Background: an optimization exercise with open tools, aiming at small area and a short achievable clock period. Do not read the settings as production practice.
Where RTL was checked, it was by simulation tests only, not by an equivalence proof against the original.
Some runs may be left out. An edit can pass the tests and still lose a function that they never use.
The RTL of runs 2 to 4 and 14 was laid out without a check of its function.

==> flow/design.v <==
module TMDS_Encoder (
    input  wire       PixelClk,
    output reg  [9:0] pDataOutRaw,    
    input  wire [7:0] pDataOut,       
    input  wire       pC0,
    input  wire       pC1,
    input  wire       pVde
);
localparam [9:0] kCtlTkn0 = 10'b1101010100;
localparam [9:0] kCtlTkn1 = 10'b0010101011;
localparam [9:0] kCtlTkn2 = 10'b0101010100;
localparam [9:0] kCtlTkn3 = 10'b1010101011;
function [3:0] sum_bits8;
    input [7:0] u;
    integer i;
    begin
        sum_bits8 = 4'd0;
        for (i = 0; i < 8; i = i + 1)
            sum_bits8 = sum_bits8 + {3'b000, u[i]};
    end
endfunction
reg  [7:0] pDataOut_1;
reg  [3:0] n1d_1;
reg        pC0_1, pC1_1, pVde_1;
reg  [8:0] q_m_2;
reg  [3:0] n1q_m_2, n0q_m_2;
reg        pC0_2, pC1_2, pVde_2;
reg  signed [4:0] cnt_t_3;
wire [8:0] q_m_xor_1, q_m_xnor_1, q_m_1;
wire [3:0] n1q_m_1;
always @(posedge PixelClk) begin
    pVde_1     <= pVde;
    n1d_1      <= sum_bits8(pDataOut);
    pDataOut_1 <= pDataOut;
    pC0_1      <= pC0;
    pC1_1      <= pC1;
end
assign q_m_xor_1[0]  = pDataOut_1[0];
assign q_m_xnor_1[0] = pDataOut_1[0];
genvar gi;
generate
    for (gi = 1; gi < 8; gi = gi + 1) begin : encode
        assign q_m_xor_1[gi]  = q_m_xor_1[gi-1] ^ pDataOut_1[gi];
        assign q_m_xnor_1[gi] = ~(q_m_xnor_1[gi-1] ^ pDataOut_1[gi]);
    end
endgenerate
assign q_m_xor_1[8]  = 1'b1;
assign q_m_xnor_1[8] = 1'b0;
assign q_m_1 = (n1d_1 > 4'd4 || (n1d_1 == 4'd4 && pDataOut_1[0] == 1'b0)) ?
               q_m_xnor_1 : q_m_xor_1;
assign n1q_m_1 = sum_bits8(q_m_1[7:0]);
always @(posedge PixelClk) begin
    n1q_m_2 <= n1q_m_1;
    n0q_m_2 <= 4'd8 - n1q_m_1;
    q_m_2   <= q_m_1;
    pC0_2   <= pC0_1;
    pC1_2   <= pC1_1;
    pVde_2  <= pVde_1;
end
wire cond_balanced_2     = (cnt_t_3 == 5'sd0) || (n1q_m_2 == 4'd4);
wire cond_not_balanced_2 = (cnt_t_3 > 5'sd0 && n1q_m_2 > 4'd4) ||
                           (cnt_t_3 < 5'sd0 && n1q_m_2 < 4'd4);
wire [9:0] control_token_2 = (!pC1_2 && !pC0_2) ? kCtlTkn0 :
                             (!pC1_2 &&  pC0_2) ? kCtlTkn1 :
                             ( pC1_2 && !pC0_2) ? kCtlTkn2 :
                                                  kCtlTkn3;
wire [9:0] q_out_2 =
    !pVde_2                            ? control_token_2 :
    (cond_balanced_2 && !q_m_2[8])     ? {~q_m_2[8], q_m_2[8], ~q_m_2[7:0]} :
    (cond_balanced_2 &&  q_m_2[8])     ? {~q_m_2[8], q_m_2[8],  q_m_2[7:0]} :
    cond_not_balanced_2                ? {1'b1,      q_m_2[8], ~q_m_2[7:0]} :
                                         {1'b0,      q_m_2[8],  q_m_2[7:0]};
wire signed [4:0] dc_bias_2 = $signed({1'b0, n0q_m_2}) - $signed({1'b0, n1q_m_2});
wire signed [4:0] cnt_t_2 =
    !pVde_2                        ? 5'sd0 :
    (cond_balanced_2 && !q_m_2[8]) ? cnt_t_3 + dc_bias_2 :
    (cond_balanced_2 &&  q_m_2[8]) ? cnt_t_3 - dc_bias_2 :
    cond_not_balanced_2            ? cnt_t_3 + $signed({3'b000,  q_m_2[8], 1'b0}) + dc_bias_2 :
                                     cnt_t_3 - $signed({3'b000, ~q_m_2[8], 1'b0}) - dc_bias_2;
always @(posedge PixelClk) begin
    cnt_t_3     <= cnt_t_2;
    pDataOutRaw <= q_out_2;    
end
endmodule
module rgb2dvi (
    input  wire        PixelClk,
    input  wire [23:0] vid_pData,
    input  wire        vid_pVDE,
    input  wire        vid_pHSync,
    input  wire        vid_pVSync,
    output wire [9:0]  pDataOutRaw0,    
    output wire [9:0]  pDataOutRaw1,    
    output wire [9:0]  pDataOutRaw2     
);
TMDS_Encoder DataEncoder0 (
    .PixelClk(PixelClk), .pDataOutRaw(pDataOutRaw0),
    .pDataOut(vid_pData[15:8]), .pC0(vid_pHSync), .pC1(vid_pVSync), .pVde(vid_pVDE));
TMDS_Encoder DataEncoder1 (
    .PixelClk(PixelClk), .pDataOutRaw(pDataOutRaw1),
    .pDataOut(vid_pData[7:0]), .pC0(1'b0), .pC1(1'b0), .pVde(vid_pVDE));
TMDS_Encoder DataEncoder2 (
    .PixelClk(PixelClk), .pDataOutRaw(pDataOutRaw2),
    .pDataOut(vid_pData[23:16]), .pC0(1'b0), .pC1(1'b0), .pVde(vid_pVDE));
endmodule
==> flow/run.sh <==
#!/bin/bash
# synth_recipe.tcl (not shown) runs the flow's synth.tcl, then flattens the netlist and writes it again
# the make line also repeats each setting of config.mk as NAME=value (left out here)
make -C /OpenROAD-flow-scripts/flow DESIGN_CONFIG=/design/flow/config.mk WORK_HOME=/design/flow/orfs CLKGATE_MAP_FILE= SYNTH_SCRIPT=/design/flow/synth_recipe.tcl finish
==> flow/config.mk <==
export PLATFORM = sky130hd
export DESIGN_NAME = rgb2dvi
export DESIGN_NICKNAME = rgb2dvi
export VERILOG_FILES = /design/flow/design.v
export SDC_FILE = /design/flow/constraint.sdc
export NUM_CORES = 4
export LEC_CHECK = 0
export CAP_MARGIN = 20
export CORE_MARGIN = 2
export CORE_UTILIZATION = 40
export SLEW_MARGIN = 20
==> flow/constraint.sdc <==
create_clock -name core_clock -period 4.0 [get_ports {PixelClk}]
set_input_delay 0.8000 -clock core_clock [delete_from_list [all_inputs] [get_ports {PixelClk}]]
set_output_delay 0.8000 -clock core_clock [all_outputs]
set_load 0.01 [all_outputs]
==> flow_metrics.py, run 1 <==
metrics = {
    "outcome": {
        "status": "finished clean",
    },
    "synthesis": {
        "syn_area_per_cell_sq_um": 10.18,
        "synth_top_cell_by_area": "dfxtp_1",
        "synth_ff_type": "dfxtp_1",
        "synthArstFlopShare_pct": 0,
        "synth_nets": 873,
        "yosysUniqueCellTypes": 59,
        "synth.area.top_cells": "dfxtp_1 37%, ha_1 15%, fa_1 9.8%",
        "synth_top_cells_by_count": "135 x dfxtp_1, 123 x inv_1, 87 x ha_1",
        "syn_area_sq_um": 7348,
        "yosysTopAreaCellShare_pct": 36.78,
        "syn-instance-count": 722,
        "yosysWarnings": 1,
        "ys_ff_latch": 135,
        "synth_compound_area_share_pct": 8.939,
        "ys_seq_area_share_pct": 36.78,
    },
    "cells_and_area": {
        "multi_input_area_share_pct": 47.25,
        "layout-drive-gt1-share_pct": 7.778,
        "buffers": 64,
        "largest_class": "multi-input combinational cells",
        "most-common-layout-cells": "134 x dfxtp_1, 123 x inv_1, 87 x ha_1",
        "fillers": 1675,
        "regArea_sq_um": 2704,
        "clock_area_share_pct": 6.423,
        "area_growth_pct": 19.82,
        "antenna_cells": 0,
        "nonClkBufAreaFrac_pct": 7.077,
        "multiInputGateArea_sq_um": 4160,
    },
    "global_routing": {
        "use_met1_pct": 17.18,
        "grt_overflow_total": 0,
        "use_met3_pct": 3.131,
        "top_usage_layer": "met2",
        "antenna_found_initial": 0,
        "grt_max_degree": 33,
        "grt_usage_pct": 14.60,
        "met2_usage_pct": 26.16,
    },
    "placement": {
        "postPlaceCellArea_sq_um": 8215,
        "dp_hpwl_um": 10450,
        "dp.cells": 1006,
    },
    "clock_tree": {
        "cts_buffer_depth": 2,
        "ctsHoldBuffers": 0,
        "clk_latency_ps": 410,
        "clock-sinks": 135,
        "cts_tree": "yes",
        "numCtsBuffers": 17,
        "htree_levels": 4,
    },
    "critical_path": {
        "path_delay_family": "adder cells",
        "cp.arrival_ps": 4100,
        "start_kind": "flop",
        "path_cells": "nand2_1 > a21oi_2 > xnor2_1 > ha_1 > fa_1 > inv_1 > fa_1 > fa_1 > fa_1 > inv_1 > nor3_1 > xor2_1",
        "timing.rr.end": "DataEncoder1.n0q_m_2[3]$_DFF_P_",
        "worstSetupPathType": "flop to flop",
        "critPathCapture": "DataEncoder1.n0q_m_2[3]$_DFF_P_",
        "crit_top_cell": "fa_1",
        "regToRegSetupSlack_ps": 240,
        "critical_path.reg2reg.startpoint": "DataEncoder1.pDataOut_1[0]$_DFF_P_",
        "crit_cells": 12,
        "max_stage_delay_ps": 540,
        "r2r_cells": 12,
    },
    "worst_hold_path": {
        "hold_path_end": "DataEncoder0.pC1_2$_DFF_P_",
        "hold_depth": 0,
    },
    "sta": {
        "max_freq_mhz": 266.0,
        "tightest_slew_ps": 906.7,
        "maxSlewViolCount": 0,
        "rsz0062_at_grt": "no",
        "clock_skew_ps": 7.639,
    },
    "floorplan": {
        "dieArea_sq_um": 19470,
        "start_util_pct": 40.77,
        "die_y_um": 139.5,
        "tap-cell-count": 229,
        "rows": 49,
        "die_x_um": 139.5,
        "core_sq_um": 18020,
        "io-pin-count": 58,
    },
    "routing": {
        "vias": 4816,
        "viasPerCell": 4.635,
        "wl_met2_um": 6852,
        "wire_per_inst_um": 12.83,
        "met3WireLength_um": 325,
        "dr.first_iter.drc_count": 243,
        "drt-total-wl_um": 13330,
        "drc": 0,
    },
    "run": {
        "cap_violations": 0,
    },
}
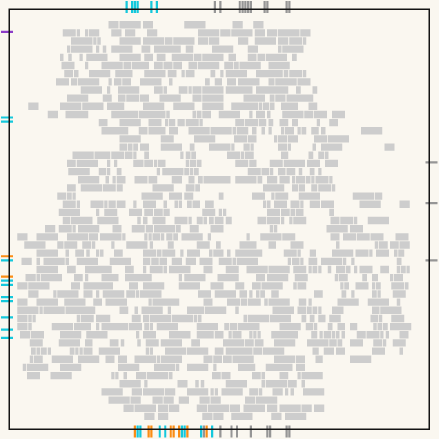
run_1/pinout.png
Drawn at 3 px/um. Pins as bars across the die edge, other pins in gray.
legend:
  pDataOutRaw2:
    color: orange
    pins: 10
    direction: output
    edge: 8 bottom, 2 left
  vid_pData:
    color: cyan
    pins: 24
    direction: input
    edge: 10 left, 8 bottom, 6 top
  PixelClk:
    color: purple
    pins: 1
    direction: input
    edge: left

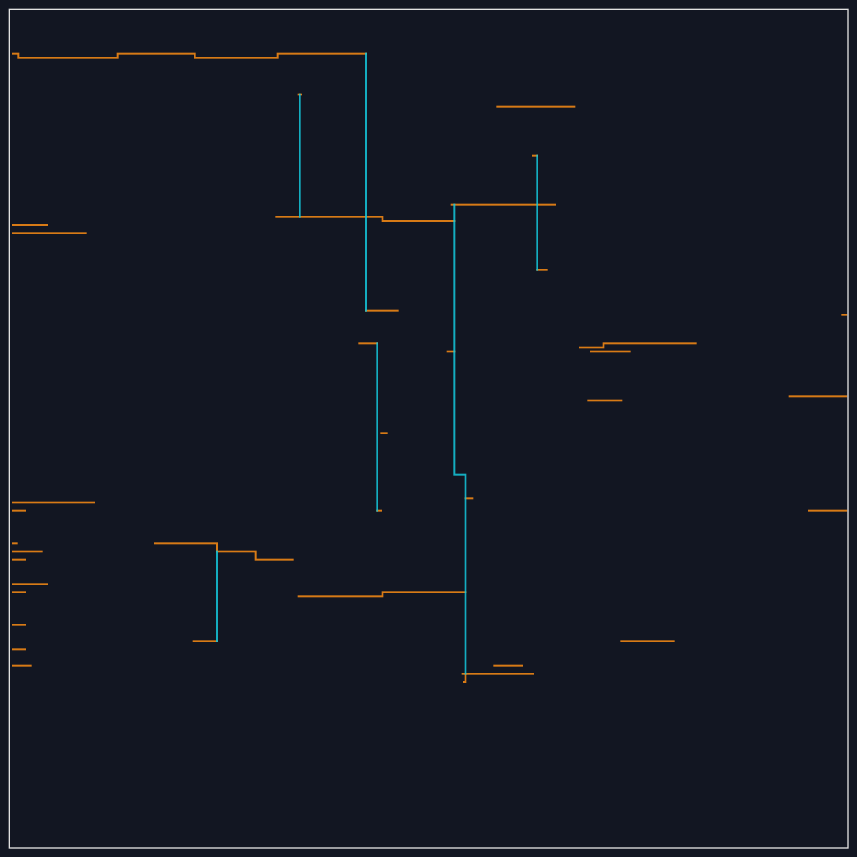
run_1/layers.png
Drawn at 6 px/um. Two of the layers only.
legend:
  M3:
    color: orange
    wire_length: 325 um
  M4:
    color: cyan
    wire_length: 205 um

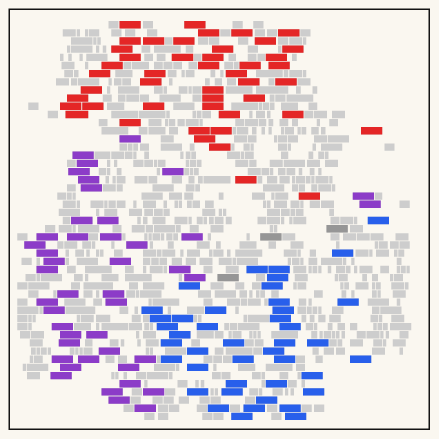
run_1/blocks.png
Drawn at 3 px/um. Other sequential cells in the stronger gray, the rest of the logic in the fainter gray.
legend:
  DataEncoder0:
    color: red
    flops: 46
  DataEncoder1:
    color: blue
    flops: 42
  DataEncoder2:
    color: purple
    flops: 44
not colored: 3

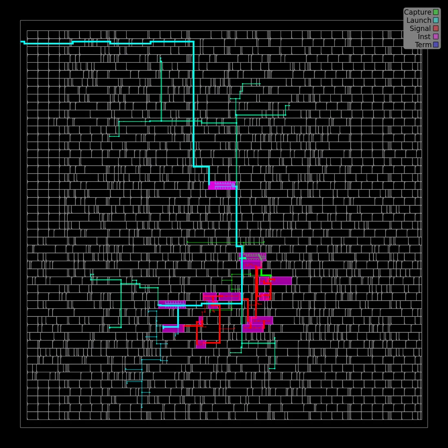
run_1/critical_path.png
total negative slack: 0 ps
setup ws final: 240.8 ps
Post-Route Utilization: 48.85%
Final Non-Filler Cells: 1,039
Period minus WS final: 3759 ps

run_1/util_map.png
Drawn at 3 px/um. The die is cut into 14 by 14 equal tiles; black is low, pale yellow is high, 0 to 100% covered.
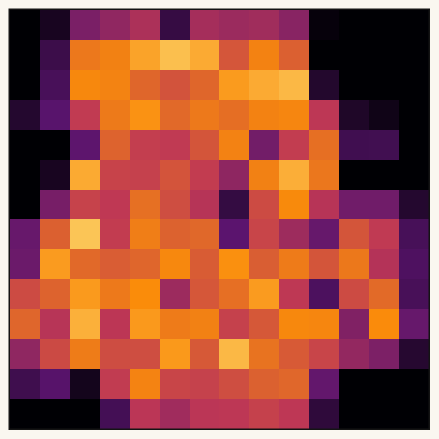

==> run 1 -> run 2 <==
==> flow/design.v (replaced) <==
module TMDS_Encoder #(
    parameter SYNC = 0               
) (
    input  wire       PixelClk,
    output reg  [9:0] pDataOutRaw,
    input  wire [7:0] pDataOut,
    input  wire       pC0,
    input  wire       pC1,
    input  wire       pVde,          
    input  wire       pVde_1,        
    input  wire       pVde_2         
);
function [3:0] sum_bits8;
    input [7:0] u;
    integer i;
    begin
        sum_bits8 = 4'd0;
        for (i = 0; i < 8; i = i + 1)
            sum_bits8 = sum_bits8 + {3'b000, u[i]};
    end
endfunction
wire [3:0] n1d = sum_bits8(pDataOut);
wire       xn  = (n1d > 4'd4) || (n1d == 4'd4 && !pDataOut[0]);
wire [7:0] q_m;
assign q_m[0] = pDataOut[0];
genvar gi;
generate
    for (gi = 1; gi < 8; gi = gi + 1) begin : encode
        assign q_m[gi] = q_m[gi-1] ^ pDataOut[gi] ^ xn;
    end
endgenerate
reg [8:0] q_m_1;
always @(posedge PixelClk) begin
    q_m_1[8]   <= ~xn;
    q_m_1[7:2] <= q_m[7:2];
    if (SYNC && !pVde) q_m_1[1:0] <= {pC1, pC0};
    else               q_m_1[1:0] <= q_m[1:0];
end
reg [8:0]        q_m_2;
reg signed [3:0] h_2;
always @(posedge PixelClk) begin
    q_m_2 <= q_m_1;
    h_2   <= $signed(sum_bits8(q_m_1[7:0]) - 4'd4);
end
reg signed [3:0] c_3;
wire c_zero = (c_3 == 4'sd0);
wire h_zero = (h_2 == 4'sd0);
wire q8     = q_m_2[8];
wire inv    = (c_zero || h_zero) ? ~q8 : (c_3[3] == h_2[3]);
wire signed [3:0] delta = inv ? ($signed({3'b000, q8}) - h_2)
                              : (h_2 - $signed({3'b000, ~q8}));
wire [9:0] tok = {~(q_m_2[1] ^ q_m_2[0]), ~q_m_2[0], {8'b01010100 ^ {8{q_m_2[0]}}}};
wire [9:0] tok0 = 10'b1101010100;
always @(posedge PixelClk) begin
    c_3 <= pVde_2 ? c_3 + delta : 4'sd0;
    if (pVde_2)
        pDataOutRaw <= {inv, q8, q_m_2[7:0] ^ {8{inv}}};
    else
        pDataOutRaw <= SYNC ? tok : tok0;
end
endmodule
module rgb2dvi (
    input  wire        PixelClk,
    input  wire [23:0] vid_pData,
    input  wire        vid_pVDE,
    input  wire        vid_pHSync,
    input  wire        vid_pVSync,
    output wire [9:0]  pDataOutRaw0,    
    output wire [9:0]  pDataOutRaw1,    
    output wire [9:0]  pDataOutRaw2     
);
reg pVde_1, pVde_2;
always @(posedge PixelClk) begin
    pVde_1 <= vid_pVDE;
    pVde_2 <= pVde_1;
end
TMDS_Encoder #(.SYNC(1)) DataEncoder0 (
    .PixelClk(PixelClk), .pDataOutRaw(pDataOutRaw0),
    .pDataOut(vid_pData[15:8]), .pC0(vid_pHSync), .pC1(vid_pVSync),
    .pVde(vid_pVDE), .pVde_1(pVde_1), .pVde_2(pVde_2));
TMDS_Encoder #(.SYNC(0)) DataEncoder1 (
    .PixelClk(PixelClk), .pDataOutRaw(pDataOutRaw1),
    .pDataOut(vid_pData[7:0]), .pC0(1'b0), .pC1(1'b0),
    .pVde(vid_pVDE), .pVde_1(pVde_1), .pVde_2(pVde_2));
TMDS_Encoder #(.SYNC(0)) DataEncoder2 (
    .PixelClk(PixelClk), .pDataOutRaw(pDataOutRaw2),
    .pDataOut(vid_pData[23:16]), .pC0(1'b0), .pC1(1'b0),
    .pVde(vid_pVDE), .pVde_1(pVde_1), .pVde_2(pVde_2));
endmodule
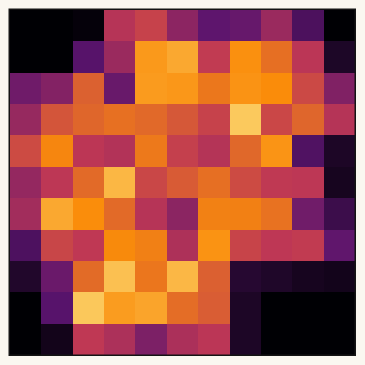
run_2/util_map.png
Drawn at 3 px/um. The die is cut into 11 by 11 equal tiles; black is low, pale yellow is high, 0 to 100% covered.
nearly empty tiles: 12%
fullest tile: 88%
emptiest ninth of the die: lower right
mean over tiles: 45%

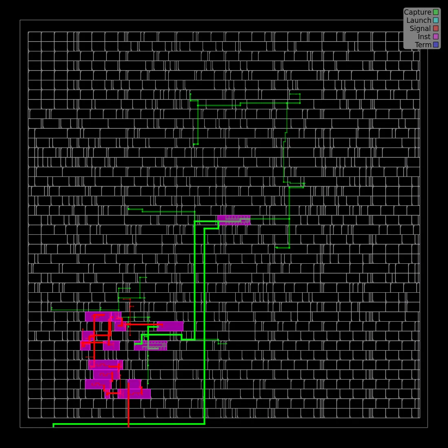
run_2/critical_path.png
Post-Route Utilization: 50.80%
setup ws final: 130.7 ps

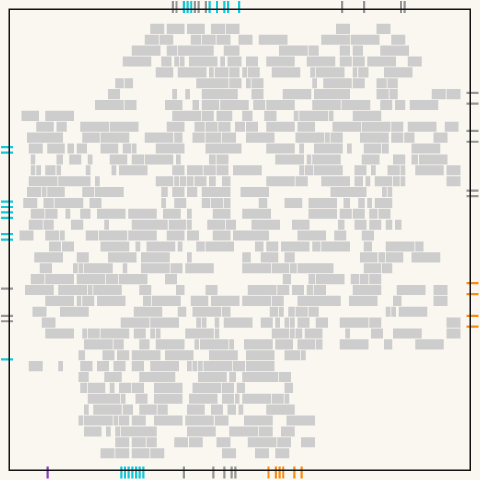
run_2/pinout.png
Drawn at 4 px/um. Pins as bars across the die edge, other pins in gray.
input/output buffers: 57
die height: 114.9 um
Chip Width: 114.9 um

==> flow_metrics.py, run 2 <==
metrics = {
    "outcome": {
        "status": "finished clean",
    },
    "global_routing": {
        "met2_usage_pct": 22.04,
        "use_met1_pct": 15.13,
        "top_usage_layer": "met2",
        "antenna_found_initial": 0,
        "grt_usage_pct": 12.88,
        "use_met3_pct": 3.637,
        "grt_max_degree": 45,
        "grt_overflow_total": 0,
    },
    "routing": {
        "wl_met2_um": 3966,
        "viasPerCell": 4.477,
        "drc": 0,
        "antenna_left": 0,
        "met3WireLength_um": 236,
        "drt-total-wl_um": 7700,
        "wire_per_inst_um": 11.63,
        "dr.first_iter.drc_count": 75,
        "vias": 2964,
    },
    "critical_path": {
        "max_stage_delay_ps": 510,
        "cp.arrival_ps": 4090,
        "path_cells": "clkdlybuf4s50_1 > ha_4 > inv_1 > fa_1 > fa_1 > inv_1 > fa_2 > fa_1 > nor3b_2 > nor3b_1 > a21oi_2 > buf_4 > xor2_1",
        "crit_top_cell": "fa_1",
        "crit_cells": 13,
        "regToRegSetupSlack_ps": 1040,
        "critical_path.reg2reg.startpoint": "DataEncoder1.c_3[1]$_SDFF_PN0_",
        "timing.rr.end": "DataEncoder1.c_3[3]$_SDFF_PN0_",
        "critPathCapture": "DataEncoder2.q_m_1[5]$_DFF_P_",
        "r2r_cells": 10,
        "start_kind": "primary input",
        "path_delay_family": "adder cells",
        "worstSetupPathType": "primary input to flop",
    },
    "cells_and_area": {
        "layout-drive-gt1-share_pct": 10.49,
        "nonClkBufAreaFrac_pct": 11.61,
        "stdcell_count": 662,
        "regArea_sq_um": 2202,
        "antenna_cells": 0,
        "most-common-layout-cells": "110 x dfxtp_1, 65 x inv_1, 53 x clkdlybuf4s50_1",
        "largest_class": "multi-input combinational cells",
        "buffers": 74,
        "fillers": 1090,
        "multiInputGateArea_sq_um": 2467,
        "multi_input_area_share_pct": 40.43,
    },
    "synthesis": {
        "yosysUniqueCellTypes": 32,
        "syn_area_per_cell_sq_um": 11.28,
        "synth_top_cell_by_area": "dfxtp_1",
        "synth_ff_type": "dfxtp_1",
        "ys_ff_latch": 110,
        "ys_seq_area_share_pct": 44.78,
        "yosysWarnings": 3,
        "synth_nets": 533,
        "synth_top_family_by_area": "adder cells",
        "syn-instance-count": 436,
        "yosysTopAreaCellShare_pct": 44.78,
        "synth_compound_area_share_pct": 5.267,
        "synth.area.top_cells": "dfxtp_1 45%, fa_1 12%, ha_1 9.9%",
        "synthArstFlopShare_pct": 0,
    },
    "floorplan": {
        "tap-cell-count": 147,
        "start_util_pct": 40.94,
        "rows": 40,
        "core_sq_um": 12010,
        "dieArea_sq_um": 13200,
        "io-pin-count": 58,
    },
    "sta": {
        "rsz0062_at_grt": "no",
        "clock_skew_ps": 6.553,
        "max_freq_mhz": 258.4,
        "finalHoldViolations": 0,
        "tns_ps": 0,
        "maxSlewViolCount": 0,
        "fin_crit_ps": 3869,
    },
    "placement": {
        "dp_hpwl_um": 6009,
        "dp.cells": 646,
        "postPlaceCellArea_sq_um": 5729,
    },
    "worst_hold_path": {
        "hold_depth": 0,
        "hold_path_end": "DataEncoder1.q_m_2[8]$_DFF_P_",
    },
    "clock_tree": {
        "ctsHoldBuffers": 0,
        "cts_buffer_depth": 2,
        "clk_latency_ps": 340,
        "htree_levels": 3,
        "clock-sinks": 110,
        "cts_tree": "yes",
        "numCtsBuffers": 9,
    },
    "run": {
        "cap_violations": 0,
    },
}
run_2/port_trees.png
Drawn at 4 px/um.
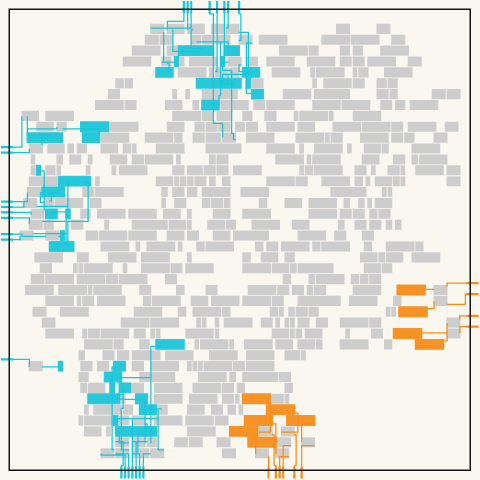

==> run 2 -> run 3 <==
--- a/flow/config.mk
+++ b/flow/config.mk
@@ -5,7 +5,8 @@
 export SDC_FILE = /design/flow/constraint.sdc
 export NUM_CORES = 4
 export LEC_CHECK = 0
+export ABC_CLOCK_PERIOD_IN_PS = 1500
 export CAP_MARGIN = 20
 export CORE_MARGIN = 2
-export CORE_UTILIZATION = 40
+export CORE_UTILIZATION = 60
 export SLEW_MARGIN = 20
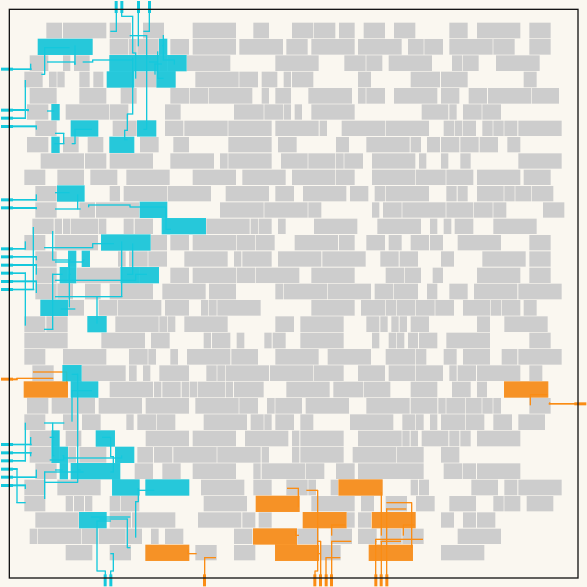
run_3/port_trees.png
Drawn at 6 px/um.
legend:
  pDataOutRaw2:
    color: orange
    bits: 10
    direction: output
    edge: 8 bottom, 1 left, 1 right
    end_cells: 10
    buffers: 10
    wire: 137 um
  vid_pData:
    color: cyan
    bits: 24
    direction: input
    edge: 18 left, 4 top, 2 bottom
    end_cells: 36
    buffers: 30
    wire: 461 um

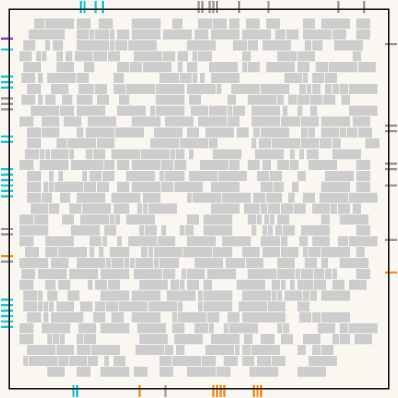
run_3/pinout.png
Drawn at 4 px/um. Pins as bars across the die edge, other pins in gray.
legend:
  PixelClk:
    color: purple
    pins: 1
    direction: input
    edge: left
  vid_pData:
    color: cyan
    pins: 24
    direction: input
    edge: 18 left, 4 top, 2 bottom
  pDataOutRaw2:
    color: orange
    pins: 10
    direction: output
    edge: 8 bottom, 1 left, 1 right

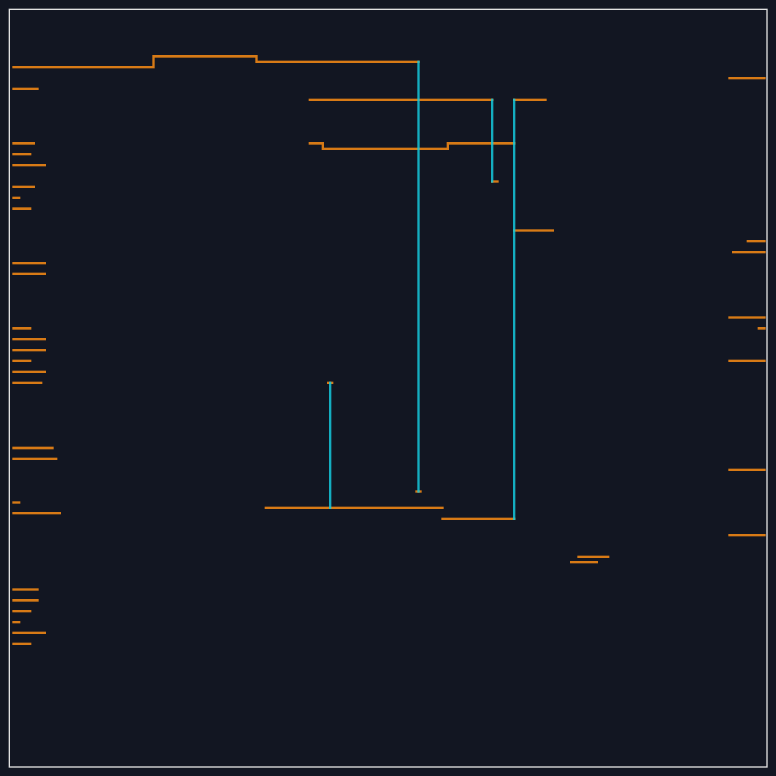
run_3/layers.png
Drawn at 8 px/um. Two of the layers only.
final WL: 7838 um
Vias: 2,914

==> flow_metrics.py, run 3 <==
metrics = {
    "outcome": {
        "status": "finished clean",
    },
    "floorplan": {
        "tap-cell-count": 105,
        "core_sq_um": 8093,
        "io-pin-count": 58,
        "start_util_pct": 60.76,
    },
    "synthesis": {
        "yosysWarnings": 3,
        "synth_nets": 533,
        "syn_area_sq_um": 4917,
        "ys_seq_area_share_pct": 44.78,
        "synthArstFlopShare_pct": 0,
    },
    "critical_path": {
        "r2r_cells": 10,
        "cp.arrival_ps": 4180,
        "regToRegSetupSlack_ps": 1020,
        "worstSetupPathType": "primary input to flop",
        "path_delay_family": "adder cells",
        "crit_top_cell": "fa_1",
    },
    "sta": {
        "maxSlewViolCount": 0,
        "fin_crit_ps": 3880,
        "setup_slack_ps": 120.1,
    },
    "global_routing": {
        "antenna_found_initial": 0,
        "met2_usage_pct": 31.43,
    },
    "cells_and_area": {
        "antenna_cells": 0,
        "nonClkBufAreaFrac_pct": 11.92,
        "fillers": 620,
        "stdcell_count": 622,
        "clock_area_share_pct": 3.313,
        "most-common-layout-cells": "110 x dfxtp_1, 64 x inv_1, 55 x clkdlybuf4s50_1",
        "finish.utilization_pct": 73.27,
        "area_growth_pct": 20.59,
        "regArea_sq_um": 2202,
    },
    "routing": {
        "drc": 0,
        "viasPerCell": 4.685,
        "dr.first_iter.drc_count": 32,
    },
    "placement": {
        "dp_hpwl_um": 6037,
        "postPlaceCellArea_sq_um": 5684,
    },
    "clock_tree": {
        "clock-sinks": 110,
        "cts_buffer_depth": 2,
        "numCtsBuffers": 9,
        "cts_tree": "yes",
    },
    "worst_hold_path": {
        "hold_depth": 0,
    },
}
run_3/critical_path.png
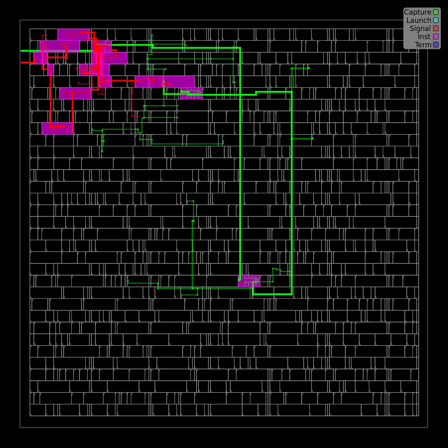

==> run 3 -> run 4 <==
--- a/flow/config.mk
+++ b/flow/config.mk
@@ -9,4 +9,5 @@
 export CAP_MARGIN = 20
 export CORE_MARGIN = 2
 export CORE_UTILIZATION = 60
+export SETUP_SLACK_MARGIN = 2.2
 export SLEW_MARGIN = 20
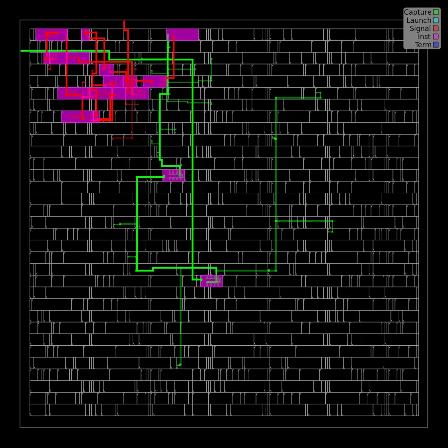
run_4/critical_path.png
Final Non-Filler Cells: 658
Post-Route Utilization: 84.72%
Period minus WS final: 3644 ps

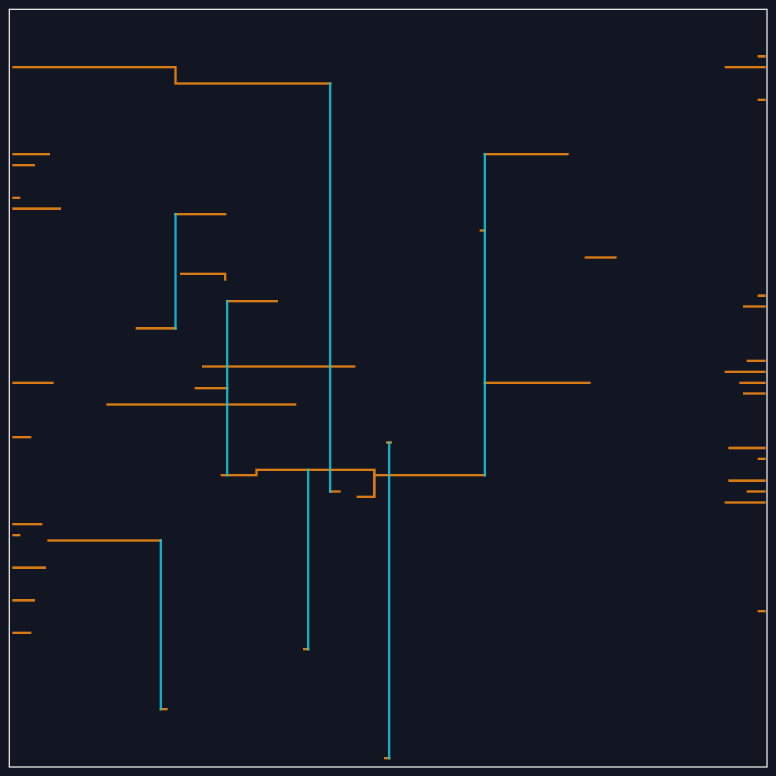
run_4/layers.png
Drawn at 8 px/um. Two of the layers only.
legend:
  M4:
    color: cyan
    wire_length: 210 um
  M3:
    color: orange
    wire_length: 266 um

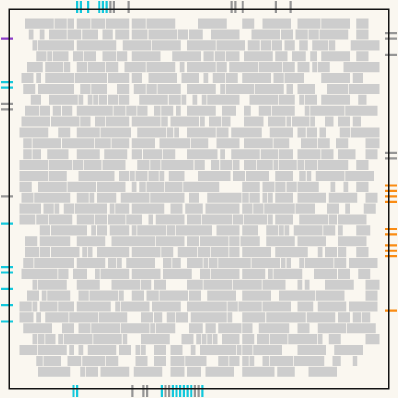
run_4/pinout.png
Drawn at 4 px/um. Pins as bars across the die edge, other pins in gray.
die height: 94.53 um
Chip Width: 94.53 um

==> flow_metrics.py, run 4 <==
metrics = {
    "outcome": {
        "status": "finished clean",
    },
    "synthesis": {
        "ys_ff_latch": 110,
        "synth.area.top_cells": "dfxtp_1 45%, fa_1 12%, ha_1 9.9%",
        "yosysWarnings": 3,
        "yosysUniqueCellTypes": 32,
        "synth_top_family_by_area": "adder cells",
        "synth_nets": 533,
        "syn-instance-count": 436,
        "syn_area_per_cell_sq_um": 11.28,
        "syn_area_sq_um": 4917,
        "yosysTopAreaCellShare_pct": 44.78,
        "synth_top_cells_by_count": "110 x dfxtp_1, 65 x inv_1, 39 x ha_1",
        "synth_compound_area_share_pct": 5.267,
        "ys_seq_area_share_pct": 44.78,
        "synth_ff_type": "dfxtp_1",
        "synth_top_cell_by_area": "dfxtp_1",
    },
    "cells_and_area": {
        "buffers": 111,
        "nMultiInputCombCells": 251,
        "antenna_cells": 0,
        "multi_input_area_share_pct": 44.51,
        "fillers": 453,
        "nonClkBufAreaFrac_pct": 14.62,
        "multiInputGateArea_sq_um": 3052,
        "area_growth_pct": 39.44,
        "most-common-layout-cells": "97 x dfxtp_1, 50 x inv_1, 44 x buf_4",
        "regArea_sq_um": 2231,
        "layout-drive-gt1-share_pct": 35.26,
        "largest_class": "multi-input combinational cells",
        "mostFrequentLayoutCell": "dfxtp_1",
        "clock_area_share_pct": 2.865,
    },
    "routing": {
        "drt-total-wl_um": 9783,
        "vias": 3202,
        "dr.first_iter.drc_count": 62,
        "wl_met2_um": 5365,
        "wire_per_inst_um": 14.87,
        "met3WireLength_um": 265,
        "antenna_left": 0,
        "drc": 0,
        "wl_met1_um": 3942,
    },
    "global_routing": {
        "top_usage_layer": "met2",
        "grt_overflow_total": 0,
        "grt_usage_pct": 21.85,
        "grt_max_degree": 45,
        "use_met1_pct": 24.74,
        "met2_usage_pct": 40.42,
        "use_met3_pct": 4.789,
    },
    "clock_tree": {
        "numCtsBuffers": 9,
        "cts_root_buffer": "clkbuf_8",
        "htree_levels": 3,
        "ctsResizeCount": 112,
        "clock-sinks": 110,
        "clk_latency_ps": 370,
        "cts_tree": "yes",
        "cts_buffer_depth": 2,
    },
    "critical_path": {
        "path_cells": "buf_8 > ha_4 > inv_2 > fa_1 > fa_1 > inv_2 > fa_2 > fa_1 > nor3b_2 > o21ai_1 > a21oi_2 > xnor2_1 > mux2_4",
        "max_stage_delay_ps": 520,
        "worstSetupPathType": "primary input to flop",
        "critical_path.reg2reg.startpoint": "DataEncoder1.q_m_1[1]$_DFF_P_",
        "critPathCapture": "DataEncoder0.q_m_1[1]$_DFF_P_",
        "crit_cells": 13,
        "cp.arrival_ps": 3910,
        "regToRegSetupSlack_ps": 1370,
        "start_kind": "primary input",
        "timing.rr.end": "DataEncoder1.h_2[2]$_DFF_P_",
        "path_delay_family": "adder cells",
        "r2r_cells": 8,
    },
    "sta": {
        "clock_skew_ps": 6.538,
        "tightest_slew_ps": 413.3,
        "finalHoldViolations": 0,
        "tns_ps": 0,
        "max_freq_mhz": 274.4,
        "maxSlewViolCount": 0,
        "setup_slack_ps": 355.7,
        "rsz0062_at_grt": "yes",
    },
    "placement": {
        "portBuffers": 57,
        "postPlaceCellArea_sq_um": 5898,
        "dp_hpwl_um": 6299,
        "dp.cells": 602,
    },
    "worst_hold_path": {
        "hold_class": "flop to flop",
        "hold_path_end": "pVde_2$_DFF_P_",
        "hold_depth": 0,
    },
    "run": {
        "cap_violations": 0,
    },
    "floorplan": {
        "tap-cell-count": 105,
        "start_util_pct": 60.76,
        "core_sq_um": 8093,
        "io-pin-count": 58,
        "rows": 33,
    },
}
run_4/port_trees.png
Drawn at 6 px/um.
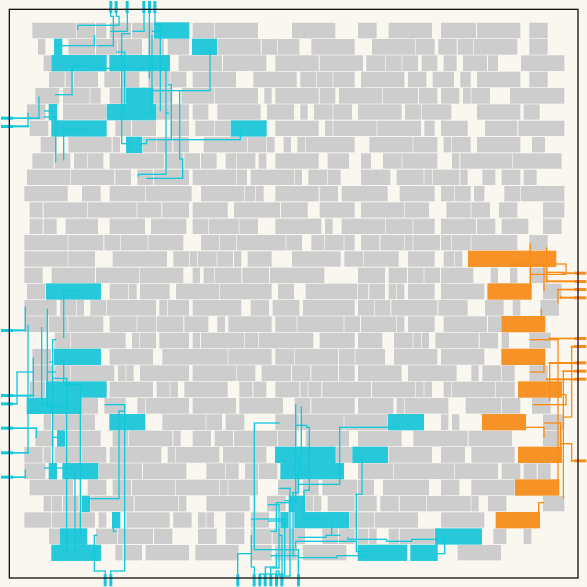

==> run 4 -> run 5 <==
==> flow/design.v (replaced) <==
module TMDS_Encoder #(
    parameter SYNC = 0               
) (
    input  wire       PixelClk,
    output reg  [9:0] pDataOutRaw,
    input  wire [7:0] pDataOut,
    input  wire       pC0,
    input  wire       pC1,
    input  wire       pVde,          
    input  wire       pVde_1,        
    input  wire       pVde_2         
);
wire [7:0] d = pDataOut;
wire a1 = d[1] | d[2] | d[3];
wire a2 = (d[1] & d[2]) | (d[1] & d[3]) | (d[2] & d[3]);
wire a3 = d[1] & d[2] & d[3];
wire b1 = d[4] | d[5] | d[6] | d[7];
wire b2 = ((d[4] | d[5]) & (d[6] | d[7])) | (d[4] & d[5]) | (d[6] & d[7]);
wire b3 = ((d[4] & d[5]) & (d[6] | d[7])) | ((d[6] & d[7]) & (d[4] | d[5]));
wire b4 = d[4] & d[5] & d[6] & d[7];
wire sel = b4 | (a1 & b3) | (a2 & b2) | (a3 & b1);
wire [7:0] P;
genvar gi;
generate
    for (gi = 0; gi < 8; gi = gi + 1) begin : parity
        assign P[gi] = ^d[gi:0];
    end
endgenerate
reg [7:0] P_1;
reg       sel_1;
always @(posedge PixelClk) begin
    sel_1    <= sel;
    P_1[7:2] <= P[7:2];
    if (SYNC && !pVde) P_1[1:0] <= {pC1, pC0};
    else               P_1[1:0] <= P[1:0];
end
wire [7:0] q1 = P_1 ^ {4{sel_1, 1'b0}};
wire [3:0] n1 = q1[0] + q1[1] + q1[2] + q1[3] + q1[4] + q1[5] + q1[6] + q1[7];
reg [7:0] P_2;
reg       sel_2;
reg [3:0] X_2;
always @(posedge PixelClk) begin
    P_2   <= P_1;
    sel_2 <= sel_1;
    X_2   <= 4'd4 - n1;
end
reg  [3:0] c_3;
wire       q8  = ~sel_2;
wire       z   = (c_3 == 4'd0) || (X_2 == 4'd0);
wire       inv = z ? sel_2 : (c_3[3] ^ X_2[3]);
wire [3:0] Y   = X_2 ^ {4{~inv}};
wire [3:0] c_n = c_3 + Y + {3'b000, q8};
wire [7:0] q2   = P_2 ^ {4{sel_2, 1'b0}};
wire [9:0] tok  = {~(P_2[1] ^ P_2[0]), ~P_2[0], {8'b01010100 ^ {8{P_2[0]}}}};
wire [9:0] tok0 = 10'b1101010100;
always @(posedge PixelClk) begin
    c_3 <= pVde_2 ? c_n : 4'd0;
    if (pVde_2)
        pDataOutRaw <= {inv, q8, q2 ^ {8{inv}}};
    else
        pDataOutRaw <= SYNC ? tok : tok0;
end
endmodule
module rgb2dvi (
    input  wire        PixelClk,
    input  wire [23:0] vid_pData,
    input  wire        vid_pVDE,
    input  wire        vid_pHSync,
    input  wire        vid_pVSync,
    output wire [9:0]  pDataOutRaw0,    
    output wire [9:0]  pDataOutRaw1,    
    output wire [9:0]  pDataOutRaw2     
);
reg pVde_1, pVde_2;
always @(posedge PixelClk) begin
    pVde_1 <= vid_pVDE;
    pVde_2 <= pVde_1;
end
TMDS_Encoder #(.SYNC(1)) DataEncoder0 (
    .PixelClk(PixelClk), .pDataOutRaw(pDataOutRaw0),
    .pDataOut(vid_pData[15:8]), .pC0(vid_pHSync), .pC1(vid_pVSync),
    .pVde(vid_pVDE), .pVde_1(pVde_1), .pVde_2(pVde_2));
TMDS_Encoder #(.SYNC(0)) DataEncoder1 (
    .PixelClk(PixelClk), .pDataOutRaw(pDataOutRaw1),
    .pDataOut(vid_pData[7:0]), .pC0(1'b0), .pC1(1'b0),
    .pVde(vid_pVDE), .pVde_1(pVde_1), .pVde_2(pVde_2));
TMDS_Encoder #(.SYNC(0)) DataEncoder2 (
    .PixelClk(PixelClk), .pDataOutRaw(pDataOutRaw2),
    .pDataOut(vid_pData[23:16]), .pC0(1'b0), .pC1(1'b0),
    .pVde(vid_pVDE), .pVde_1(pVde_1), .pVde_2(pVde_2));
endmodule
==> flow/config.mk (replaced) <==
export PLATFORM = sky130hd
export DESIGN_NAME = rgb2dvi
export DESIGN_NICKNAME = rgb2dvi
export VERILOG_FILES = /design/flow/design.v
export SDC_FILE = /design/flow/constraint.sdc
export NUM_CORES = 4
export LEC_CHECK = 0
export CAP_MARGIN = 20
export CORE_MARGIN = 2
export CORE_UTILIZATION = 60
export SLEW_MARGIN = 20
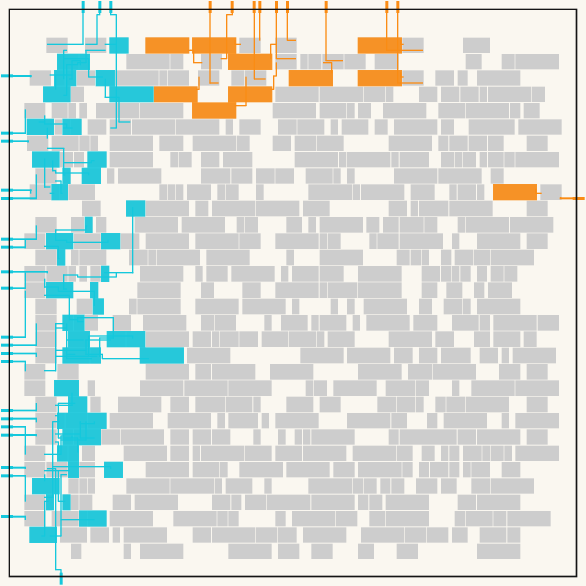
run_5/port_trees.png
Drawn at 6 px/um.
legend:
  vid_pData:
    color: cyan
    bits: 24
    direction: input
    edge: 20 left, 3 top, 1 bottom
    end_cells: 51
    buffers: 24
    wire: 519 um
  pDataOutRaw2:
    color: orange
    bits: 10
    direction: output
    edge: 9 top, 1 right
    end_cells: 10
    buffers: 10
    wire: 131 um

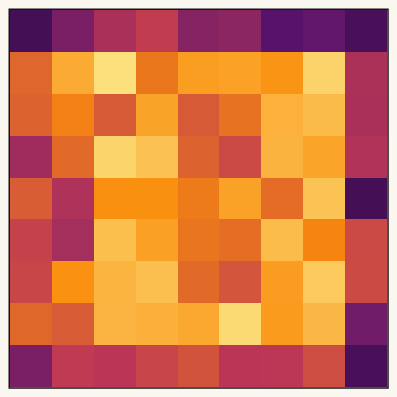
run_5/util_map.png
Drawn at 4 px/um. The die is cut into 9 by 9 equal tiles; black is low, pale yellow is high, 0 to 100% covered.
fullest tile: 93%
tiles over 75% full: 38%
mean over tiles: 63%

==> flow_metrics.py, run 5 <==
metrics = {
    "synthesis": {
        "yosysUniqueCellTypes": 43,
        "syn_area_sq_um": 4892,
        "ys_seq_area_share_pct": 45.01,
        "synth_top_cells_by_count": "110 x dfxtp_1, 59 x inv_1, 39 x ha_1",
        "synth.area.top_cells": "dfxtp_1 45%, ha_1 10%, fa_1 7.4%",
        "synth_nets": 540,
        "synth_top_family_by_area": "adder cells",
        "synth_compound_area_share_pct": 7.570,
        "synth_ff_type": "dfxtp_1",
        "ys_ff_latch": 110,
    },
    "critical_path": {
        "path_delay_family": "adder cells",
        "regToRegSetupSlack_ps": 1190,
        "r2r_cells": 8,
        "timing.rr.end": "DataEncoder0.X_2[2]$_DFF_P_",
        "critPathCapture": "DataEncoder0.X_2[2]$_DFF_P_",
        "path_cells": "xnor2_1 > fa_1 > ha_1 > inv_1 > fa_1 > inv_1 > fa_1 > fa_1",
        "worstSetupPathType": "flop to flop",
    },
    "floorplan": {
        "dieArea_sq_um": 8892,
        "rows": 32,
        "core_sq_um": 7807,
        "die_x_um": 94.30,
        "die_y_um": 94.30,
        "start_util_pct": 62.66,
    },
    "worst_hold_path": {
        "hold_path_end": "pVde_2$_DFF_P_",
    },
    "routing": {
        "vias": 3155,
        "antenna_left": 0,
        "wl_met2_um": 3801,
        "drc": 0,
        "viasPerCell": 5.056,
        "met3WireLength_um": 301,
        "wire_per_inst_um": 12.91,
    },
    "cells_and_area": {
        "area_growth_pct": 17.37,
        "mostFrequentLayoutCell": "dfxtp_1",
        "fillers": 558,
        "finish.utilization_pct": 73.54,
        "antenna_cells": 0,
        "nMultiInputCombCells": 279,
    },
    "clock_tree": {
        "ctsResizeCount": 0,
        "ctsHoldBuffers": 0,
    },
    "global_routing": {
        "grt_max_degree": 30,
        "top_usage_layer": "met2",
    },
    "sta": {
        "tightest_slew_ps": 1031,
        "clock_skew_ps": 16.49,
        "max_freq_mhz": 356.3,
    },
    "placement": {
        "portBuffers": 57,
    },
    "outcome": {
        "status": "finished clean",
    },
    "run": {
        "cap_violations": 0,
    },
}
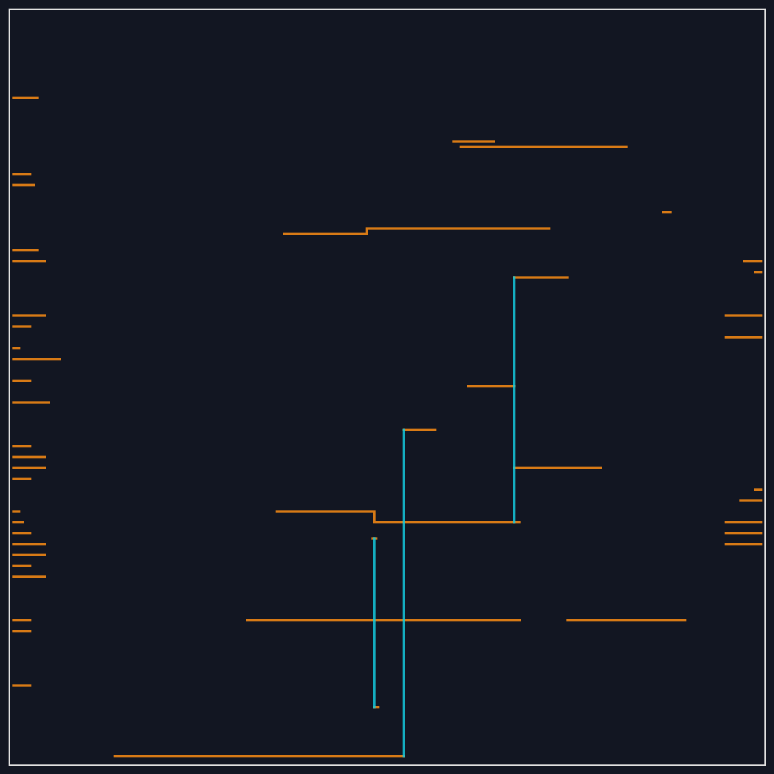
run_5/layers.png
Drawn at 8 px/um. Two of the layers only.
legend:
  M3:
    color: orange
    wire_length: 302 um
  M4:
    color: cyan
    wire_length: 92.5 um

run_5/critical_path.png
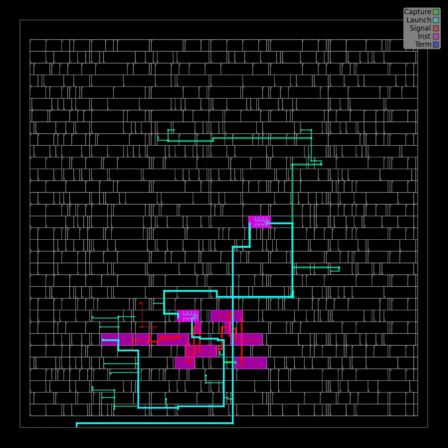

==> run 5 -> run 6 <==
--- a/flow/config.mk
+++ b/flow/config.mk
@@ -8,4 +8,5 @@
 export CAP_MARGIN = 20
 export CORE_MARGIN = 2
 export CORE_UTILIZATION = 60
+export SETUP_SLACK_MARGIN = 2.2
 export SLEW_MARGIN = 20
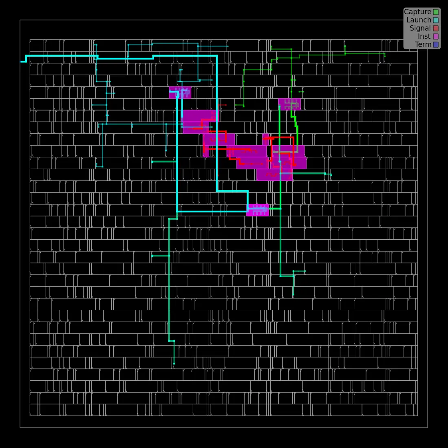
run_6/critical_path.png
Post-Route Utilization: 82.04%
Final Non-Filler Cells: 657
Period minus WS final: 2633 ps

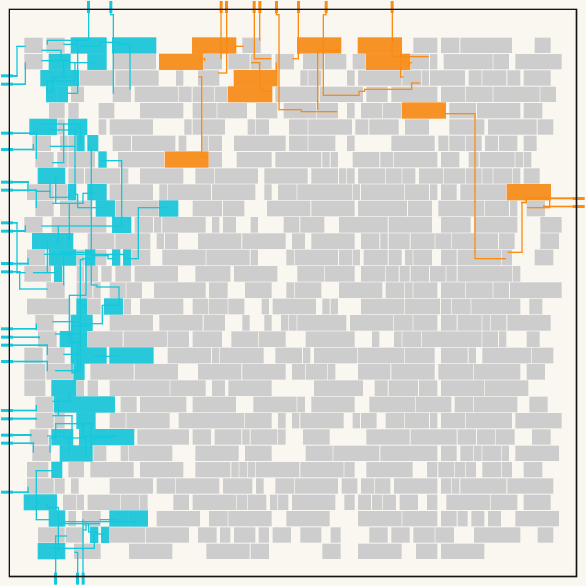
run_6/port_trees.png
Drawn at 6 px/um.
IO Count: 58

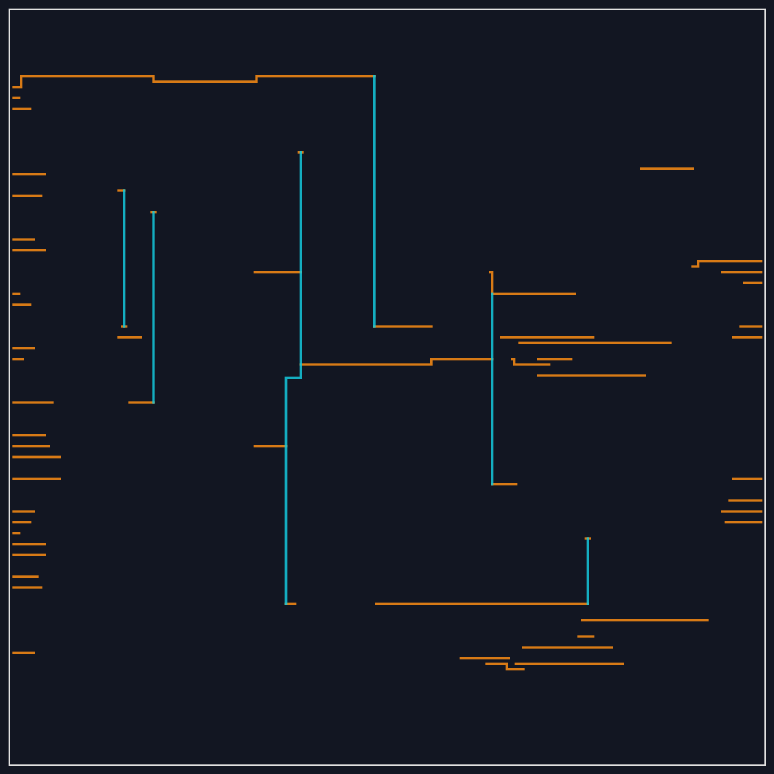
run_6/layers.png
Drawn at 8 px/um. Two of the layers only.
final WL: 9429 um
All-Layer GR Usage: 22.37%
wire per inst: 14.35 um

==> flow_metrics.py, run 6 <==
metrics = {
    "critical_path": {
        "start_kind": "flop",
        "worstSetupPathType": "flop to flop",
        "timing.rr.end": "DataEncoder2.X_2[2]$_DFF_P_",
        "cp.arrival_ps": 2940,
        "path_cells": "xnor2_2 > fa_1 > inv_2 > ha_4 > fa_1 > inv_2 > fa_2 > fa_2",
        "critPathCapture": "DataEncoder2.X_2[2]$_DFF_P_",
    },
    "synthesis": {
        "yosysTopAreaCellShare_pct": 45.01,
        "synth.area.top_cells": "dfxtp_1 45%, ha_1 10%, fa_1 7.4%",
        "ys_ff_latch": 110,
        "synth_top_cell_by_area": "dfxtp_1",
        "syn_area_per_cell_sq_um": 10.75,
        "syn-instance-count": 455,
        "synth_nets": 540,
        "synth_compound_area_share_pct": 7.570,
        "synth_ff_type": "dfxtp_1",
        "synthArstFlopShare_pct": 0,
        "synth_top_family_by_area": "adder cells",
    },
    "routing": {
        "antenna_left": 0,
        "viasPerCell": 5.155,
        "wl_met1_um": 4257,
        "dr.first_iter.drc_count": 86,
    },
    "cells_and_area": {
        "largest_class": "multi-input combinational cells",
        "mostFrequentLayoutCell": "dfxtp_1",
        "layout-drive-gt1-share_pct": 26.67,
        "clock_area_share_pct": 3.184,
        "multiInputGateArea_sq_um": 2781,
        "nMultiInputCombCells": 279,
        "most-common-layout-cells": "88 x dfxtp_1, 53 x inv_1, 36 x dlygate4sd2_1",
        "area_growth_pct": 30.92,
        "multi_input_area_share_pct": 43.43,
        "antenna_cells": 0,
    },
    "outcome": {
        "status": "finished clean",
    },
    "floorplan": {
        "core_sq_um": 7807,
        "start_util_pct": 62.66,
    },
    "global_routing": {
        "antenna_found_initial": 0,
        "top_usage_layer": "met2",
        "grt_overflow_total": 0,
        "met2_usage_pct": 38.57,
        "grt_max_degree": 32,
        "use_met3_pct": 4.896,
    },
    "placement": {
        "portBuffers": 57,
        "dp_hpwl_um": 6372,
        "postPlaceCellArea_sq_um": 5704,
        "dp.cells": 608,
    },
    "sta": {
        "tightest_slew_ps": 537.9,
        "rsz0062_at_grt": "yes",
        "setup_slack_ps": 1367,
    },
    "run": {
        "cap_violations": 0,
    },
    "clock_tree": {
        "ctsHoldBuffers": 0,
        "numCtsBuffers": 9,
        "htree_levels": 3,
        "ctsResizeCount": 95,
        "cts_root_buffer": "clkbuf_8",
        "clock-sinks": 110,
    },
    "worst_hold_path": {
        "hold_depth": 0,
    },
}
run_6/util_map.png
Drawn at 4 px/um. The die is cut into 9 by 9 equal tiles; black is low, pale yellow is high, 0 to 100% covered.
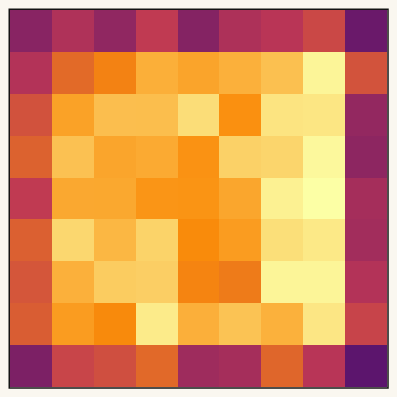

==> run 6 -> run 7 <==
==> flow/flow/run.sh (new file) <==
#!/bin/bash
# Standard layout, with the adder cells left out of synthesis (plain gates
# for ABC) and ABC's area script.
set -e
bash standard.sh ADDER_MAP_FILE= ABC_AREA=1 > standard.log 2>&1
==> flow/standard.sh (new file) <==
#!/bin/bash
# synth_recipe.tcl (not shown) runs the flow's synth.tcl, then flattens the netlist and writes it again
# the make line also repeats each setting of config.mk as NAME=value (left out here)
make -C /OpenROAD-flow-scripts/flow DESIGN_CONFIG=/design/flow/config.mk WORK_HOME=/design/flow/orfs CLKGATE_MAP_FILE= SYNTH_SCRIPT=/design/flow/synth_recipe.tcl "${@:-finish}"
--- a/flow/config.mk
+++ b/flow/config.mk
@@ -8,5 +8,4 @@
 export CAP_MARGIN = 20
 export CORE_MARGIN = 2
 export CORE_UTILIZATION = 60
-export SETUP_SLACK_MARGIN = 2.2
 export SLEW_MARGIN = 20
removed: flow/run.sh
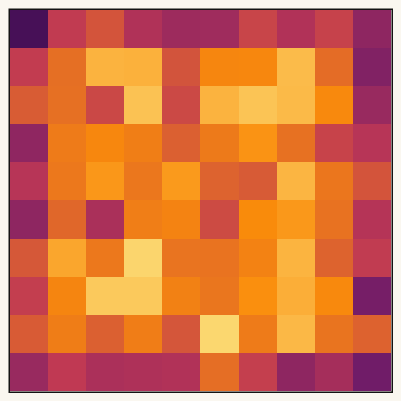
run_7/util_map.png
Drawn at 4 px/um. The die is cut into 10 by 10 equal tiles; black is low, pale yellow is high, 0 to 100% covered.
fullest tile: 91%
mean over tiles: 63%
tiles over 75% full: 21%

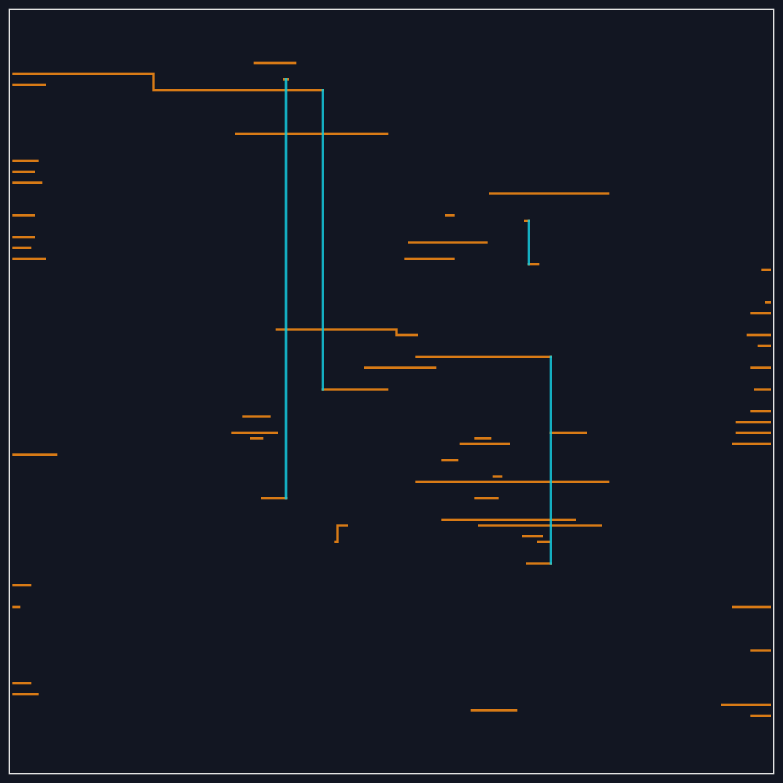
run_7/layers.png
Drawn at 8 px/um. Two of the layers only.
legend:
  M3:
    color: orange
    wire_length: 330 um
  M4:
    color: cyan
    wire_length: 121 um

==> flow_metrics.py, run 7 <==
metrics = {
    "critical_path": {
        "max_stage_delay_ps": 580,
        "regToRegSetupSlack_ps": 1920,
        "cp.arrival_ps": 2470,
        "timing.rr.end": "DataEncoder1.c_3[2]$_SDFF_PN0_",
        "crit_cells": 6,
    },
    "cells_and_area": {
        "nonClkBufAreaFrac_pct": 9.842,
        "largest_class": "multi-input combinational cells",
        "multiInputGateArea_sq_um": 2439,
        "layout-drive-gt1-share_pct": 5.121,
        "area_growth_pct": 17.26,
    },
    "outcome": {
        "status": "finished clean",
    },
    "floorplan": {
        "core_sq_um": 8134,
        "dieArea_sq_um": 9094,
    },
    "sta": {
        "tightest_slew_ps": 419.7,
        "rsz0062_at_grt": "no",
    },
    "routing": {
        "drc": 0,
        "met3WireLength_um": 330,
        "dr.first_iter.drc_count": 146,
        "wl_met1_um": 3986,
    },
    "synthesis": {
        "synth_nets": 710,
        "yosysWarnings": 3,
        "yosysUniqueCellTypes": 28,
        "synth_compound_area_share_pct": 9.893,
        "syn_area_sq_um": 5009,
        "ys_seq_area_share_pct": 43.97,
        "synth_top_cells_by_count": "196 x nand2_1, 110 x dfxtp_1, 82 x inv_1",
    },
    "clock_tree": {
        "clock-sinks": 110,
        "cts_buffer_depth": 2,
        "ctsResizeCount": 0,
        "numCtsBuffers": 9,
    },
    "worst_hold_path": {
        "hold_path_end": "pVde_2$_DFF_P_",
        "hold_depth": 0,
    },
    "run": {
        "cap_violations": 0,
    },
    "global_routing": {
        "use_met1_pct": 24.01,
        "grt_max_degree": 44,
    },
    "placement": {
        "dp.cells": 831,
        "portBuffers": 57,
    },
}
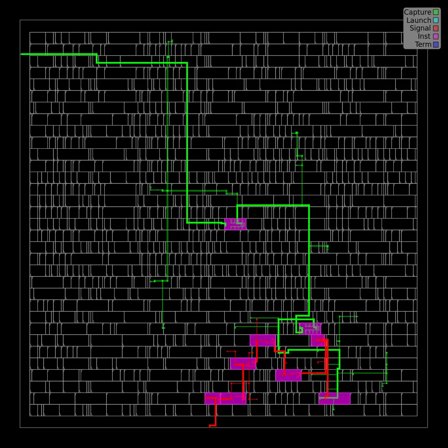
run_7/critical_path.png
setup ws final: 1830 ps
Period minus WS final: 2170 ps
Final Non-Filler Cells: 847

run_7/port_trees.png
Drawn at 6 px/um.
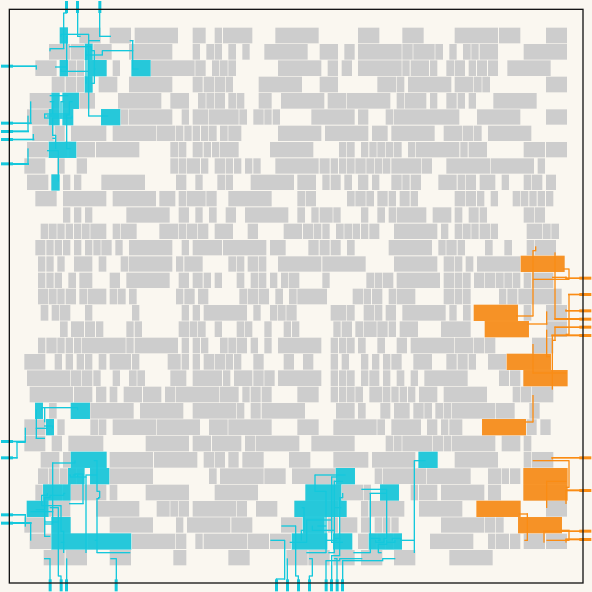

==> run 7 -> run 8 <==
==> flow/flow/run.sh (replaced) <==
#!/bin/bash
# Standard layout, with the adder cells left out of synthesis (plain gates
# for ABC), ABC's area script, and the smallest buffer on the ports.
set -e
bash standard.sh ADDER_MAP_FILE= ABC_AREA=1 "BUFFER_PORTS_ARGS=-buffer_cell sky130_fd_sc_hd__buf_1" > standard.log 2>&1
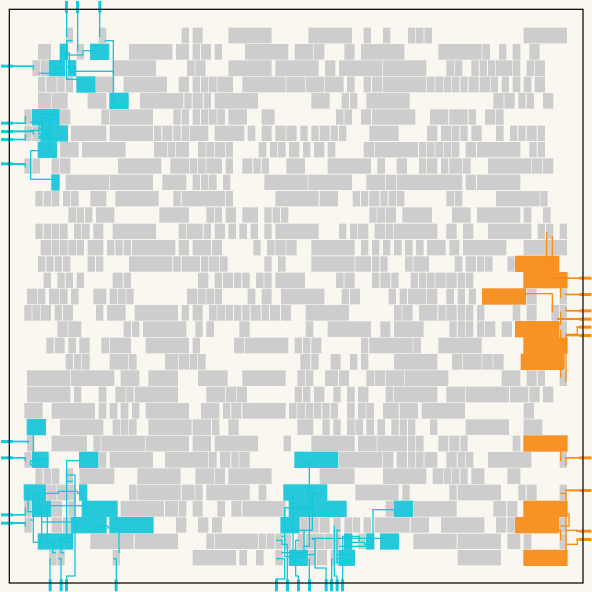
run_8/port_trees.png
Drawn at 6 px/um.
legend:
  vid_pData:
    color: cyan
    bits: 24
    direction: input
    edge: 12 bottom, 9 left, 3 top
    end_cells: 40
    buffers: 24
    wire: 451 um
  pDataOutRaw2:
    color: orange
    bits: 10
    direction: output
    edge: right
    end_cells: 10
    buffers: 10
    wire: 89.4 um

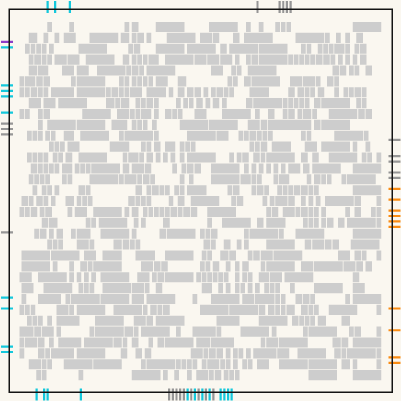
run_8/pinout.png
Drawn at 4 px/um. Pins as bars across the die edge, other pins in gray.
legend:
  vid_pData:
    color: cyan
    pins: 24
    direction: input
    edge: 12 bottom, 9 left, 3 top
  PixelClk:
    color: purple
    pins: 1
    direction: input
    edge: left
  pDataOutRaw2:
    color: orange
    pins: 10
    direction: output
    edge: right

==> flow_metrics.py, run 8 <==
metrics = {
    "cells_and_area": {
        "area_growth_pct": 9.818,
        "fillers": 686,
        "nMultiInputCombCells": 476,
        "buffers": 58,
        "mostFrequentLayoutCell": "nand2_1",
        "most-common-layout-cells": "196 x nand2_1, 110 x dfxtp_1, 82 x inv_1",
        "finish.utilization_pct": 67.62,
        "antenna_cells": 0,
        "nonClkBufAreaFrac_pct": 4.026,
        "largest_class": "multi-input combinational cells",
        "multi_input_area_share_pct": 44.34,
        "layout-drive-gt1-share_pct": 4.987,
        "regArea_sq_um": 2202,
    },
    "worst_hold_path": {
        "hold_depth": 0,
        "hold_class": "flop to flop",
        "hold_path_end": "pVde_2$_DFF_P_",
    },
    "floorplan": {
        "dieArea_sq_um": 9094,
        "tap-cell-count": 105,
        "rows": 33,
        "start_util_pct": 61.58,
        "die_y_um": 95.37,
        "core_sq_um": 8134,
    },
    "critical_path": {
        "worstSetupPathType": "flop to flop",
        "critPathCapture": "DataEncoder2.c_3[3]$_SDFF_PN0_",
        "path_delay_family": "simple AND/OR/NAND/NOR gates",
        "cp_num_buf_inv": 0,
        "crit_top_cell": "nand2_1",
        "regToRegSetupSlack_ps": 1930,
        "timing.rr.end": "DataEncoder2.c_3[3]$_SDFF_PN0_",
        "start_kind": "flop",
        "cp.arrival_ps": 2340,
        "critical_path.reg2reg.startpoint": "DataEncoder2.X_2[3]$_DFF_P_",
        "crit_cells": 12,
    },
    "global_routing": {
        "grt_max_degree": 23,
        "top_usage_layer": "met2",
        "use_met1_pct": 24.95,
        "met2_usage_pct": 36.44,
        "use_met3_pct": 3.399,
        "grt_overflow_total": 0,
    },
    "synthesis": {
        "yosysTopAreaCellShare_pct": 43.97,
        "synth_top_cells_by_count": "196 x nand2_1, 110 x dfxtp_1, 82 x inv_1",
        "synth_top_family_by_area": "simple AND/OR/NAND/NOR gates",
        "synth_nets": 710,
        "synth_compound_area_share_pct": 9.893,
        "synthArstFlopShare_pct": 0,
        "synth.area.top_cells": "dfxtp_1 44%, nand2_1 15%, inv_1 6.1%",
        "syn-instance-count": 682,
        "syn_area_sq_um": 5009,
        "synth_ff_type": "dfxtp_1",
        "synth_top_cell_by_area": "dfxtp_1",
        "syn_area_per_cell_sq_um": 7.344,
        "ys_seq_area_share_pct": 43.97,
        "yosysUniqueCellTypes": 28,
    },
    "clock_tree": {
        "htree_levels": 3,
        "ctsResizeCount": 0,
        "clk_latency_ps": 370,
        "cts_buffer_depth": 2,
        "clock-sinks": 110,
        "numCtsBuffers": 9,
        "cts_root_buffer": "clkbuf_8",
        "ctsHoldBuffers": 0,
        "cts_tree": "yes",
    },
    "placement": {
        "dp_hpwl_um": 6722,
        "postPlaceCellArea_sq_um": 5301,
        "portBuffers": 57,
    },
    "routing": {
        "vias": 4176,
        "wl_met2_um": 3993,
        "drc": 0,
        "antenna_left": 0,
        "met3WireLength_um": 299,
        "dr.first_iter.drc_count": 137,
        "viasPerCell": 4.930,
        "drt-total-wl_um": 8616,
        "wl_met1_um": 4163,
        "wire_per_inst_um": 10.17,
    },
    "sta": {
        "finalHoldViolations": 0,
        "tightest_slew_ps": 724.8,
        "clock_skew_ps": 10.07,
        "rsz0062_at_grt": "no",
        "setup_slack_ps": 1928,
        "maxSlewViolCount": 0,
        "fin_crit_ps": 2072,
        "max_freq_mhz": 482.7,
    },
    "outcome": {
        "status": "finished clean",
    },
    "run": {
        "cap_violations": 0,
    },
}
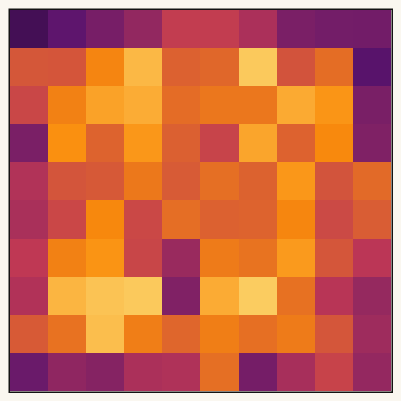
run_8/util_map.png
Drawn at 4 px/um. The die is cut into 10 by 10 equal tiles; black is low, pale yellow is high, 0 to 100% covered.
fullest tile: 89%
mean over tiles: 59%
tiles over 75% full: 18%

run_8/critical_path.png
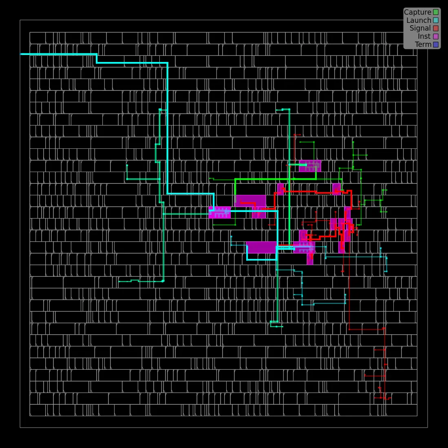

==> run 8 -> run 9 <==
--- a/flow/design.v
+++ b/flow/design.v
@@ -19,44 +19,62 @@
 wire b3 = ((d[4] & d[5]) & (d[6] | d[7])) | ((d[6] & d[7]) & (d[4] | d[5]));
 wire b4 = d[4] & d[5] & d[6] & d[7];
 wire sel = b4 | (a1 & b3) | (a2 & b2) | (a3 & b1);
-wire [7:0] P;
-genvar gi;
+wire x12 = d[1] ^ d[2];
+wire x34 = d[3] ^ d[4];
+wire x56 = d[5] ^ d[6];
+wire p2  = d[0] ^ x12;
+wire p4  = p2 ^ x34;
+wire p6  = p2 ^ (x34 ^ x56);
+reg [3:0] pe_1;      
+reg [3:0] nz_1;      
+reg       sel_1;
+wire [3:0] nz = ~({d[7], d[5], d[3], d[1]} ^ {4{sel}});
+always @(posedge PixelClk) begin
+    sel_1     <= sel;
+    pe_1[3:1] <= {p6, p4, p2};
+    nz_1[3:1] <= nz[3:1];
+    if (SYNC && !pVde) {nz_1[0], pe_1[0]} <= {pC1, pC0};
+    else               {nz_1[0], pe_1[0]} <= {nz[0], d[0]};
+end
+wire [3:0] nz2 = nz_1;
+wire [3:0] neg = nz2 & pe_1;
+wire       m0  = ^nz2;
+wire       m1  = (nz2[0] & nz2[1]) ^ (nz2[2] & nz2[3]) ^ ((nz2[0] ^ nz2[1]) & (nz2[2] ^ nz2[3]));
+wire       m2  = &nz2;
+wire [2:0] n   = neg[0] + neg[1] + neg[2] + neg[3];
+wire [2:0] xh  = {1'b0, m2, m1} - n;
+wire [3:0] X   = {xh, m0};
+wire [7:0] q1;
+genvar gk;
 generate
-    for (gi = 0; gi < 8; gi = gi + 1) begin : parity
-        assign P[gi] = ^d[gi:0];
+    for (gk = 0; gk < 4; gk = gk + 1) begin : qm
+        assign q1[2*gk]   = pe_1[gk];
+        assign q1[2*gk+1] = ~(pe_1[gk] ^ nz_1[gk]);
     end
 endgenerate
-reg [7:0] P_1;
-reg       sel_1;
-always @(posedge PixelClk) begin
-    sel_1    <= sel;
-    P_1[7:2] <= P[7:2];
-    if (SYNC && !pVde) P_1[1:0] <= {pC1, pC0};
-    else               P_1[1:0] <= P[1:0];
-end
-wire [7:0] q1 = P_1 ^ {4{sel_1, 1'b0}};
-wire [3:0] n1 = q1[0] + q1[1] + q1[2] + q1[3] + q1[4] + q1[5] + q1[6] + q1[7];
-reg [7:0] P_2;
+reg [7:0] q_2;
 reg       sel_2;
 reg [3:0] X_2;
 always @(posedge PixelClk) begin
-    P_2   <= P_1;
-    sel_2 <= sel_1;
-    X_2   <= 4'd4 - n1;
+    sel_2   <= sel_1;
+    X_2     <= X;
+    q_2[0]  <= q1[0];
+    q_2[7:2] <= q1[7:2];
+    if (SYNC && !pVde_1) q_2[1] <= nz_1[0];    
+    else                 q_2[1] <= q1[1];
 end
 reg  [3:0] c_3;
 wire       q8  = ~sel_2;
 wire       z   = (c_3 == 4'd0) || (X_2 == 4'd0);
 wire       inv = z ? sel_2 : (c_3[3] ^ X_2[3]);
-wire [3:0] Y   = X_2 ^ {4{~inv}};
-wire [3:0] c_n = c_3 + Y + {3'b000, q8};
-wire [7:0] q2   = P_2 ^ {4{sel_2, 1'b0}};
-wire [9:0] tok  = {~(P_2[1] ^ P_2[0]), ~P_2[0], {8'b01010100 ^ {8{P_2[0]}}}};
+wire [3:0] s1  = c_3 + X_2 + {3'b000, q8};
+wire [3:0] s0  = c_3 + ~X_2 + {3'b000, q8};
+wire [9:0] tok  = {~(q_2[1] ^ q_2[0]), ~q_2[0], {8'b01010100 ^ {8{q_2[0]}}}};
 wire [9:0] tok0 = 10'b1101010100;
 always @(posedge PixelClk) begin
-    c_3 <= pVde_2 ? c_n : 4'd0;
+    c_3 <= pVde_2 ? (inv ? s1 : s0) : 4'd0;
     if (pVde_2)
-        pDataOutRaw <= {inv, q8, q2 ^ {8{inv}}};
+        pDataOutRaw <= {inv, q8, q_2 ^ {8{inv}}};
     else
         pDataOutRaw <= SYNC ? tok : tok0;
 end
==> flow/flow/run.sh (replaced) <==
#!/bin/bash
# Standard layout (standard.sh) with these ORFS settings on top:
#  ADDER_MAP_FILE= : no adder cells in synthesis, ABC maps the adders as plain gates
#  ABC_AREA=1 with a copy of ORFS's scripts whose abc_area.script is flow/abc.script
#  BUFFER_PORTS_ARGS : the smallest buffer on each port
set -e
SD=$PWD/scripts_abc
rm -rf "$SD"
cp -r "$FLOW_HOME/scripts" "$SD"
cp flow/abc.script "$SD/abc_area.script"
bash standard.sh SCRIPTS_DIR="$SD" ADDER_MAP_FILE= ABC_AREA=1 "BUFFER_PORTS_ARGS=-buffer_cell sky130_fd_sc_hd__buf_1" > standard.log 2>&1
==> flow/flow/abc.script (new file) <==
strash
dc2
dch -f
amap
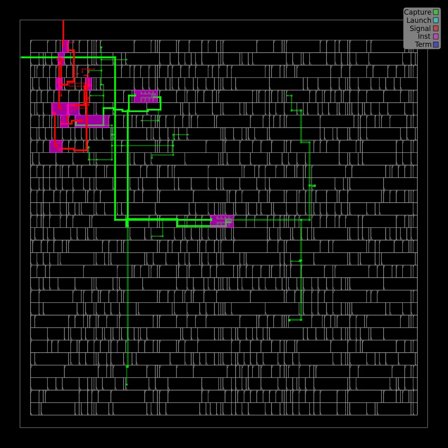
run_9/critical_path.png
setup ws final: 1673 ps
Post-Route Utilization: 71.06%
Final Non-Filler Cells: 709

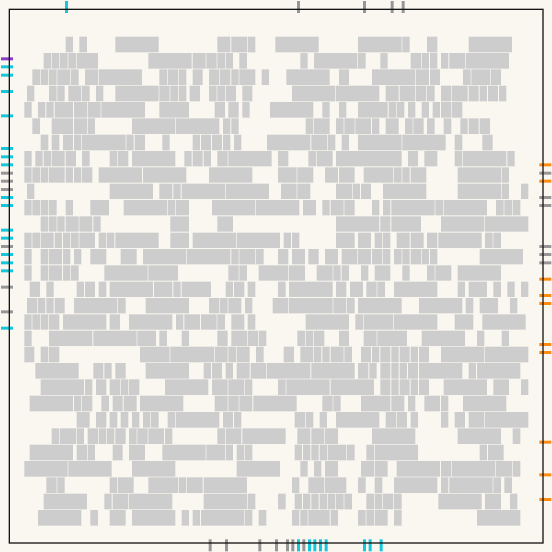
run_9/pinout.png
Drawn at 6 px/um. Pins as bars across the die edge, other pins in gray.
legend:
  PixelClk:
    color: purple
    pins: 1
    direction: input
    edge: left
  pDataOutRaw2:
    color: orange
    pins: 10
    direction: output
    edge: right
  vid_pData:
    color: cyan
    pins: 24
    direction: input
    edge: 15 left, 8 bottom, 1 top
all pins by edge: 22 left, 16 right, 15 bottom, 5 top

==> flow_metrics.py, run 9 <==
metrics = {
    "worst_hold_path": {
        "hold_depth": 0,
        "hold_path_end": "DataEncoder1.sel_2$_DFF_P_",
        "hold_class": "flop to flop",
    },
    "critical_path": {
        "cp_num_buf_inv": 2,
        "path_delay_family": "compound AO/OA/AOI/OAI gates",
        "crit_top_cell": "nor2_1",
        "regToRegSetupSlack_ps": 1700,
        "start_kind": "primary input",
        "r2r_cells": 7,
        "max_stage_delay_ps": 540,
        "cp.arrival_ps": 2580,
        "timing.rr.end": "DataEncoder0.c_3[2]$_SDFF_PN0_",
        "critPathCapture": "DataEncoder0.nz_1[0]$_DFF_P_",
        "worstSetupPathType": "primary input to flop",
    },
    "routing": {
        "wl_met2_um": 3576,
        "drt-total-wl_um": 8002,
        "vias": 3756,
        "met3WireLength_um": 335,
        "wl_met1_um": 3928,
        "dr.first_iter.drc_count": 193,
        "wire_per_inst_um": 11.29,
        "drc": 0,
    },
    "sta": {
        "max_freq_mhz": 429.7,
        "maxSlewViolCount": 0,
        "tightest_slew_ps": 727.8,
        "rsz0062_at_grt": "no",
        "fin_crit_ps": 2327,
        "tns_ps": 0,
    },
    "global_routing": {
        "grt_overflow_total": 0,
        "grt_usage_pct": 21.85,
        "use_met3_pct": 4.011,
        "antenna_found_initial": 0,
        "top_usage_layer": "met2",
        "met2_usage_pct": 35.21,
    },
    "outcome": {
        "status": "finished clean",
    },
    "placement": {
        "portBuffers": 57,
        "dp_hpwl_um": 6018,
        "postPlaceCellArea_sq_um": 4669,
        "dp.cells": 693,
    },
    "clock_tree": {
        "ctsHoldBuffers": 0,
        "htree_levels": 3,
        "ctsResizeCount": 0,
        "cts_buffer_depth": 2,
        "cts_root_buffer": "clkbuf_8",
        "numCtsBuffers": 9,
        "clk_latency_ps": 360,
    },
    "cells_and_area": {
        "most-common-layout-cells": "110 x dfxtp_1, 87 x nor2_1, 73 x nand2_1",
        "clock_area_share_pct": 4.332,
        "reg.largest.list": "DataEncoder0.pDataOutRaw: 10 flops, DataEncoder1.pDataOutRaw: 10 flops, DataEncoder2.pDataOutRaw: 10 flops",
        "nMultiInputCombCells": 370,
        "nonClkBufAreaFrac_pct": 4.999,
        "fillers": 585,
        "mostFrequentLayoutCell": "dfxtp_1",
        "largest_class": "flip-flops and latches",
        "regArea_sq_um": 2202,
        "buffers": 61,
        "multi_input_area_share_pct": 38.79,
        "multiInputGateArea_sq_um": 1893,
        "layout-drive-gt1-share_pct": 2.936,
    },
    "floorplan": {
        "io-pin-count": 58,
        "dieArea_sq_um": 7869,
        "core_sq_um": 6869,
        "die_y_um": 88.71,
        "die_x_um": 88.71,
        "tap-cell-count": 96,
        "start_util_pct": 62.68,
    },
    "synthesis": {
        "synth_ff_type": "dfxtp_1",
        "synth_nets": 564,
        "synth.area.top_cells": "dfxtp_1 51%, nor2_1 7.6%, nand2_1 6.4%",
        "syn-instance-count": 536,
        "yosysTopAreaCellShare_pct": 51.15,
        "syn_area_sq_um": 4305,
        "synth_top_family_by_area": "compound AO/OA/AOI/OAI gates",
        "syn_area_per_cell_sq_um": 8.032,
        "yosysUniqueCellTypes": 28,
        "synth_compound_area_share_pct": 27.75,
        "synth_top_cells_by_count": "110 x dfxtp_1, 87 x nor2_1, 73 x nand2_1",
        "ys_ff_latch": 110,
        "synth_top_cell_by_area": "dfxtp_1",
    },
    "run": {
        "cap_violations": 0,
    },
}
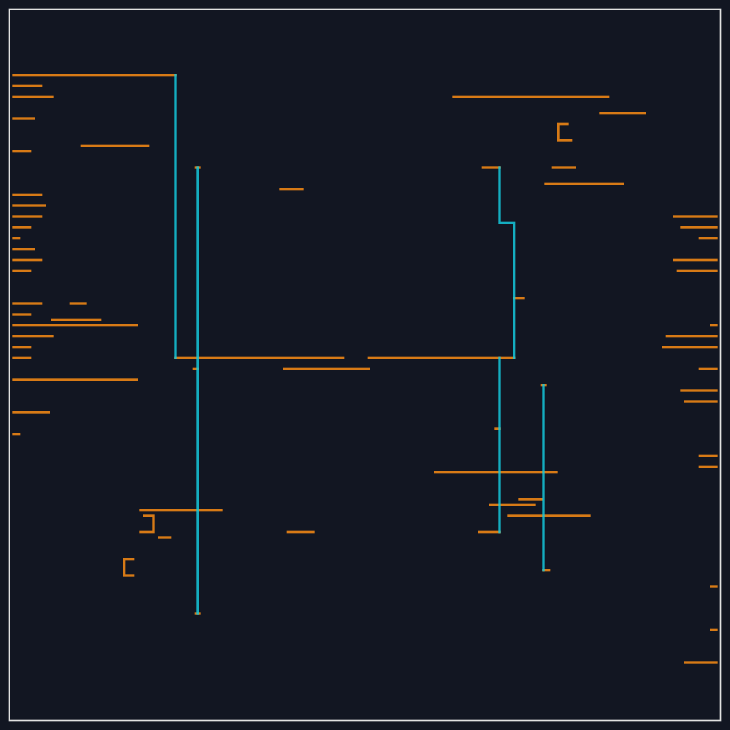
run_9/layers.png
Drawn at 8 px/um. Two of the layers only.
legend:
  M3:
    color: orange
    wire_length: 336 um
  M4:
    color: cyan
    wire_length: 162 um

run_9/util_map.png
Drawn at 4 px/um. The die is cut into 9 by 9 equal tiles; black is low, pale yellow is high, 0 to 100% covered.
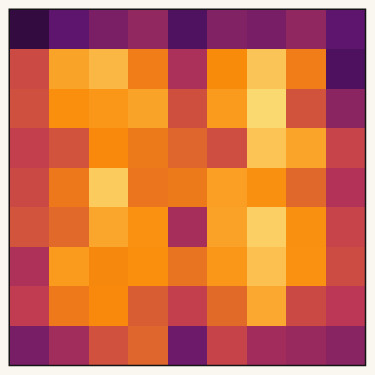

==> run 9 -> run 10 <==
==> flow/flow/abc.script (replaced) <==
strash
dc2
&get -n
&dch -f
&nf
&put
buffer -c
topo
stime -c
upsize -c
dnsize -c
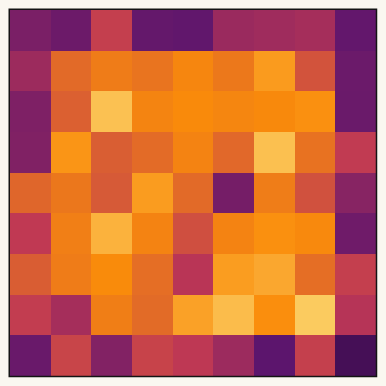
run_10/util_map.png
Drawn at 4 px/um. The die is cut into 9 by 9 equal tiles; black is low, pale yellow is high, 0 to 100% covered.
tiles over 75% full: 17%
mean over tiles: 58%
fullest tile: 89%

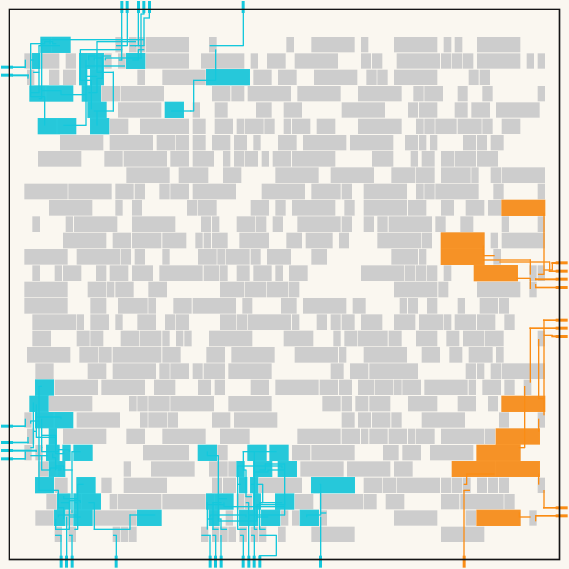
run_10/port_trees.png
Drawn at 6 px/um.
legend:
  pDataOutRaw2:
    color: orange
    bits: 10
    direction: output
    edge: 9 right, 1 bottom
    end_cells: 10
    buffers: 10
    wire: 140 um
  vid_pData:
    color: cyan
    bits: 24
    direction: input
    edge: 12 bottom, 6 top, 6 left
    end_cells: 53
    buffers: 24
    wire: 621 um

==> flow_metrics.py, run 10 <==
metrics = {
    "sta": {
        "maxSlewViolCount": 0,
        "clock_skew_ps": 12.25,
        "finalHoldViolations": 0,
        "tightest_slew_ps": 716.8,
        "max_freq_mhz": 514.0,
        "tns_ps": 0,
    },
    "critical_path": {
        "path_delay_family": "simple AND/OR/NAND/NOR gates",
        "cp_num_buf_inv": 0,
        "worstSetupPathType": "flop to flop",
        "max_stage_delay_ps": 480,
        "critical_path.reg2reg.startpoint": "DataEncoder2.nz_1[1]$_DFF_P_",
        "timing.rr.end": "DataEncoder2.X_2[3]$_DFF_P_",
        "critPathCapture": "DataEncoder2.X_2[3]$_DFF_P_",
        "path_cells": "nand4_1 > and2_1 > maj3_1 > xnor2_1 > a21oi_1 > o22ai_1",
        "regToRegSetupSlack_ps": 2050,
        "start_kind": "flop",
    },
    "synthesis": {
        "ys_seq_area_share_pct": 47.98,
        "yosysUniqueCellTypes": 47,
        "yosysWarnings": 3,
        "synth.area.top_cells": "dfxtp_1 48%, xnor2_1 11%, xor2_1 5.9%",
        "synth_ff_type": "dfxtp_1",
        "synth_top_cells_by_count": "110 x dfxtp_1, 56 x xnor2_1, 44 x a21oi_1",
        "synth_top_family_by_area": "XOR/XNOR gates",
        "ys_ff_latch": 110,
        "synth_compound_area_share_pct": 15.19,
        "syn_area_sq_um": 4589,
        "synth_nets": 492,
        "syn-instance-count": 464,
        "synth_top_cell_by_area": "dfxtp_1",
    },
    "clock_tree": {
        "ctsHoldBuffers": 0,
        "clock-sinks": 110,
        "ctsResizeCount": 0,
        "htree_levels": 3,
        "cts_buffer_depth": 2,
        "numCtsBuffers": 9,
    },
    "placement": {
        "dp_hpwl_um": 5944,
        "dp.cells": 602,
    },
    "global_routing": {
        "grt_max_degree": 36,
        "grt_usage_pct": 20.43,
        "met2_usage_pct": 34.13,
        "antenna_found_initial": 0,
        "grt_overflow_total": 0,
        "use_met1_pct": 25.13,
        "use_met3_pct": 4.979,
    },
    "floorplan": {
        "core_sq_um": 7331,
        "tap-cell-count": 99,
        "io-pin-count": 58,
        "die_x_um": 91.46,
        "rows": 31,
        "start_util_pct": 62.60,
        "dieArea_sq_um": 8365,
        "die_y_um": 91.46,
    },
    "cells_and_area": {
        "reg.largest.list": "DataEncoder0.pDataOutRaw: 10 flops, DataEncoder1.pDataOutRaw: 10 flops, DataEncoder2.pDataOutRaw: 10 flops",
        "nMultiInputCombCells": 324,
        "area_growth_pct": 9.024,
        "mostFrequentLayoutCell": "dfxtp_1",
        "layout-drive-gt1-share_pct": 5.609,
        "buffers": 57,
        "largest_class": "multi-input combinational cells",
        "clock_area_share_pct": 3.101,
        "nonClkBufAreaFrac_pct": 4.276,
        "multiInputGateArea_sq_um": 2262,
        "most-common-layout-cells": "109 x dfxtp_1, 57 x buf_1, 56 x xnor2_1",
        "antenna_cells": 0,
    },
    "routing": {
        "drt-total-wl_um": 7965,
        "antenna_left": 0,
        "vias": 3315,
        "wl_met2_um": 3820,
        "dr.first_iter.drc_count": 77,
        "met3WireLength_um": 203,
        "wl_met1_um": 3748,
    },
    "worst_hold_path": {
        "hold_path_end": "DataEncoder2.sel_2$_DFF_P_",
    },
    "outcome": {
        "status": "finished clean",
    },
}
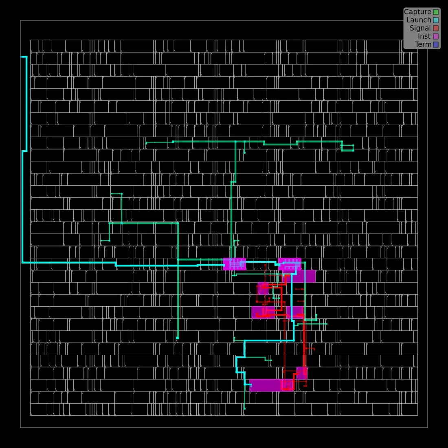
run_10/critical_path.png
setup ws final: 2054 ps
Period minus WS final: 1946 ps

run_10/layers.png
Drawn at 8 px/um. Two of the layers only.
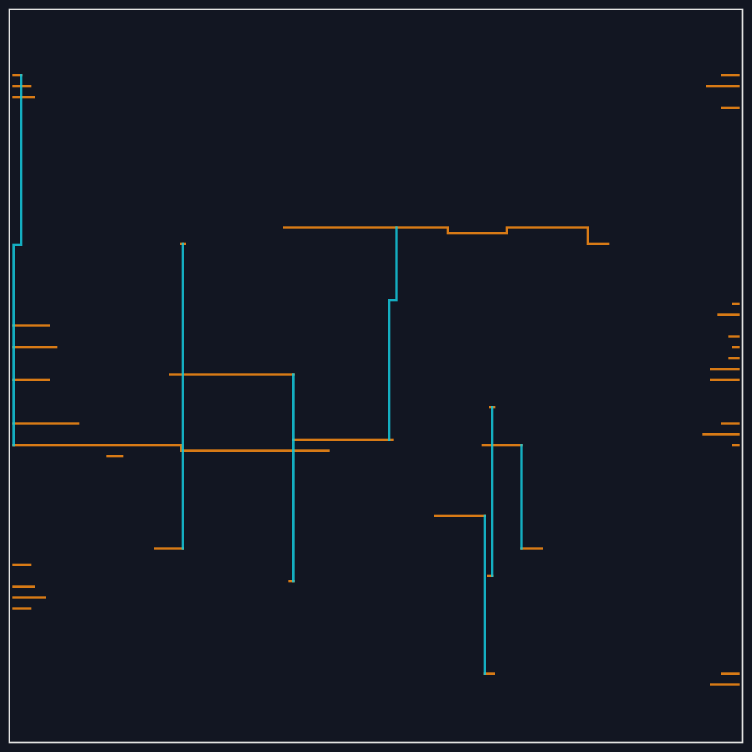

==> run 10 -> run 11 <==
--- a/flow/flow/run.sh
+++ b/flow/flow/run.sh
@@ -8,4 +8,4 @@
 rm -rf "$SD"
 cp -r "$FLOW_HOME/scripts" "$SD"
 cp flow/abc.script "$SD/abc_area.script"
-bash standard.sh SCRIPTS_DIR="$SD" ADDER_MAP_FILE= ABC_AREA=1 "BUFFER_PORTS_ARGS=-buffer_cell sky130_fd_sc_hd__buf_1" > standard.log 2>&1
+bash standard.sh SCRIPTS_DIR="$SD" ADDER_MAP_FILE= ABC_AREA=1 "BUFFER_PORTS_ARGS=-buffer_cell sky130_fd_sc_hd__buf_1" "CTS_ARGS=-sink_clustering_enable -repair_clock_nets -dont_use_dummy_load -sink_clustering_size 28" > standard.log 2>&1
--- a/flow/config.mk
+++ b/flow/config.mk
@@ -8,4 +8,5 @@
 export CAP_MARGIN = 20
 export CORE_MARGIN = 2
 export CORE_UTILIZATION = 60
+export SETUP_SLACK_MARGIN = 2.1
 export SLEW_MARGIN = 20
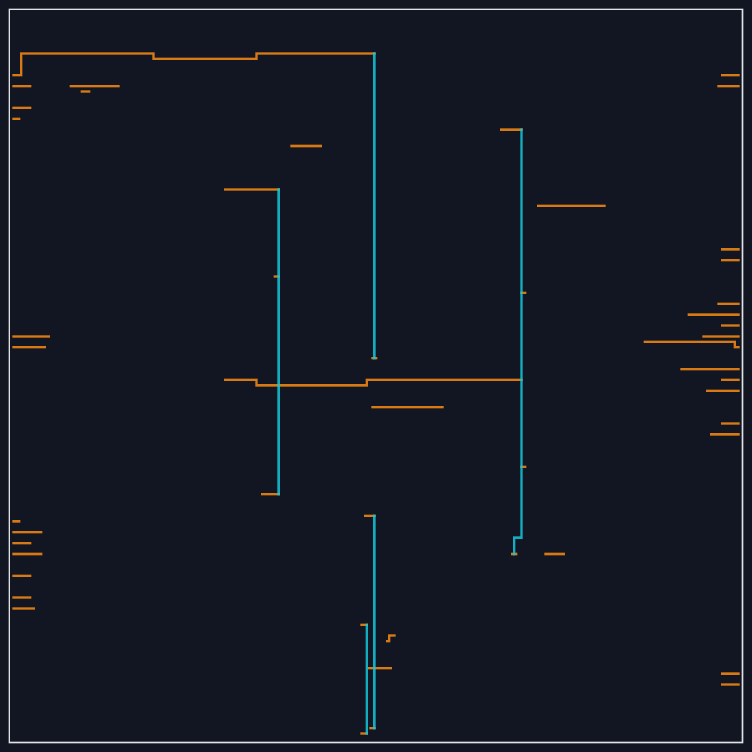
run_11/layers.png
Drawn at 8 px/um. Two of the layers only.
All-Layer GR Usage: 20.18%
wire per inst: 13.01 um
Vias: 3,309

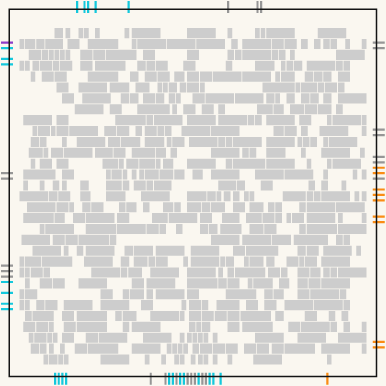
run_11/pinout.png
Drawn at 4 px/um. Pins as bars across the die edge, other pins in gray.
legend:
  pDataOutRaw2:
    color: orange
    pins: 10
    direction: output
    edge: 9 right, 1 bottom
  PixelClk:
    color: purple
    pins: 1
    direction: input
    edge: left
  vid_pData:
    color: cyan
    pins: 24
    direction: input
    edge: 12 bottom, 7 left, 5 top
all pins by edge: 21 bottom, 16 right, 13 left, 8 top

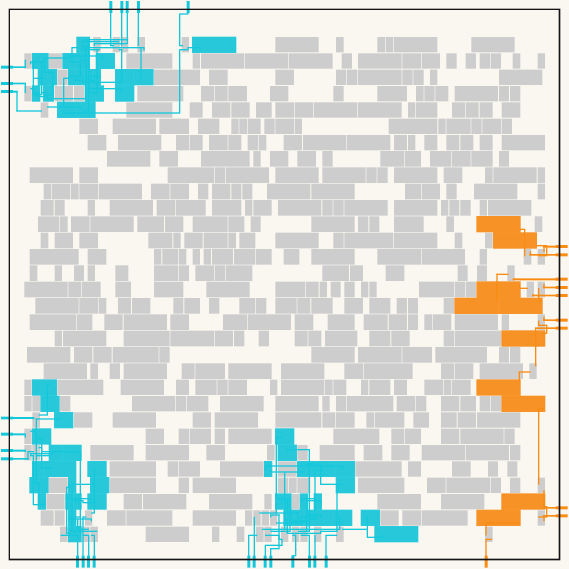
run_11/port_trees.png
Drawn at 6 px/um.
legend:
  vid_pData:
    color: cyan
    bits: 24
    direction: input
    edge: 12 bottom, 7 left, 5 top
    end_cells: 53
    buffers: 24
    wire: 622 um
  pDataOutRaw2:
    color: orange
    bits: 10
    direction: output
    edge: 9 right, 1 bottom
    end_cells: 10
    buffers: 10
    wire: 98.7 um

==> flow_metrics.py, run 11 <==
metrics = {
    "outcome": {
        "status": "finished clean",
    },
    "worst_hold_path": {
        "hold_path_end": "DataEncoder1.sel_2$_DFF_P_",
        "hold_depth": 0,
        "hold_class": "flop to flop",
    },
    "routing": {
        "wl_met1_um": 3769,
        "met3WireLength_um": 225,
        "antenna_left": 0,
        "first_pass_iters": 4,
        "viasPerCell": 5.354,
        "dr.first_iter.drc_count": 98,
        "drc": 0,
        "drt-total-wl_um": 8038,
    },
    "synthesis": {
        "synth.area.top_cells": "dfxtp_1 48%, xnor2_1 11%, xor2_1 5.9%",
        "ys_ff_latch": 110,
        "synth_top_cells_by_count": "110 x dfxtp_1, 56 x xnor2_1, 44 x a21oi_1",
        "synth_nets": 492,
        "synth.most_common_cell": "dfxtp_1",
        "synthArstFlopShare_pct": 0,
        "synth_top_cell_by_area": "dfxtp_1",
        "syn-instance-count": 464,
        "synth_ff_type": "dfxtp_1",
        "ys_seq_area_share_pct": 47.98,
        "synth_top_family_by_area": "XOR/XNOR gates",
        "yosysUniqueCellTypes": 47,
        "synth_compound_area_share_pct": 15.19,
        "yosysWarnings": 3,
        "yosysTopAreaCellShare_pct": 47.98,
        "syn_area_sq_um": 4589,
        "synthAdderAreaFrac_pct": 2.754,
        "syn_area_per_cell_sq_um": 9.891,
    },
    "placement": {
        "postPlaceCellArea_sq_um": 4857,
        "portBuffers": 57,
        "dp_hpwl_um": 5733,
        "dp.cells": 602,
    },
    "clock_tree": {
        "cts_root_buffer": "clkbuf_8",
        "cts_buffer_depth": 2,
        "ctsHoldBuffers": 0,
        "clk_latency_ps": 360,
        "cts_tree": "yes",
        "numCtsBuffers": 9,
        "htree_levels": 3,
        "ctsResizeCount": 3,
        "clock-sinks": 110,
    },
    "sta": {
        "tns_ps": 0,
        "maxSlewViolCount": 0,
        "setup_slack_ps": 2170,
        "hold_ws_ps": 330.9,
        "finalHoldViolations": 0,
        "clock_skew_ps": 16.97,
        "rsz0062_at_grt": "no",
        "fin_crit_ps": 1830,
        "setup_viol": 0,
        "max_freq_mhz": 546.3,
        "tightest_slew_ps": 606.0,
    },
    "critical_path": {
        "cp_max_fo": 4,
        "critPathCapture": "DataEncoder2.c_3[3]$_SDFF_PN0_",
        "crit_cells": 6,
        "timing.rr.end": "DataEncoder2.c_3[3]$_SDFF_PN0_",
        "start_kind": "flop",
        "critical_path.reg2reg.startpoint": "DataEncoder2.c_3[0]$_SDFF_PN0_",
        "worstSetupPathType": "flop to flop",
        "cp_num_buf_inv": 0,
        "cp.arrival_ps": 2070,
        "r2r_cells": 6,
        "startpoint": "DataEncoder2.c_3[0]$_SDFF_PN0_",
        "path_delay_family": "compound AO/OA/AOI/OAI gates",
        "path_cells": "xnor2_2 > o21ai_0 > maj3_1 > a211o_1 > a21oi_1 > nor3b_2",
        "max_stage_delay_ps": 430,
        "regToRegSetupSlack_ps": 2170,
    },
    "cells_and_area": {
        "nMultiInputCombCells": 324,
        "antenna_cells": 0,
        "nonClkBufAreaFrac_pct": 5.176,
        "reg.largest.list": "DataEncoder0.pDataOutRaw: 10 flops, DataEncoder1.pDataOutRaw: 10 flops, DataEncoder2.pDataOutRaw: 10 flops",
        "area_growth_pct": 12.19,
        "stdcell_count": 618,
        "multi_input_area_share_pct": 45.86,
        "fillers": 562,
        "buffers": 64,
        "most-common-layout-cells": "91 x dfxtp_1, 57 x buf_1, 53 x xnor2_1",
        "finish.utilization_pct": 70.23,
        "multiInputGateArea_sq_um": 2361,
        "clock_area_share_pct": 2.406,
        "mostFrequentLayoutCell": "dfxtp_1",
        "layout-drive-gt1-share_pct": 12.52,
    },
    "floorplan": {
        "die_x_um": 91.46,
        "dieArea_sq_um": 8365,
        "start_util_pct": 62.60,
        "io-pin-count": 58,
        "die_y_um": 91.46,
        "tap-cell-count": 99,
        "core_sq_um": 7331,
        "rows": 31,
    },
    "global_routing": {
        "use_met3_pct": 3.900,
        "use_met1_pct": 25.86,
        "top_usage_layer": "met2",
        "met2_usage_pct": 33.15,
        "grt_pass1_wl_um": 13800,
        "grt_max_degree": 36,
        "antenna_found_initial": 0,
        "grt_overflow_total": 0,
    },
}
run_11/util_map.png
Drawn at 4 px/um. The die is cut into 9 by 9 equal tiles; black is low, pale yellow is high, 0 to 100% covered.
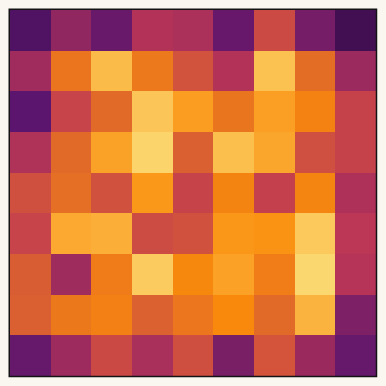

==> run 11 -> run 12 <==
--- a/flow/config.mk
+++ b/flow/config.mk
@@ -8,5 +8,5 @@
 export CAP_MARGIN = 20
 export CORE_MARGIN = 2
 export CORE_UTILIZATION = 60
-export SETUP_SLACK_MARGIN = 2.1
+export SETUP_SLACK_MARGIN = 2.25
 export SLEW_MARGIN = 20
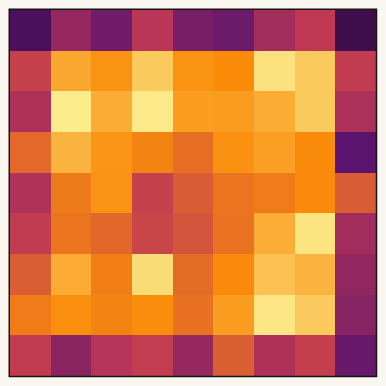
run_12/util_map.png
Drawn at 4 px/um. The die is cut into 9 by 9 equal tiles; black is low, pale yellow is high, 0 to 100% covered.
mean over tiles: 64%
fullest tile: 96%
tiles over 75% full: 36%

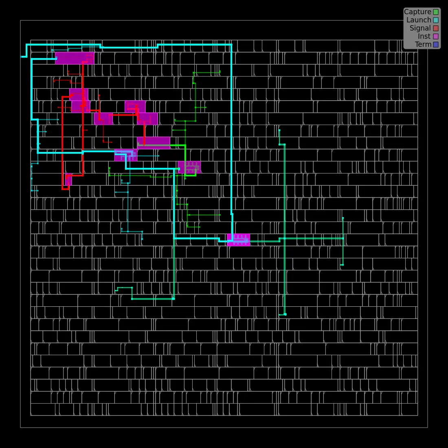
run_12/critical_path.png
Post-Route Utilization: 74.98%
setup ws final: 2214 ps

==> flow_metrics.py, run 12 <==
metrics = {
    "outcome": {
        "status": "finished clean",
    },
    "clock_tree": {
        "clock-sinks": 110,
        "htree_levels": 3,
        "cts_tree": "yes",
        "cts_buffer_depth": 2,
        "ctsResizeCount": 30,
        "numCtsBuffers": 9,
        "cts_root_buffer": "clkbuf_8",
        "ctsHoldBuffers": 0,
        "clk_latency_ps": 350,
    },
    "synthesis": {
        "synthAdderAreaFrac_pct": 2.754,
        "ys_seq_area_share_pct": 47.98,
        "syn_area_sq_um": 4589,
        "synth.most_common_cell": "dfxtp_1",
        "synth_nets": 492,
        "synthArstFlopShare_pct": 0,
        "yosysWarnings": 3,
        "synth_top_family_by_area": "XOR/XNOR gates",
        "syn_area_per_cell_sq_um": 9.891,
        "yosysUniqueCellTypes": 47,
        "synth_compound_area_share_pct": 15.19,
        "syn-instance-count": 464,
    },
    "global_routing": {
        "grt_max_degree": 36,
        "met2_usage_pct": 35.97,
        "top_usage_layer": "met2",
        "grt_pass1_wl_um": 13310,
        "grt_overflow_total": 0,
    },
    "sta": {
        "max_freq_mhz": 560.1,
        "rsz0062_at_grt": "yes",
        "finalHoldViolations": 0,
        "clock_skew_ps": 16.88,
        "maxSlewViolCount": 0,
        "setup_viol": 0,
        "fin_crit_ps": 1786,
    },
    "cells_and_area": {
        "antenna_cells": 0,
        "buffers": 78,
        "mostFrequentLayoutCell": "dfxtp_1",
        "nMultiInputCombCells": 324,
        "nonClkBufAreaFrac_pct": 7.239,
        "clock_area_share_pct": 2.254,
        "regArea_sq_um": 2253,
        "stdcell_count": 632,
        "multi_input_area_share_pct": 46.44,
        "area_growth_pct": 19.77,
        "largest_class": "multi-input combinational cells",
        "reg.largest.list": "DataEncoder0.pDataOutRaw: 10 flops, DataEncoder1.pDataOutRaw: 10 flops, DataEncoder2.pDataOutRaw: 10 flops",
        "fillers": 522,
        "multiInputGateArea_sq_um": 2552,
    },
    "run": {
        "cap_violations": 0,
    },
    "routing": {
        "wire_per_inst_um": 13.53,
        "wl_met1_um": 3712,
        "viasPerCell": 5.326,
        "drt-total-wl_um": 8548,
        "antenna_left": 0,
        "drc": 0,
        "dr.first_iter.drc_count": 105,
        "met3WireLength_um": 261,
        "vias": 3366,
    },
    "critical_path": {
        "critPathCapture": "DataEncoder0.c_3[3]$_SDFF_PN0_",
        "crit_top_cell": "maj3_2",
        "start_kind": "flop",
        "timing.rr.end": "DataEncoder0.c_3[3]$_SDFF_PN0_",
        "cp_max_fo": 5,
        "critical_path.reg2reg.startpoint": "DataEncoder0.c_3[0]$_SDFF_PN0_",
        "path_cells": "inv_2 > maj3_2 > maj3_2 > maj3_2 > a211oi_2 > nor3b_2",
        "startpoint": "DataEncoder0.c_3[0]$_SDFF_PN0_",
    },
    "floorplan": {
        "tap-cell-count": 99,
        "start_util_pct": 62.60,
        "die_x_um": 91.46,
        "dieArea_sq_um": 8365,
        "io-pin-count": 58,
        "die_y_um": 91.46,
    },
    "placement": {
        "dp.cells": 603,
        "postPlaceCellArea_sq_um": 4882,
    },
    "worst_hold_path": {
        "hold_class": "flop to flop",
    },
}
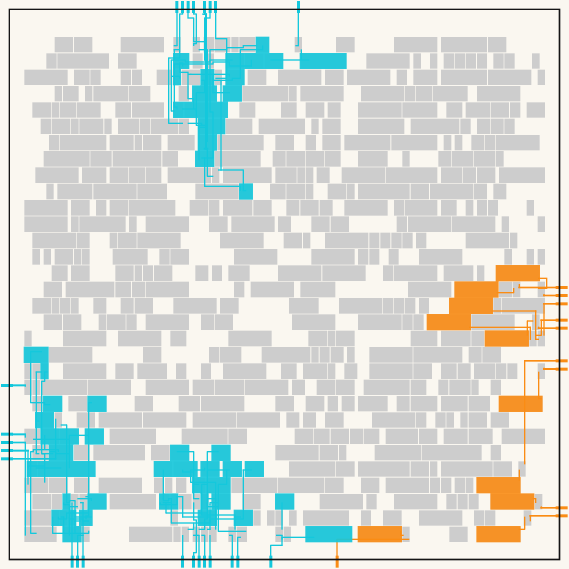
run_12/port_trees.png
Drawn at 6 px/um.
legend:
  pDataOutRaw2:
    color: orange
    bits: 10
    direction: output
    edge: 9 right, 1 bottom
    end_cells: 10
    buffers: 10
    wire: 121 um
  vid_pData:
    color: cyan
    bits: 24
    direction: input
    edge: 11 bottom, 8 top, 5 left
    end_cells: 53
    buffers: 25
    wire: 745 um

run_12/layers.png
Drawn at 8 px/um. Two of the layers only.
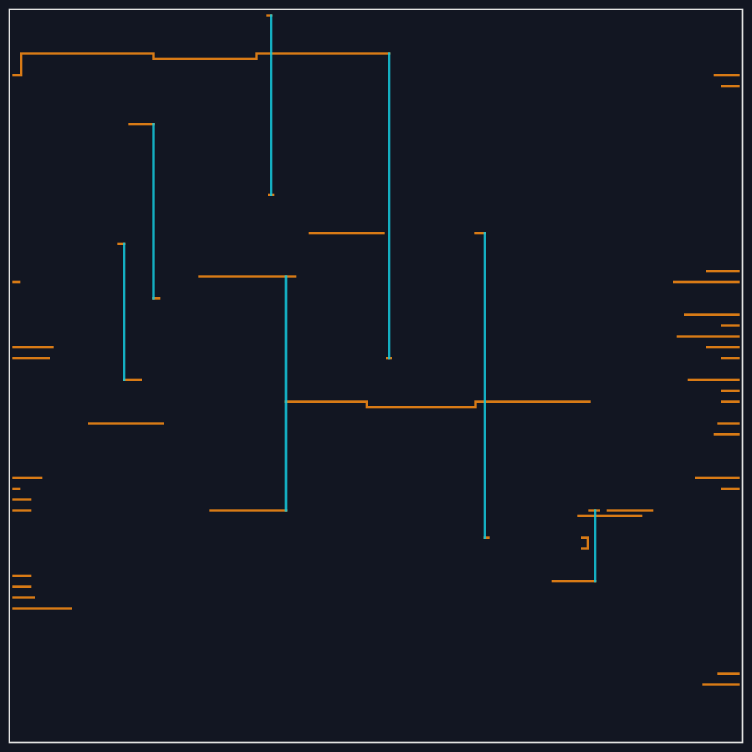

==> run 12 -> run 13 <==
--- a/flow/config.mk
+++ b/flow/config.mk
@@ -8,5 +8,4 @@
 export CAP_MARGIN = 20
 export CORE_MARGIN = 2
 export CORE_UTILIZATION = 60
-export SETUP_SLACK_MARGIN = 2.25
 export SLEW_MARGIN = 20
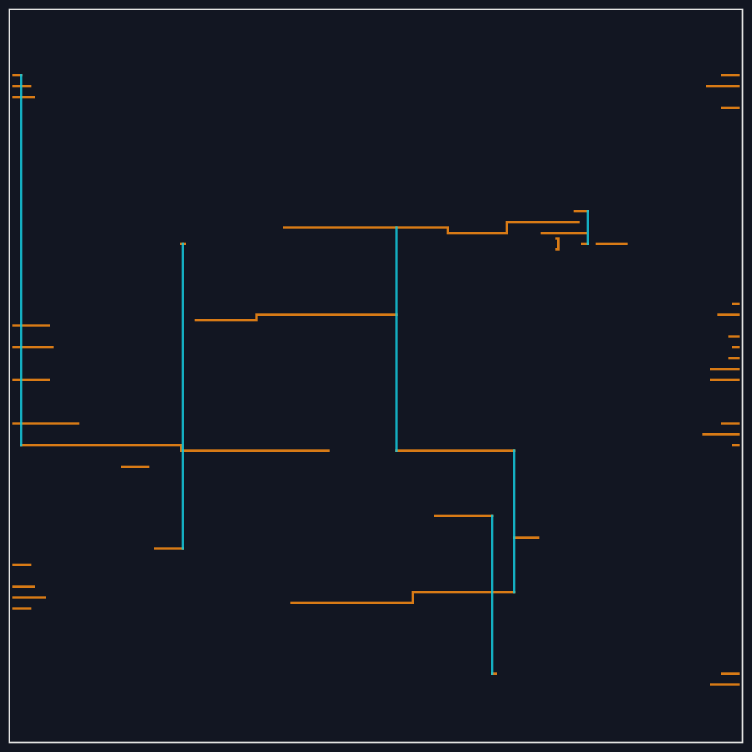
run_13/layers.png
Drawn at 8 px/um. Two of the layers only.
Vias: 3,286
All-Layer GR Usage: 20.41%

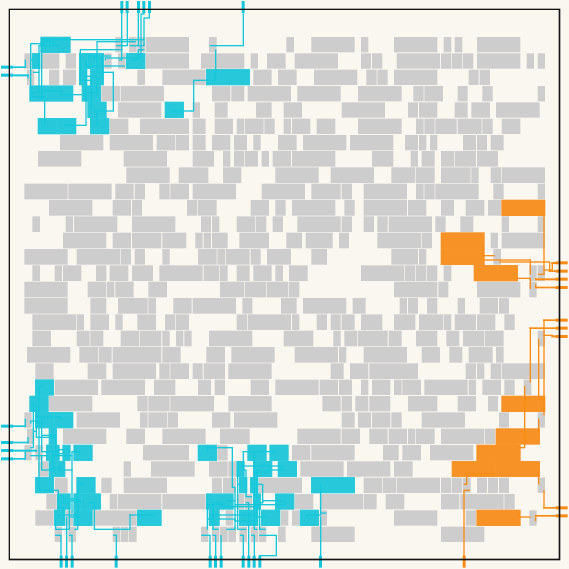
run_13/port_trees.png
Drawn at 6 px/um.
legend:
  pDataOutRaw2:
    color: orange
    bits: 10
    direction: output
    edge: 9 right, 1 bottom
    end_cells: 10
    buffers: 10
    wire: 140 um
  vid_pData:
    color: cyan
    bits: 24
    direction: input
    edge: 12 bottom, 6 top, 6 left
    end_cells: 53
    buffers: 24
    wire: 614 um

==> flow_metrics.py, run 13 <==
metrics = {
    "outcome": {
        "status": "finished clean",
    },
    "cells_and_area": {
        "buffers": 57,
        "multiInputGateArea_sq_um": 2262,
        "most-common-layout-cells": "109 x dfxtp_1, 57 x buf_1, 56 x xnor2_1",
        "reg.largest.list": "DataEncoder0.pDataOutRaw: 10 flops, DataEncoder1.pDataOutRaw: 10 flops, DataEncoder2.pDataOutRaw: 10 flops",
        "regArea_sq_um": 2203,
        "area_growth_pct": 8.342,
        "clock_area_share_pct": 2.491,
        "layout-drive-gt1-share_pct": 5.078,
        "largest_class": "multi-input combinational cells",
        "mostFrequentLayoutCell": "dfxtp_1",
        "antenna_cells": 0,
    },
    "placement": {
        "postPlaceCellArea_sq_um": 4847,
    },
    "critical_path": {
        "crit_cells": 6,
        "critPathCapture": "DataEncoder0.X_2[3]$_DFF_P_",
        "path_cells": "nand4_1 > and2_1 > maj3_1 > xnor2_1 > a21oi_1 > o32ai_1",
        "cp_num_buf_inv": 0,
        "r2r_cells": 6,
        "max_stage_delay_ps": 480,
        "worstSetupPathType": "flop to flop",
        "startpoint": "DataEncoder0.nz_1[2]$_DFF_P_",
        "regToRegSetupSlack_ps": 2070,
        "timing.rr.end": "DataEncoder0.X_2[3]$_DFF_P_",
    },
    "synthesis": {
        "synth_nets": 492,
        "synthArstFlopShare_pct": 0,
        "synth_top_cells_by_count": "110 x dfxtp_1, 56 x xnor2_1, 44 x a21oi_1",
        "ys_seq_area_share_pct": 47.98,
        "synth_ff_type": "dfxtp_1",
        "ys_ff_latch": 110,
        "syn_area_sq_um": 4589,
        "synth_compound_area_share_pct": 15.19,
        "synthAdderAreaFrac_pct": 2.754,
    },
    "clock_tree": {
        "clock-sinks": 110,
        "clk_latency_ps": 370,
        "cts_root_buffer": "clkbuf_8",
    },
    "routing": {
        "wl_met1_um": 3693,
        "viasPerCell": 5.378,
        "dr.first_iter.drc_count": 80,
        "wire_per_inst_um": 12.92,
        "antenna_left": 0,
        "met3WireLength_um": 249,
        "drc": 0,
        "wl_met2_um": 3796,
    },
    "floorplan": {
        "die_y_um": 91.46,
        "start_util_pct": 62.60,
        "io-pin-count": 58,
        "rows": 31,
        "core_sq_um": 7331,
    },
    "worst_hold_path": {
        "hold_path_end": "DataEncoder1.sel_2$_DFF_P_",
        "hold_class": "flop to flop",
    },
    "global_routing": {
        "grt_overflow_total": 0,
        "use_met1_pct": 25.13,
    },
    "sta": {
        "rsz0062_at_grt": "no",
        "max_freq_mhz": 519.2,
    },
}
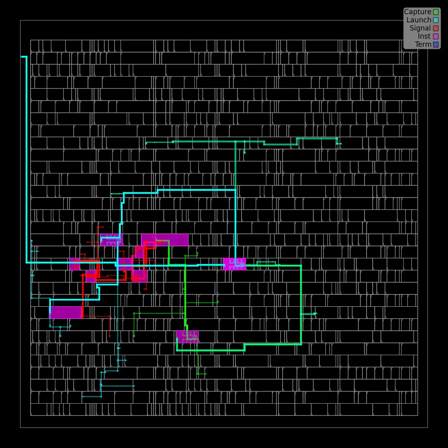
run_13/critical_path.png
Final Non-Filler Cells: 611
Period minus WS final: 1926 ps
Post-Route Utilization: 67.83%

run_13/util_map.png
Drawn at 4 px/um. The die is cut into 9 by 9 equal tiles; black is low, pale yellow is high, 0 to 100% covered.
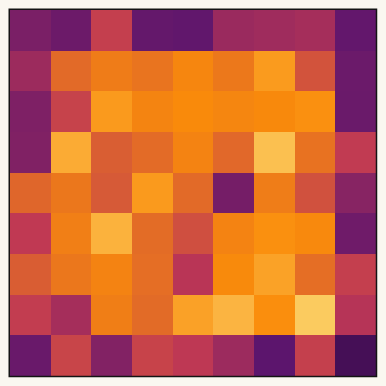

==> run 13 -> run 14 <==
--- a/flow/design.v
+++ b/flow/design.v
@@ -55,9 +55,11 @@
 reg [7:0] q_2;
 reg       sel_2;
 reg [3:0] X_2;
+reg       xz_2;      
 always @(posedge PixelClk) begin
     sel_2   <= sel_1;
     X_2     <= X;
+    xz_2    <= (X == 4'd0);
     q_2[0]  <= q1[0];
     q_2[7:2] <= q1[7:2];
     if (SYNC && !pVde_1) q_2[1] <= nz_1[0];    
@@ -65,14 +67,17 @@
 end
 reg  [3:0] c_3;
 wire       q8  = ~sel_2;
-wire       z   = (c_3 == 4'd0) || (X_2 == 4'd0);
-wire       inv = z ? sel_2 : (c_3[3] ^ X_2[3]);
+wire       z   = (c_3 == 4'd0) || xz_2;
+wire       t   = c_3[3] ^ X_2[3];
+wire       inv = z ? sel_2 : t;
 wire [3:0] s1  = c_3 + X_2 + {3'b000, q8};
 wire [3:0] s0  = c_3 + ~X_2 + {3'b000, q8};
+wire [3:0] sa  = sel_2 ? s1 : s0;      
+wire [3:0] sb  = t ? s1 : s0;          
 wire [9:0] tok  = {~(q_2[1] ^ q_2[0]), ~q_2[0], {8'b01010100 ^ {8{q_2[0]}}}};
 wire [9:0] tok0 = 10'b1101010100;
 always @(posedge PixelClk) begin
-    c_3 <= pVde_2 ? (inv ? s1 : s0) : 4'd0;
+    c_3 <= pVde_2 ? (z ? sa : sb) : 4'd0;
     if (pVde_2)
         pDataOutRaw <= {inv, q8, q_2 ^ {8{inv}}};
     else
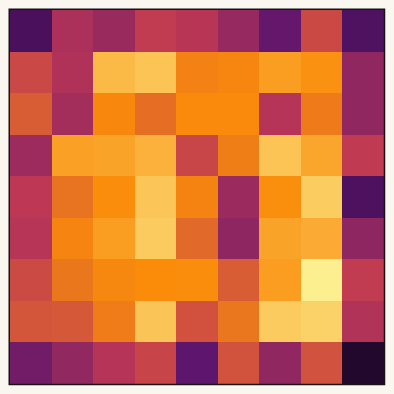
run_14/util_map.png
Drawn at 4 px/um. The die is cut into 9 by 9 equal tiles; black is low, pale yellow is high, 0 to 100% covered.
tiles over 75% full: 30%
fullest tile: 97%
mean over tiles: 61%

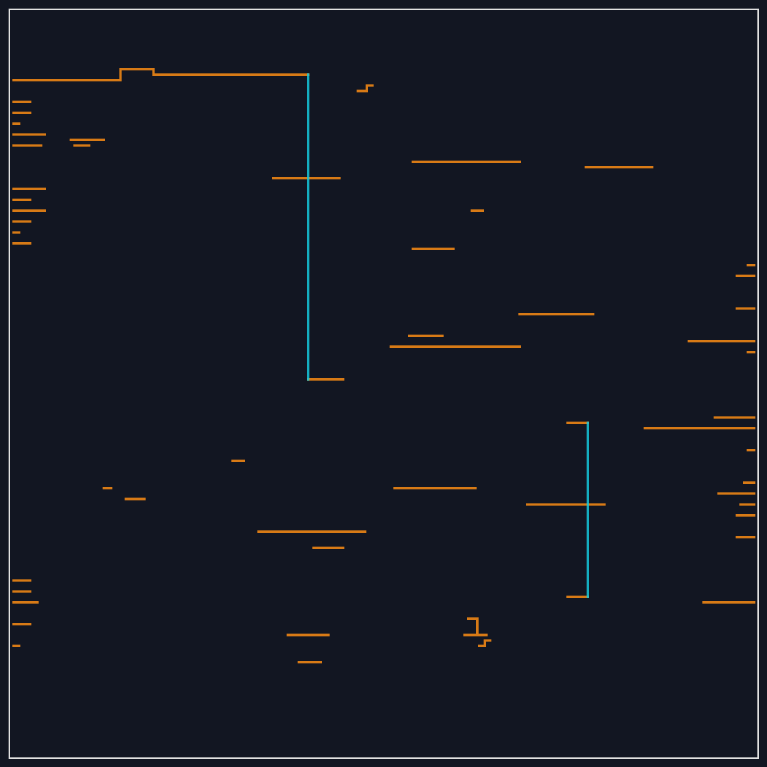
run_14/layers.png
Drawn at 8 px/um. Two of the layers only.
legend:
  M4:
    color: cyan
    wire_length: 59.8 um
  M3:
    color: orange
    wire_length: 268 um

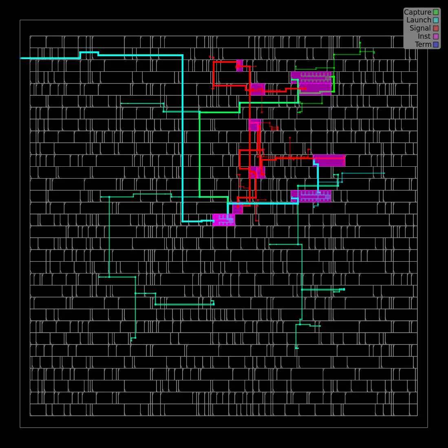
run_14/critical_path.png
Post-Route Utilization: 70.51%
setup ws final: 1831 ps
Period minus WS final: 2169 ps
Final Non-Filler Cells: 650

==> flow_metrics.py, run 14 <==
metrics = {
    "cells_and_area": {
        "multi_input_area_share_pct": 43.51,
        "layout-drive-gt1-share_pct": 6.387,
        "regArea_sq_um": 2262,
        "most-common-layout-cells": "113 x dfxtp_1, 57 x buf_1, 54 x xnor2_1",
        "fillers": 607,
        "largest_class": "multi-input combinational cells",
        "nMultiInputCombCells": 346,
        "area_growth_pct": 13.56,
        "multiInputGateArea_sq_um": 2371,
        "reg.largest.list": "DataEncoder0.pDataOutRaw: 10 flops, DataEncoder1.pDataOutRaw: 10 flops, DataEncoder2.pDataOutRaw: 10 flops",
        "nonClkBufAreaFrac_pct": 4.064,
        "antenna_cells": 0,
    },
    "synthesis": {
        "synthAdderAreaFrac_pct": 2.660,
        "syn-instance-count": 497,
        "syn_area_sq_um": 4798,
        "synth_compound_area_share_pct": 14.52,
        "yosysWarnings": 3,
        "synth_nets": 525,
        "synth.most_common_cell": "dfxtp_1",
        "synthArstFlopShare_pct": 0,
        "synth_top_family_by_area": "XOR/XNOR gates",
        "synth_ff_type": "dfxtp_1",
        "synth_top_cells_by_count": "113 x dfxtp_1, 54 x xnor2_1, 43 x xor2_1",
        "ys_seq_area_share_pct": 47.14,
        "ys_ff_latch": 113,
        "yosysUniqueCellTypes": 52,
    },
    "run": {
        "cap_violations": 0,
    },
    "global_routing": {
        "grt_pass1_wl_um": 14150,
        "antenna_found_initial": 0,
        "met2_usage_pct": 35.79,
        "grt_usage_pct": 20.56,
        "use_met3_pct": 6.124,
    },
    "clock_tree": {
        "htree_levels": 4,
        "clock-sinks": 113,
        "ctsResizeCount": 0,
        "numCtsBuffers": 17,
        "cts_root_buffer": "clkbuf_8",
    },
    "floorplan": {
        "dieArea_sq_um": 8728,
        "io-pin-count": 58,
        "rows": 32,
        "core_sq_um": 7727,
        "die_y_um": 93.43,
        "die_x_um": 93.43,
    },
    "critical_path": {
        "start_kind": "flop",
        "crit_cells": 6,
        "timing.rr.end": "DataEncoder0.pDataOutRaw[0]$_DFF_P_",
        "worstSetupPathType": "flop to flop",
        "critical_path.reg2reg.startpoint": "DataEncoder0.c_3[1]$_SDFF_PN0_",
        "path_delay_family": "compound AO/OA/AOI/OAI gates",
        "path_cells": "nor3_1 > a21o_1 > nor2b_1 > a21oi_1 > nor2_1 > xor2_1",
    },
    "routing": {
        "wire_per_inst_um": 12.49,
        "drt-total-wl_um": 8118,
        "wl_met2_um": 4167,
        "antenna_left": 0,
        "met3WireLength_um": 268,
    },
    "placement": {
        "portBuffers": 57,
        "dp.cells": 633,
    },
    "sta": {
        "hold_ws_ps": 324.5,
        "finalHoldViolations": 0,
        "tightest_slew_ps": 779.3,
        "maxSlewViolCount": 0,
        "clock_skew_ps": 17.39,
        "tns_ps": 0,
    },
    "worst_hold_path": {
        "hold_class": "flop to flop",
        "hold_path_end": "DataEncoder0.sel_2$_DFF_P_",
    },
    "outcome": {
        "status": "finished clean",
    },
}

==> separate check: timing with driven ports <==
The flow's constraints put no driver on any port. The routed layouts listed below were extracted and timed again, unchanged, in two steps. Step 1 assumes that a clkbuf_16 drives the clock port and a buf_2 every other input. Step 2 also shifts input and output timing later by t, the mid clock arrival at the registers, as if the neighbouring blocks saw the same clock. a / b / c = ideal ports / drivers / drivers and shift; a / b = the first two.
run	shift t [ns]	setup slack, ns	clock arrival spread, ns
run 1	0.448	0.241 / 0.241 / 0.241	0.009 / 0.009
run 2	0.379	0.131 / 0.143 / -0.236	0.008 / 0.007
run 3	0.394	0.120 / 0.136 / -0.257	0.014 / 0.013
run 4	0.395	0.356 / 0.343 / -0.052	0.008 / 0.008
run 5	0.383	1.194 / 1.194 / 1.194	0.018 / 0.018
run 6	0.392	1.367 / 1.367 / 1.367	0.010 / 0.010
run 7	0.394	1.830 / 1.834 / 1.440	0.011 / 0.011
run 8	0.392	1.928 / 1.928 / 1.825	0.010 / 0.010
run 9	0.386	1.673 / 1.683 / 1.298	0.009 / 0.009
run 10	0.388	2.054 / 2.054 / 1.786	0.013 / 0.013
run 11	0.382	2.170 / 2.170 / 1.878	0.017 / 0.017
run 12	0.373	2.214 / 2.214 / 1.897	0.017 / 0.017
run 13	0.384	2.074 / 2.074 / 1.785	0.025 / 0.026
run 14	0.516	1.831 / 1.831 / 1.569	0.020 / 0.020
With both steps, setup timing fails in run 2, run 3 and run 4, where it was met with ideal ports. For run 4, which loses most, drivers alone change the setup slack by -0.013 ns; drivers and shift together by -0.408 ns.
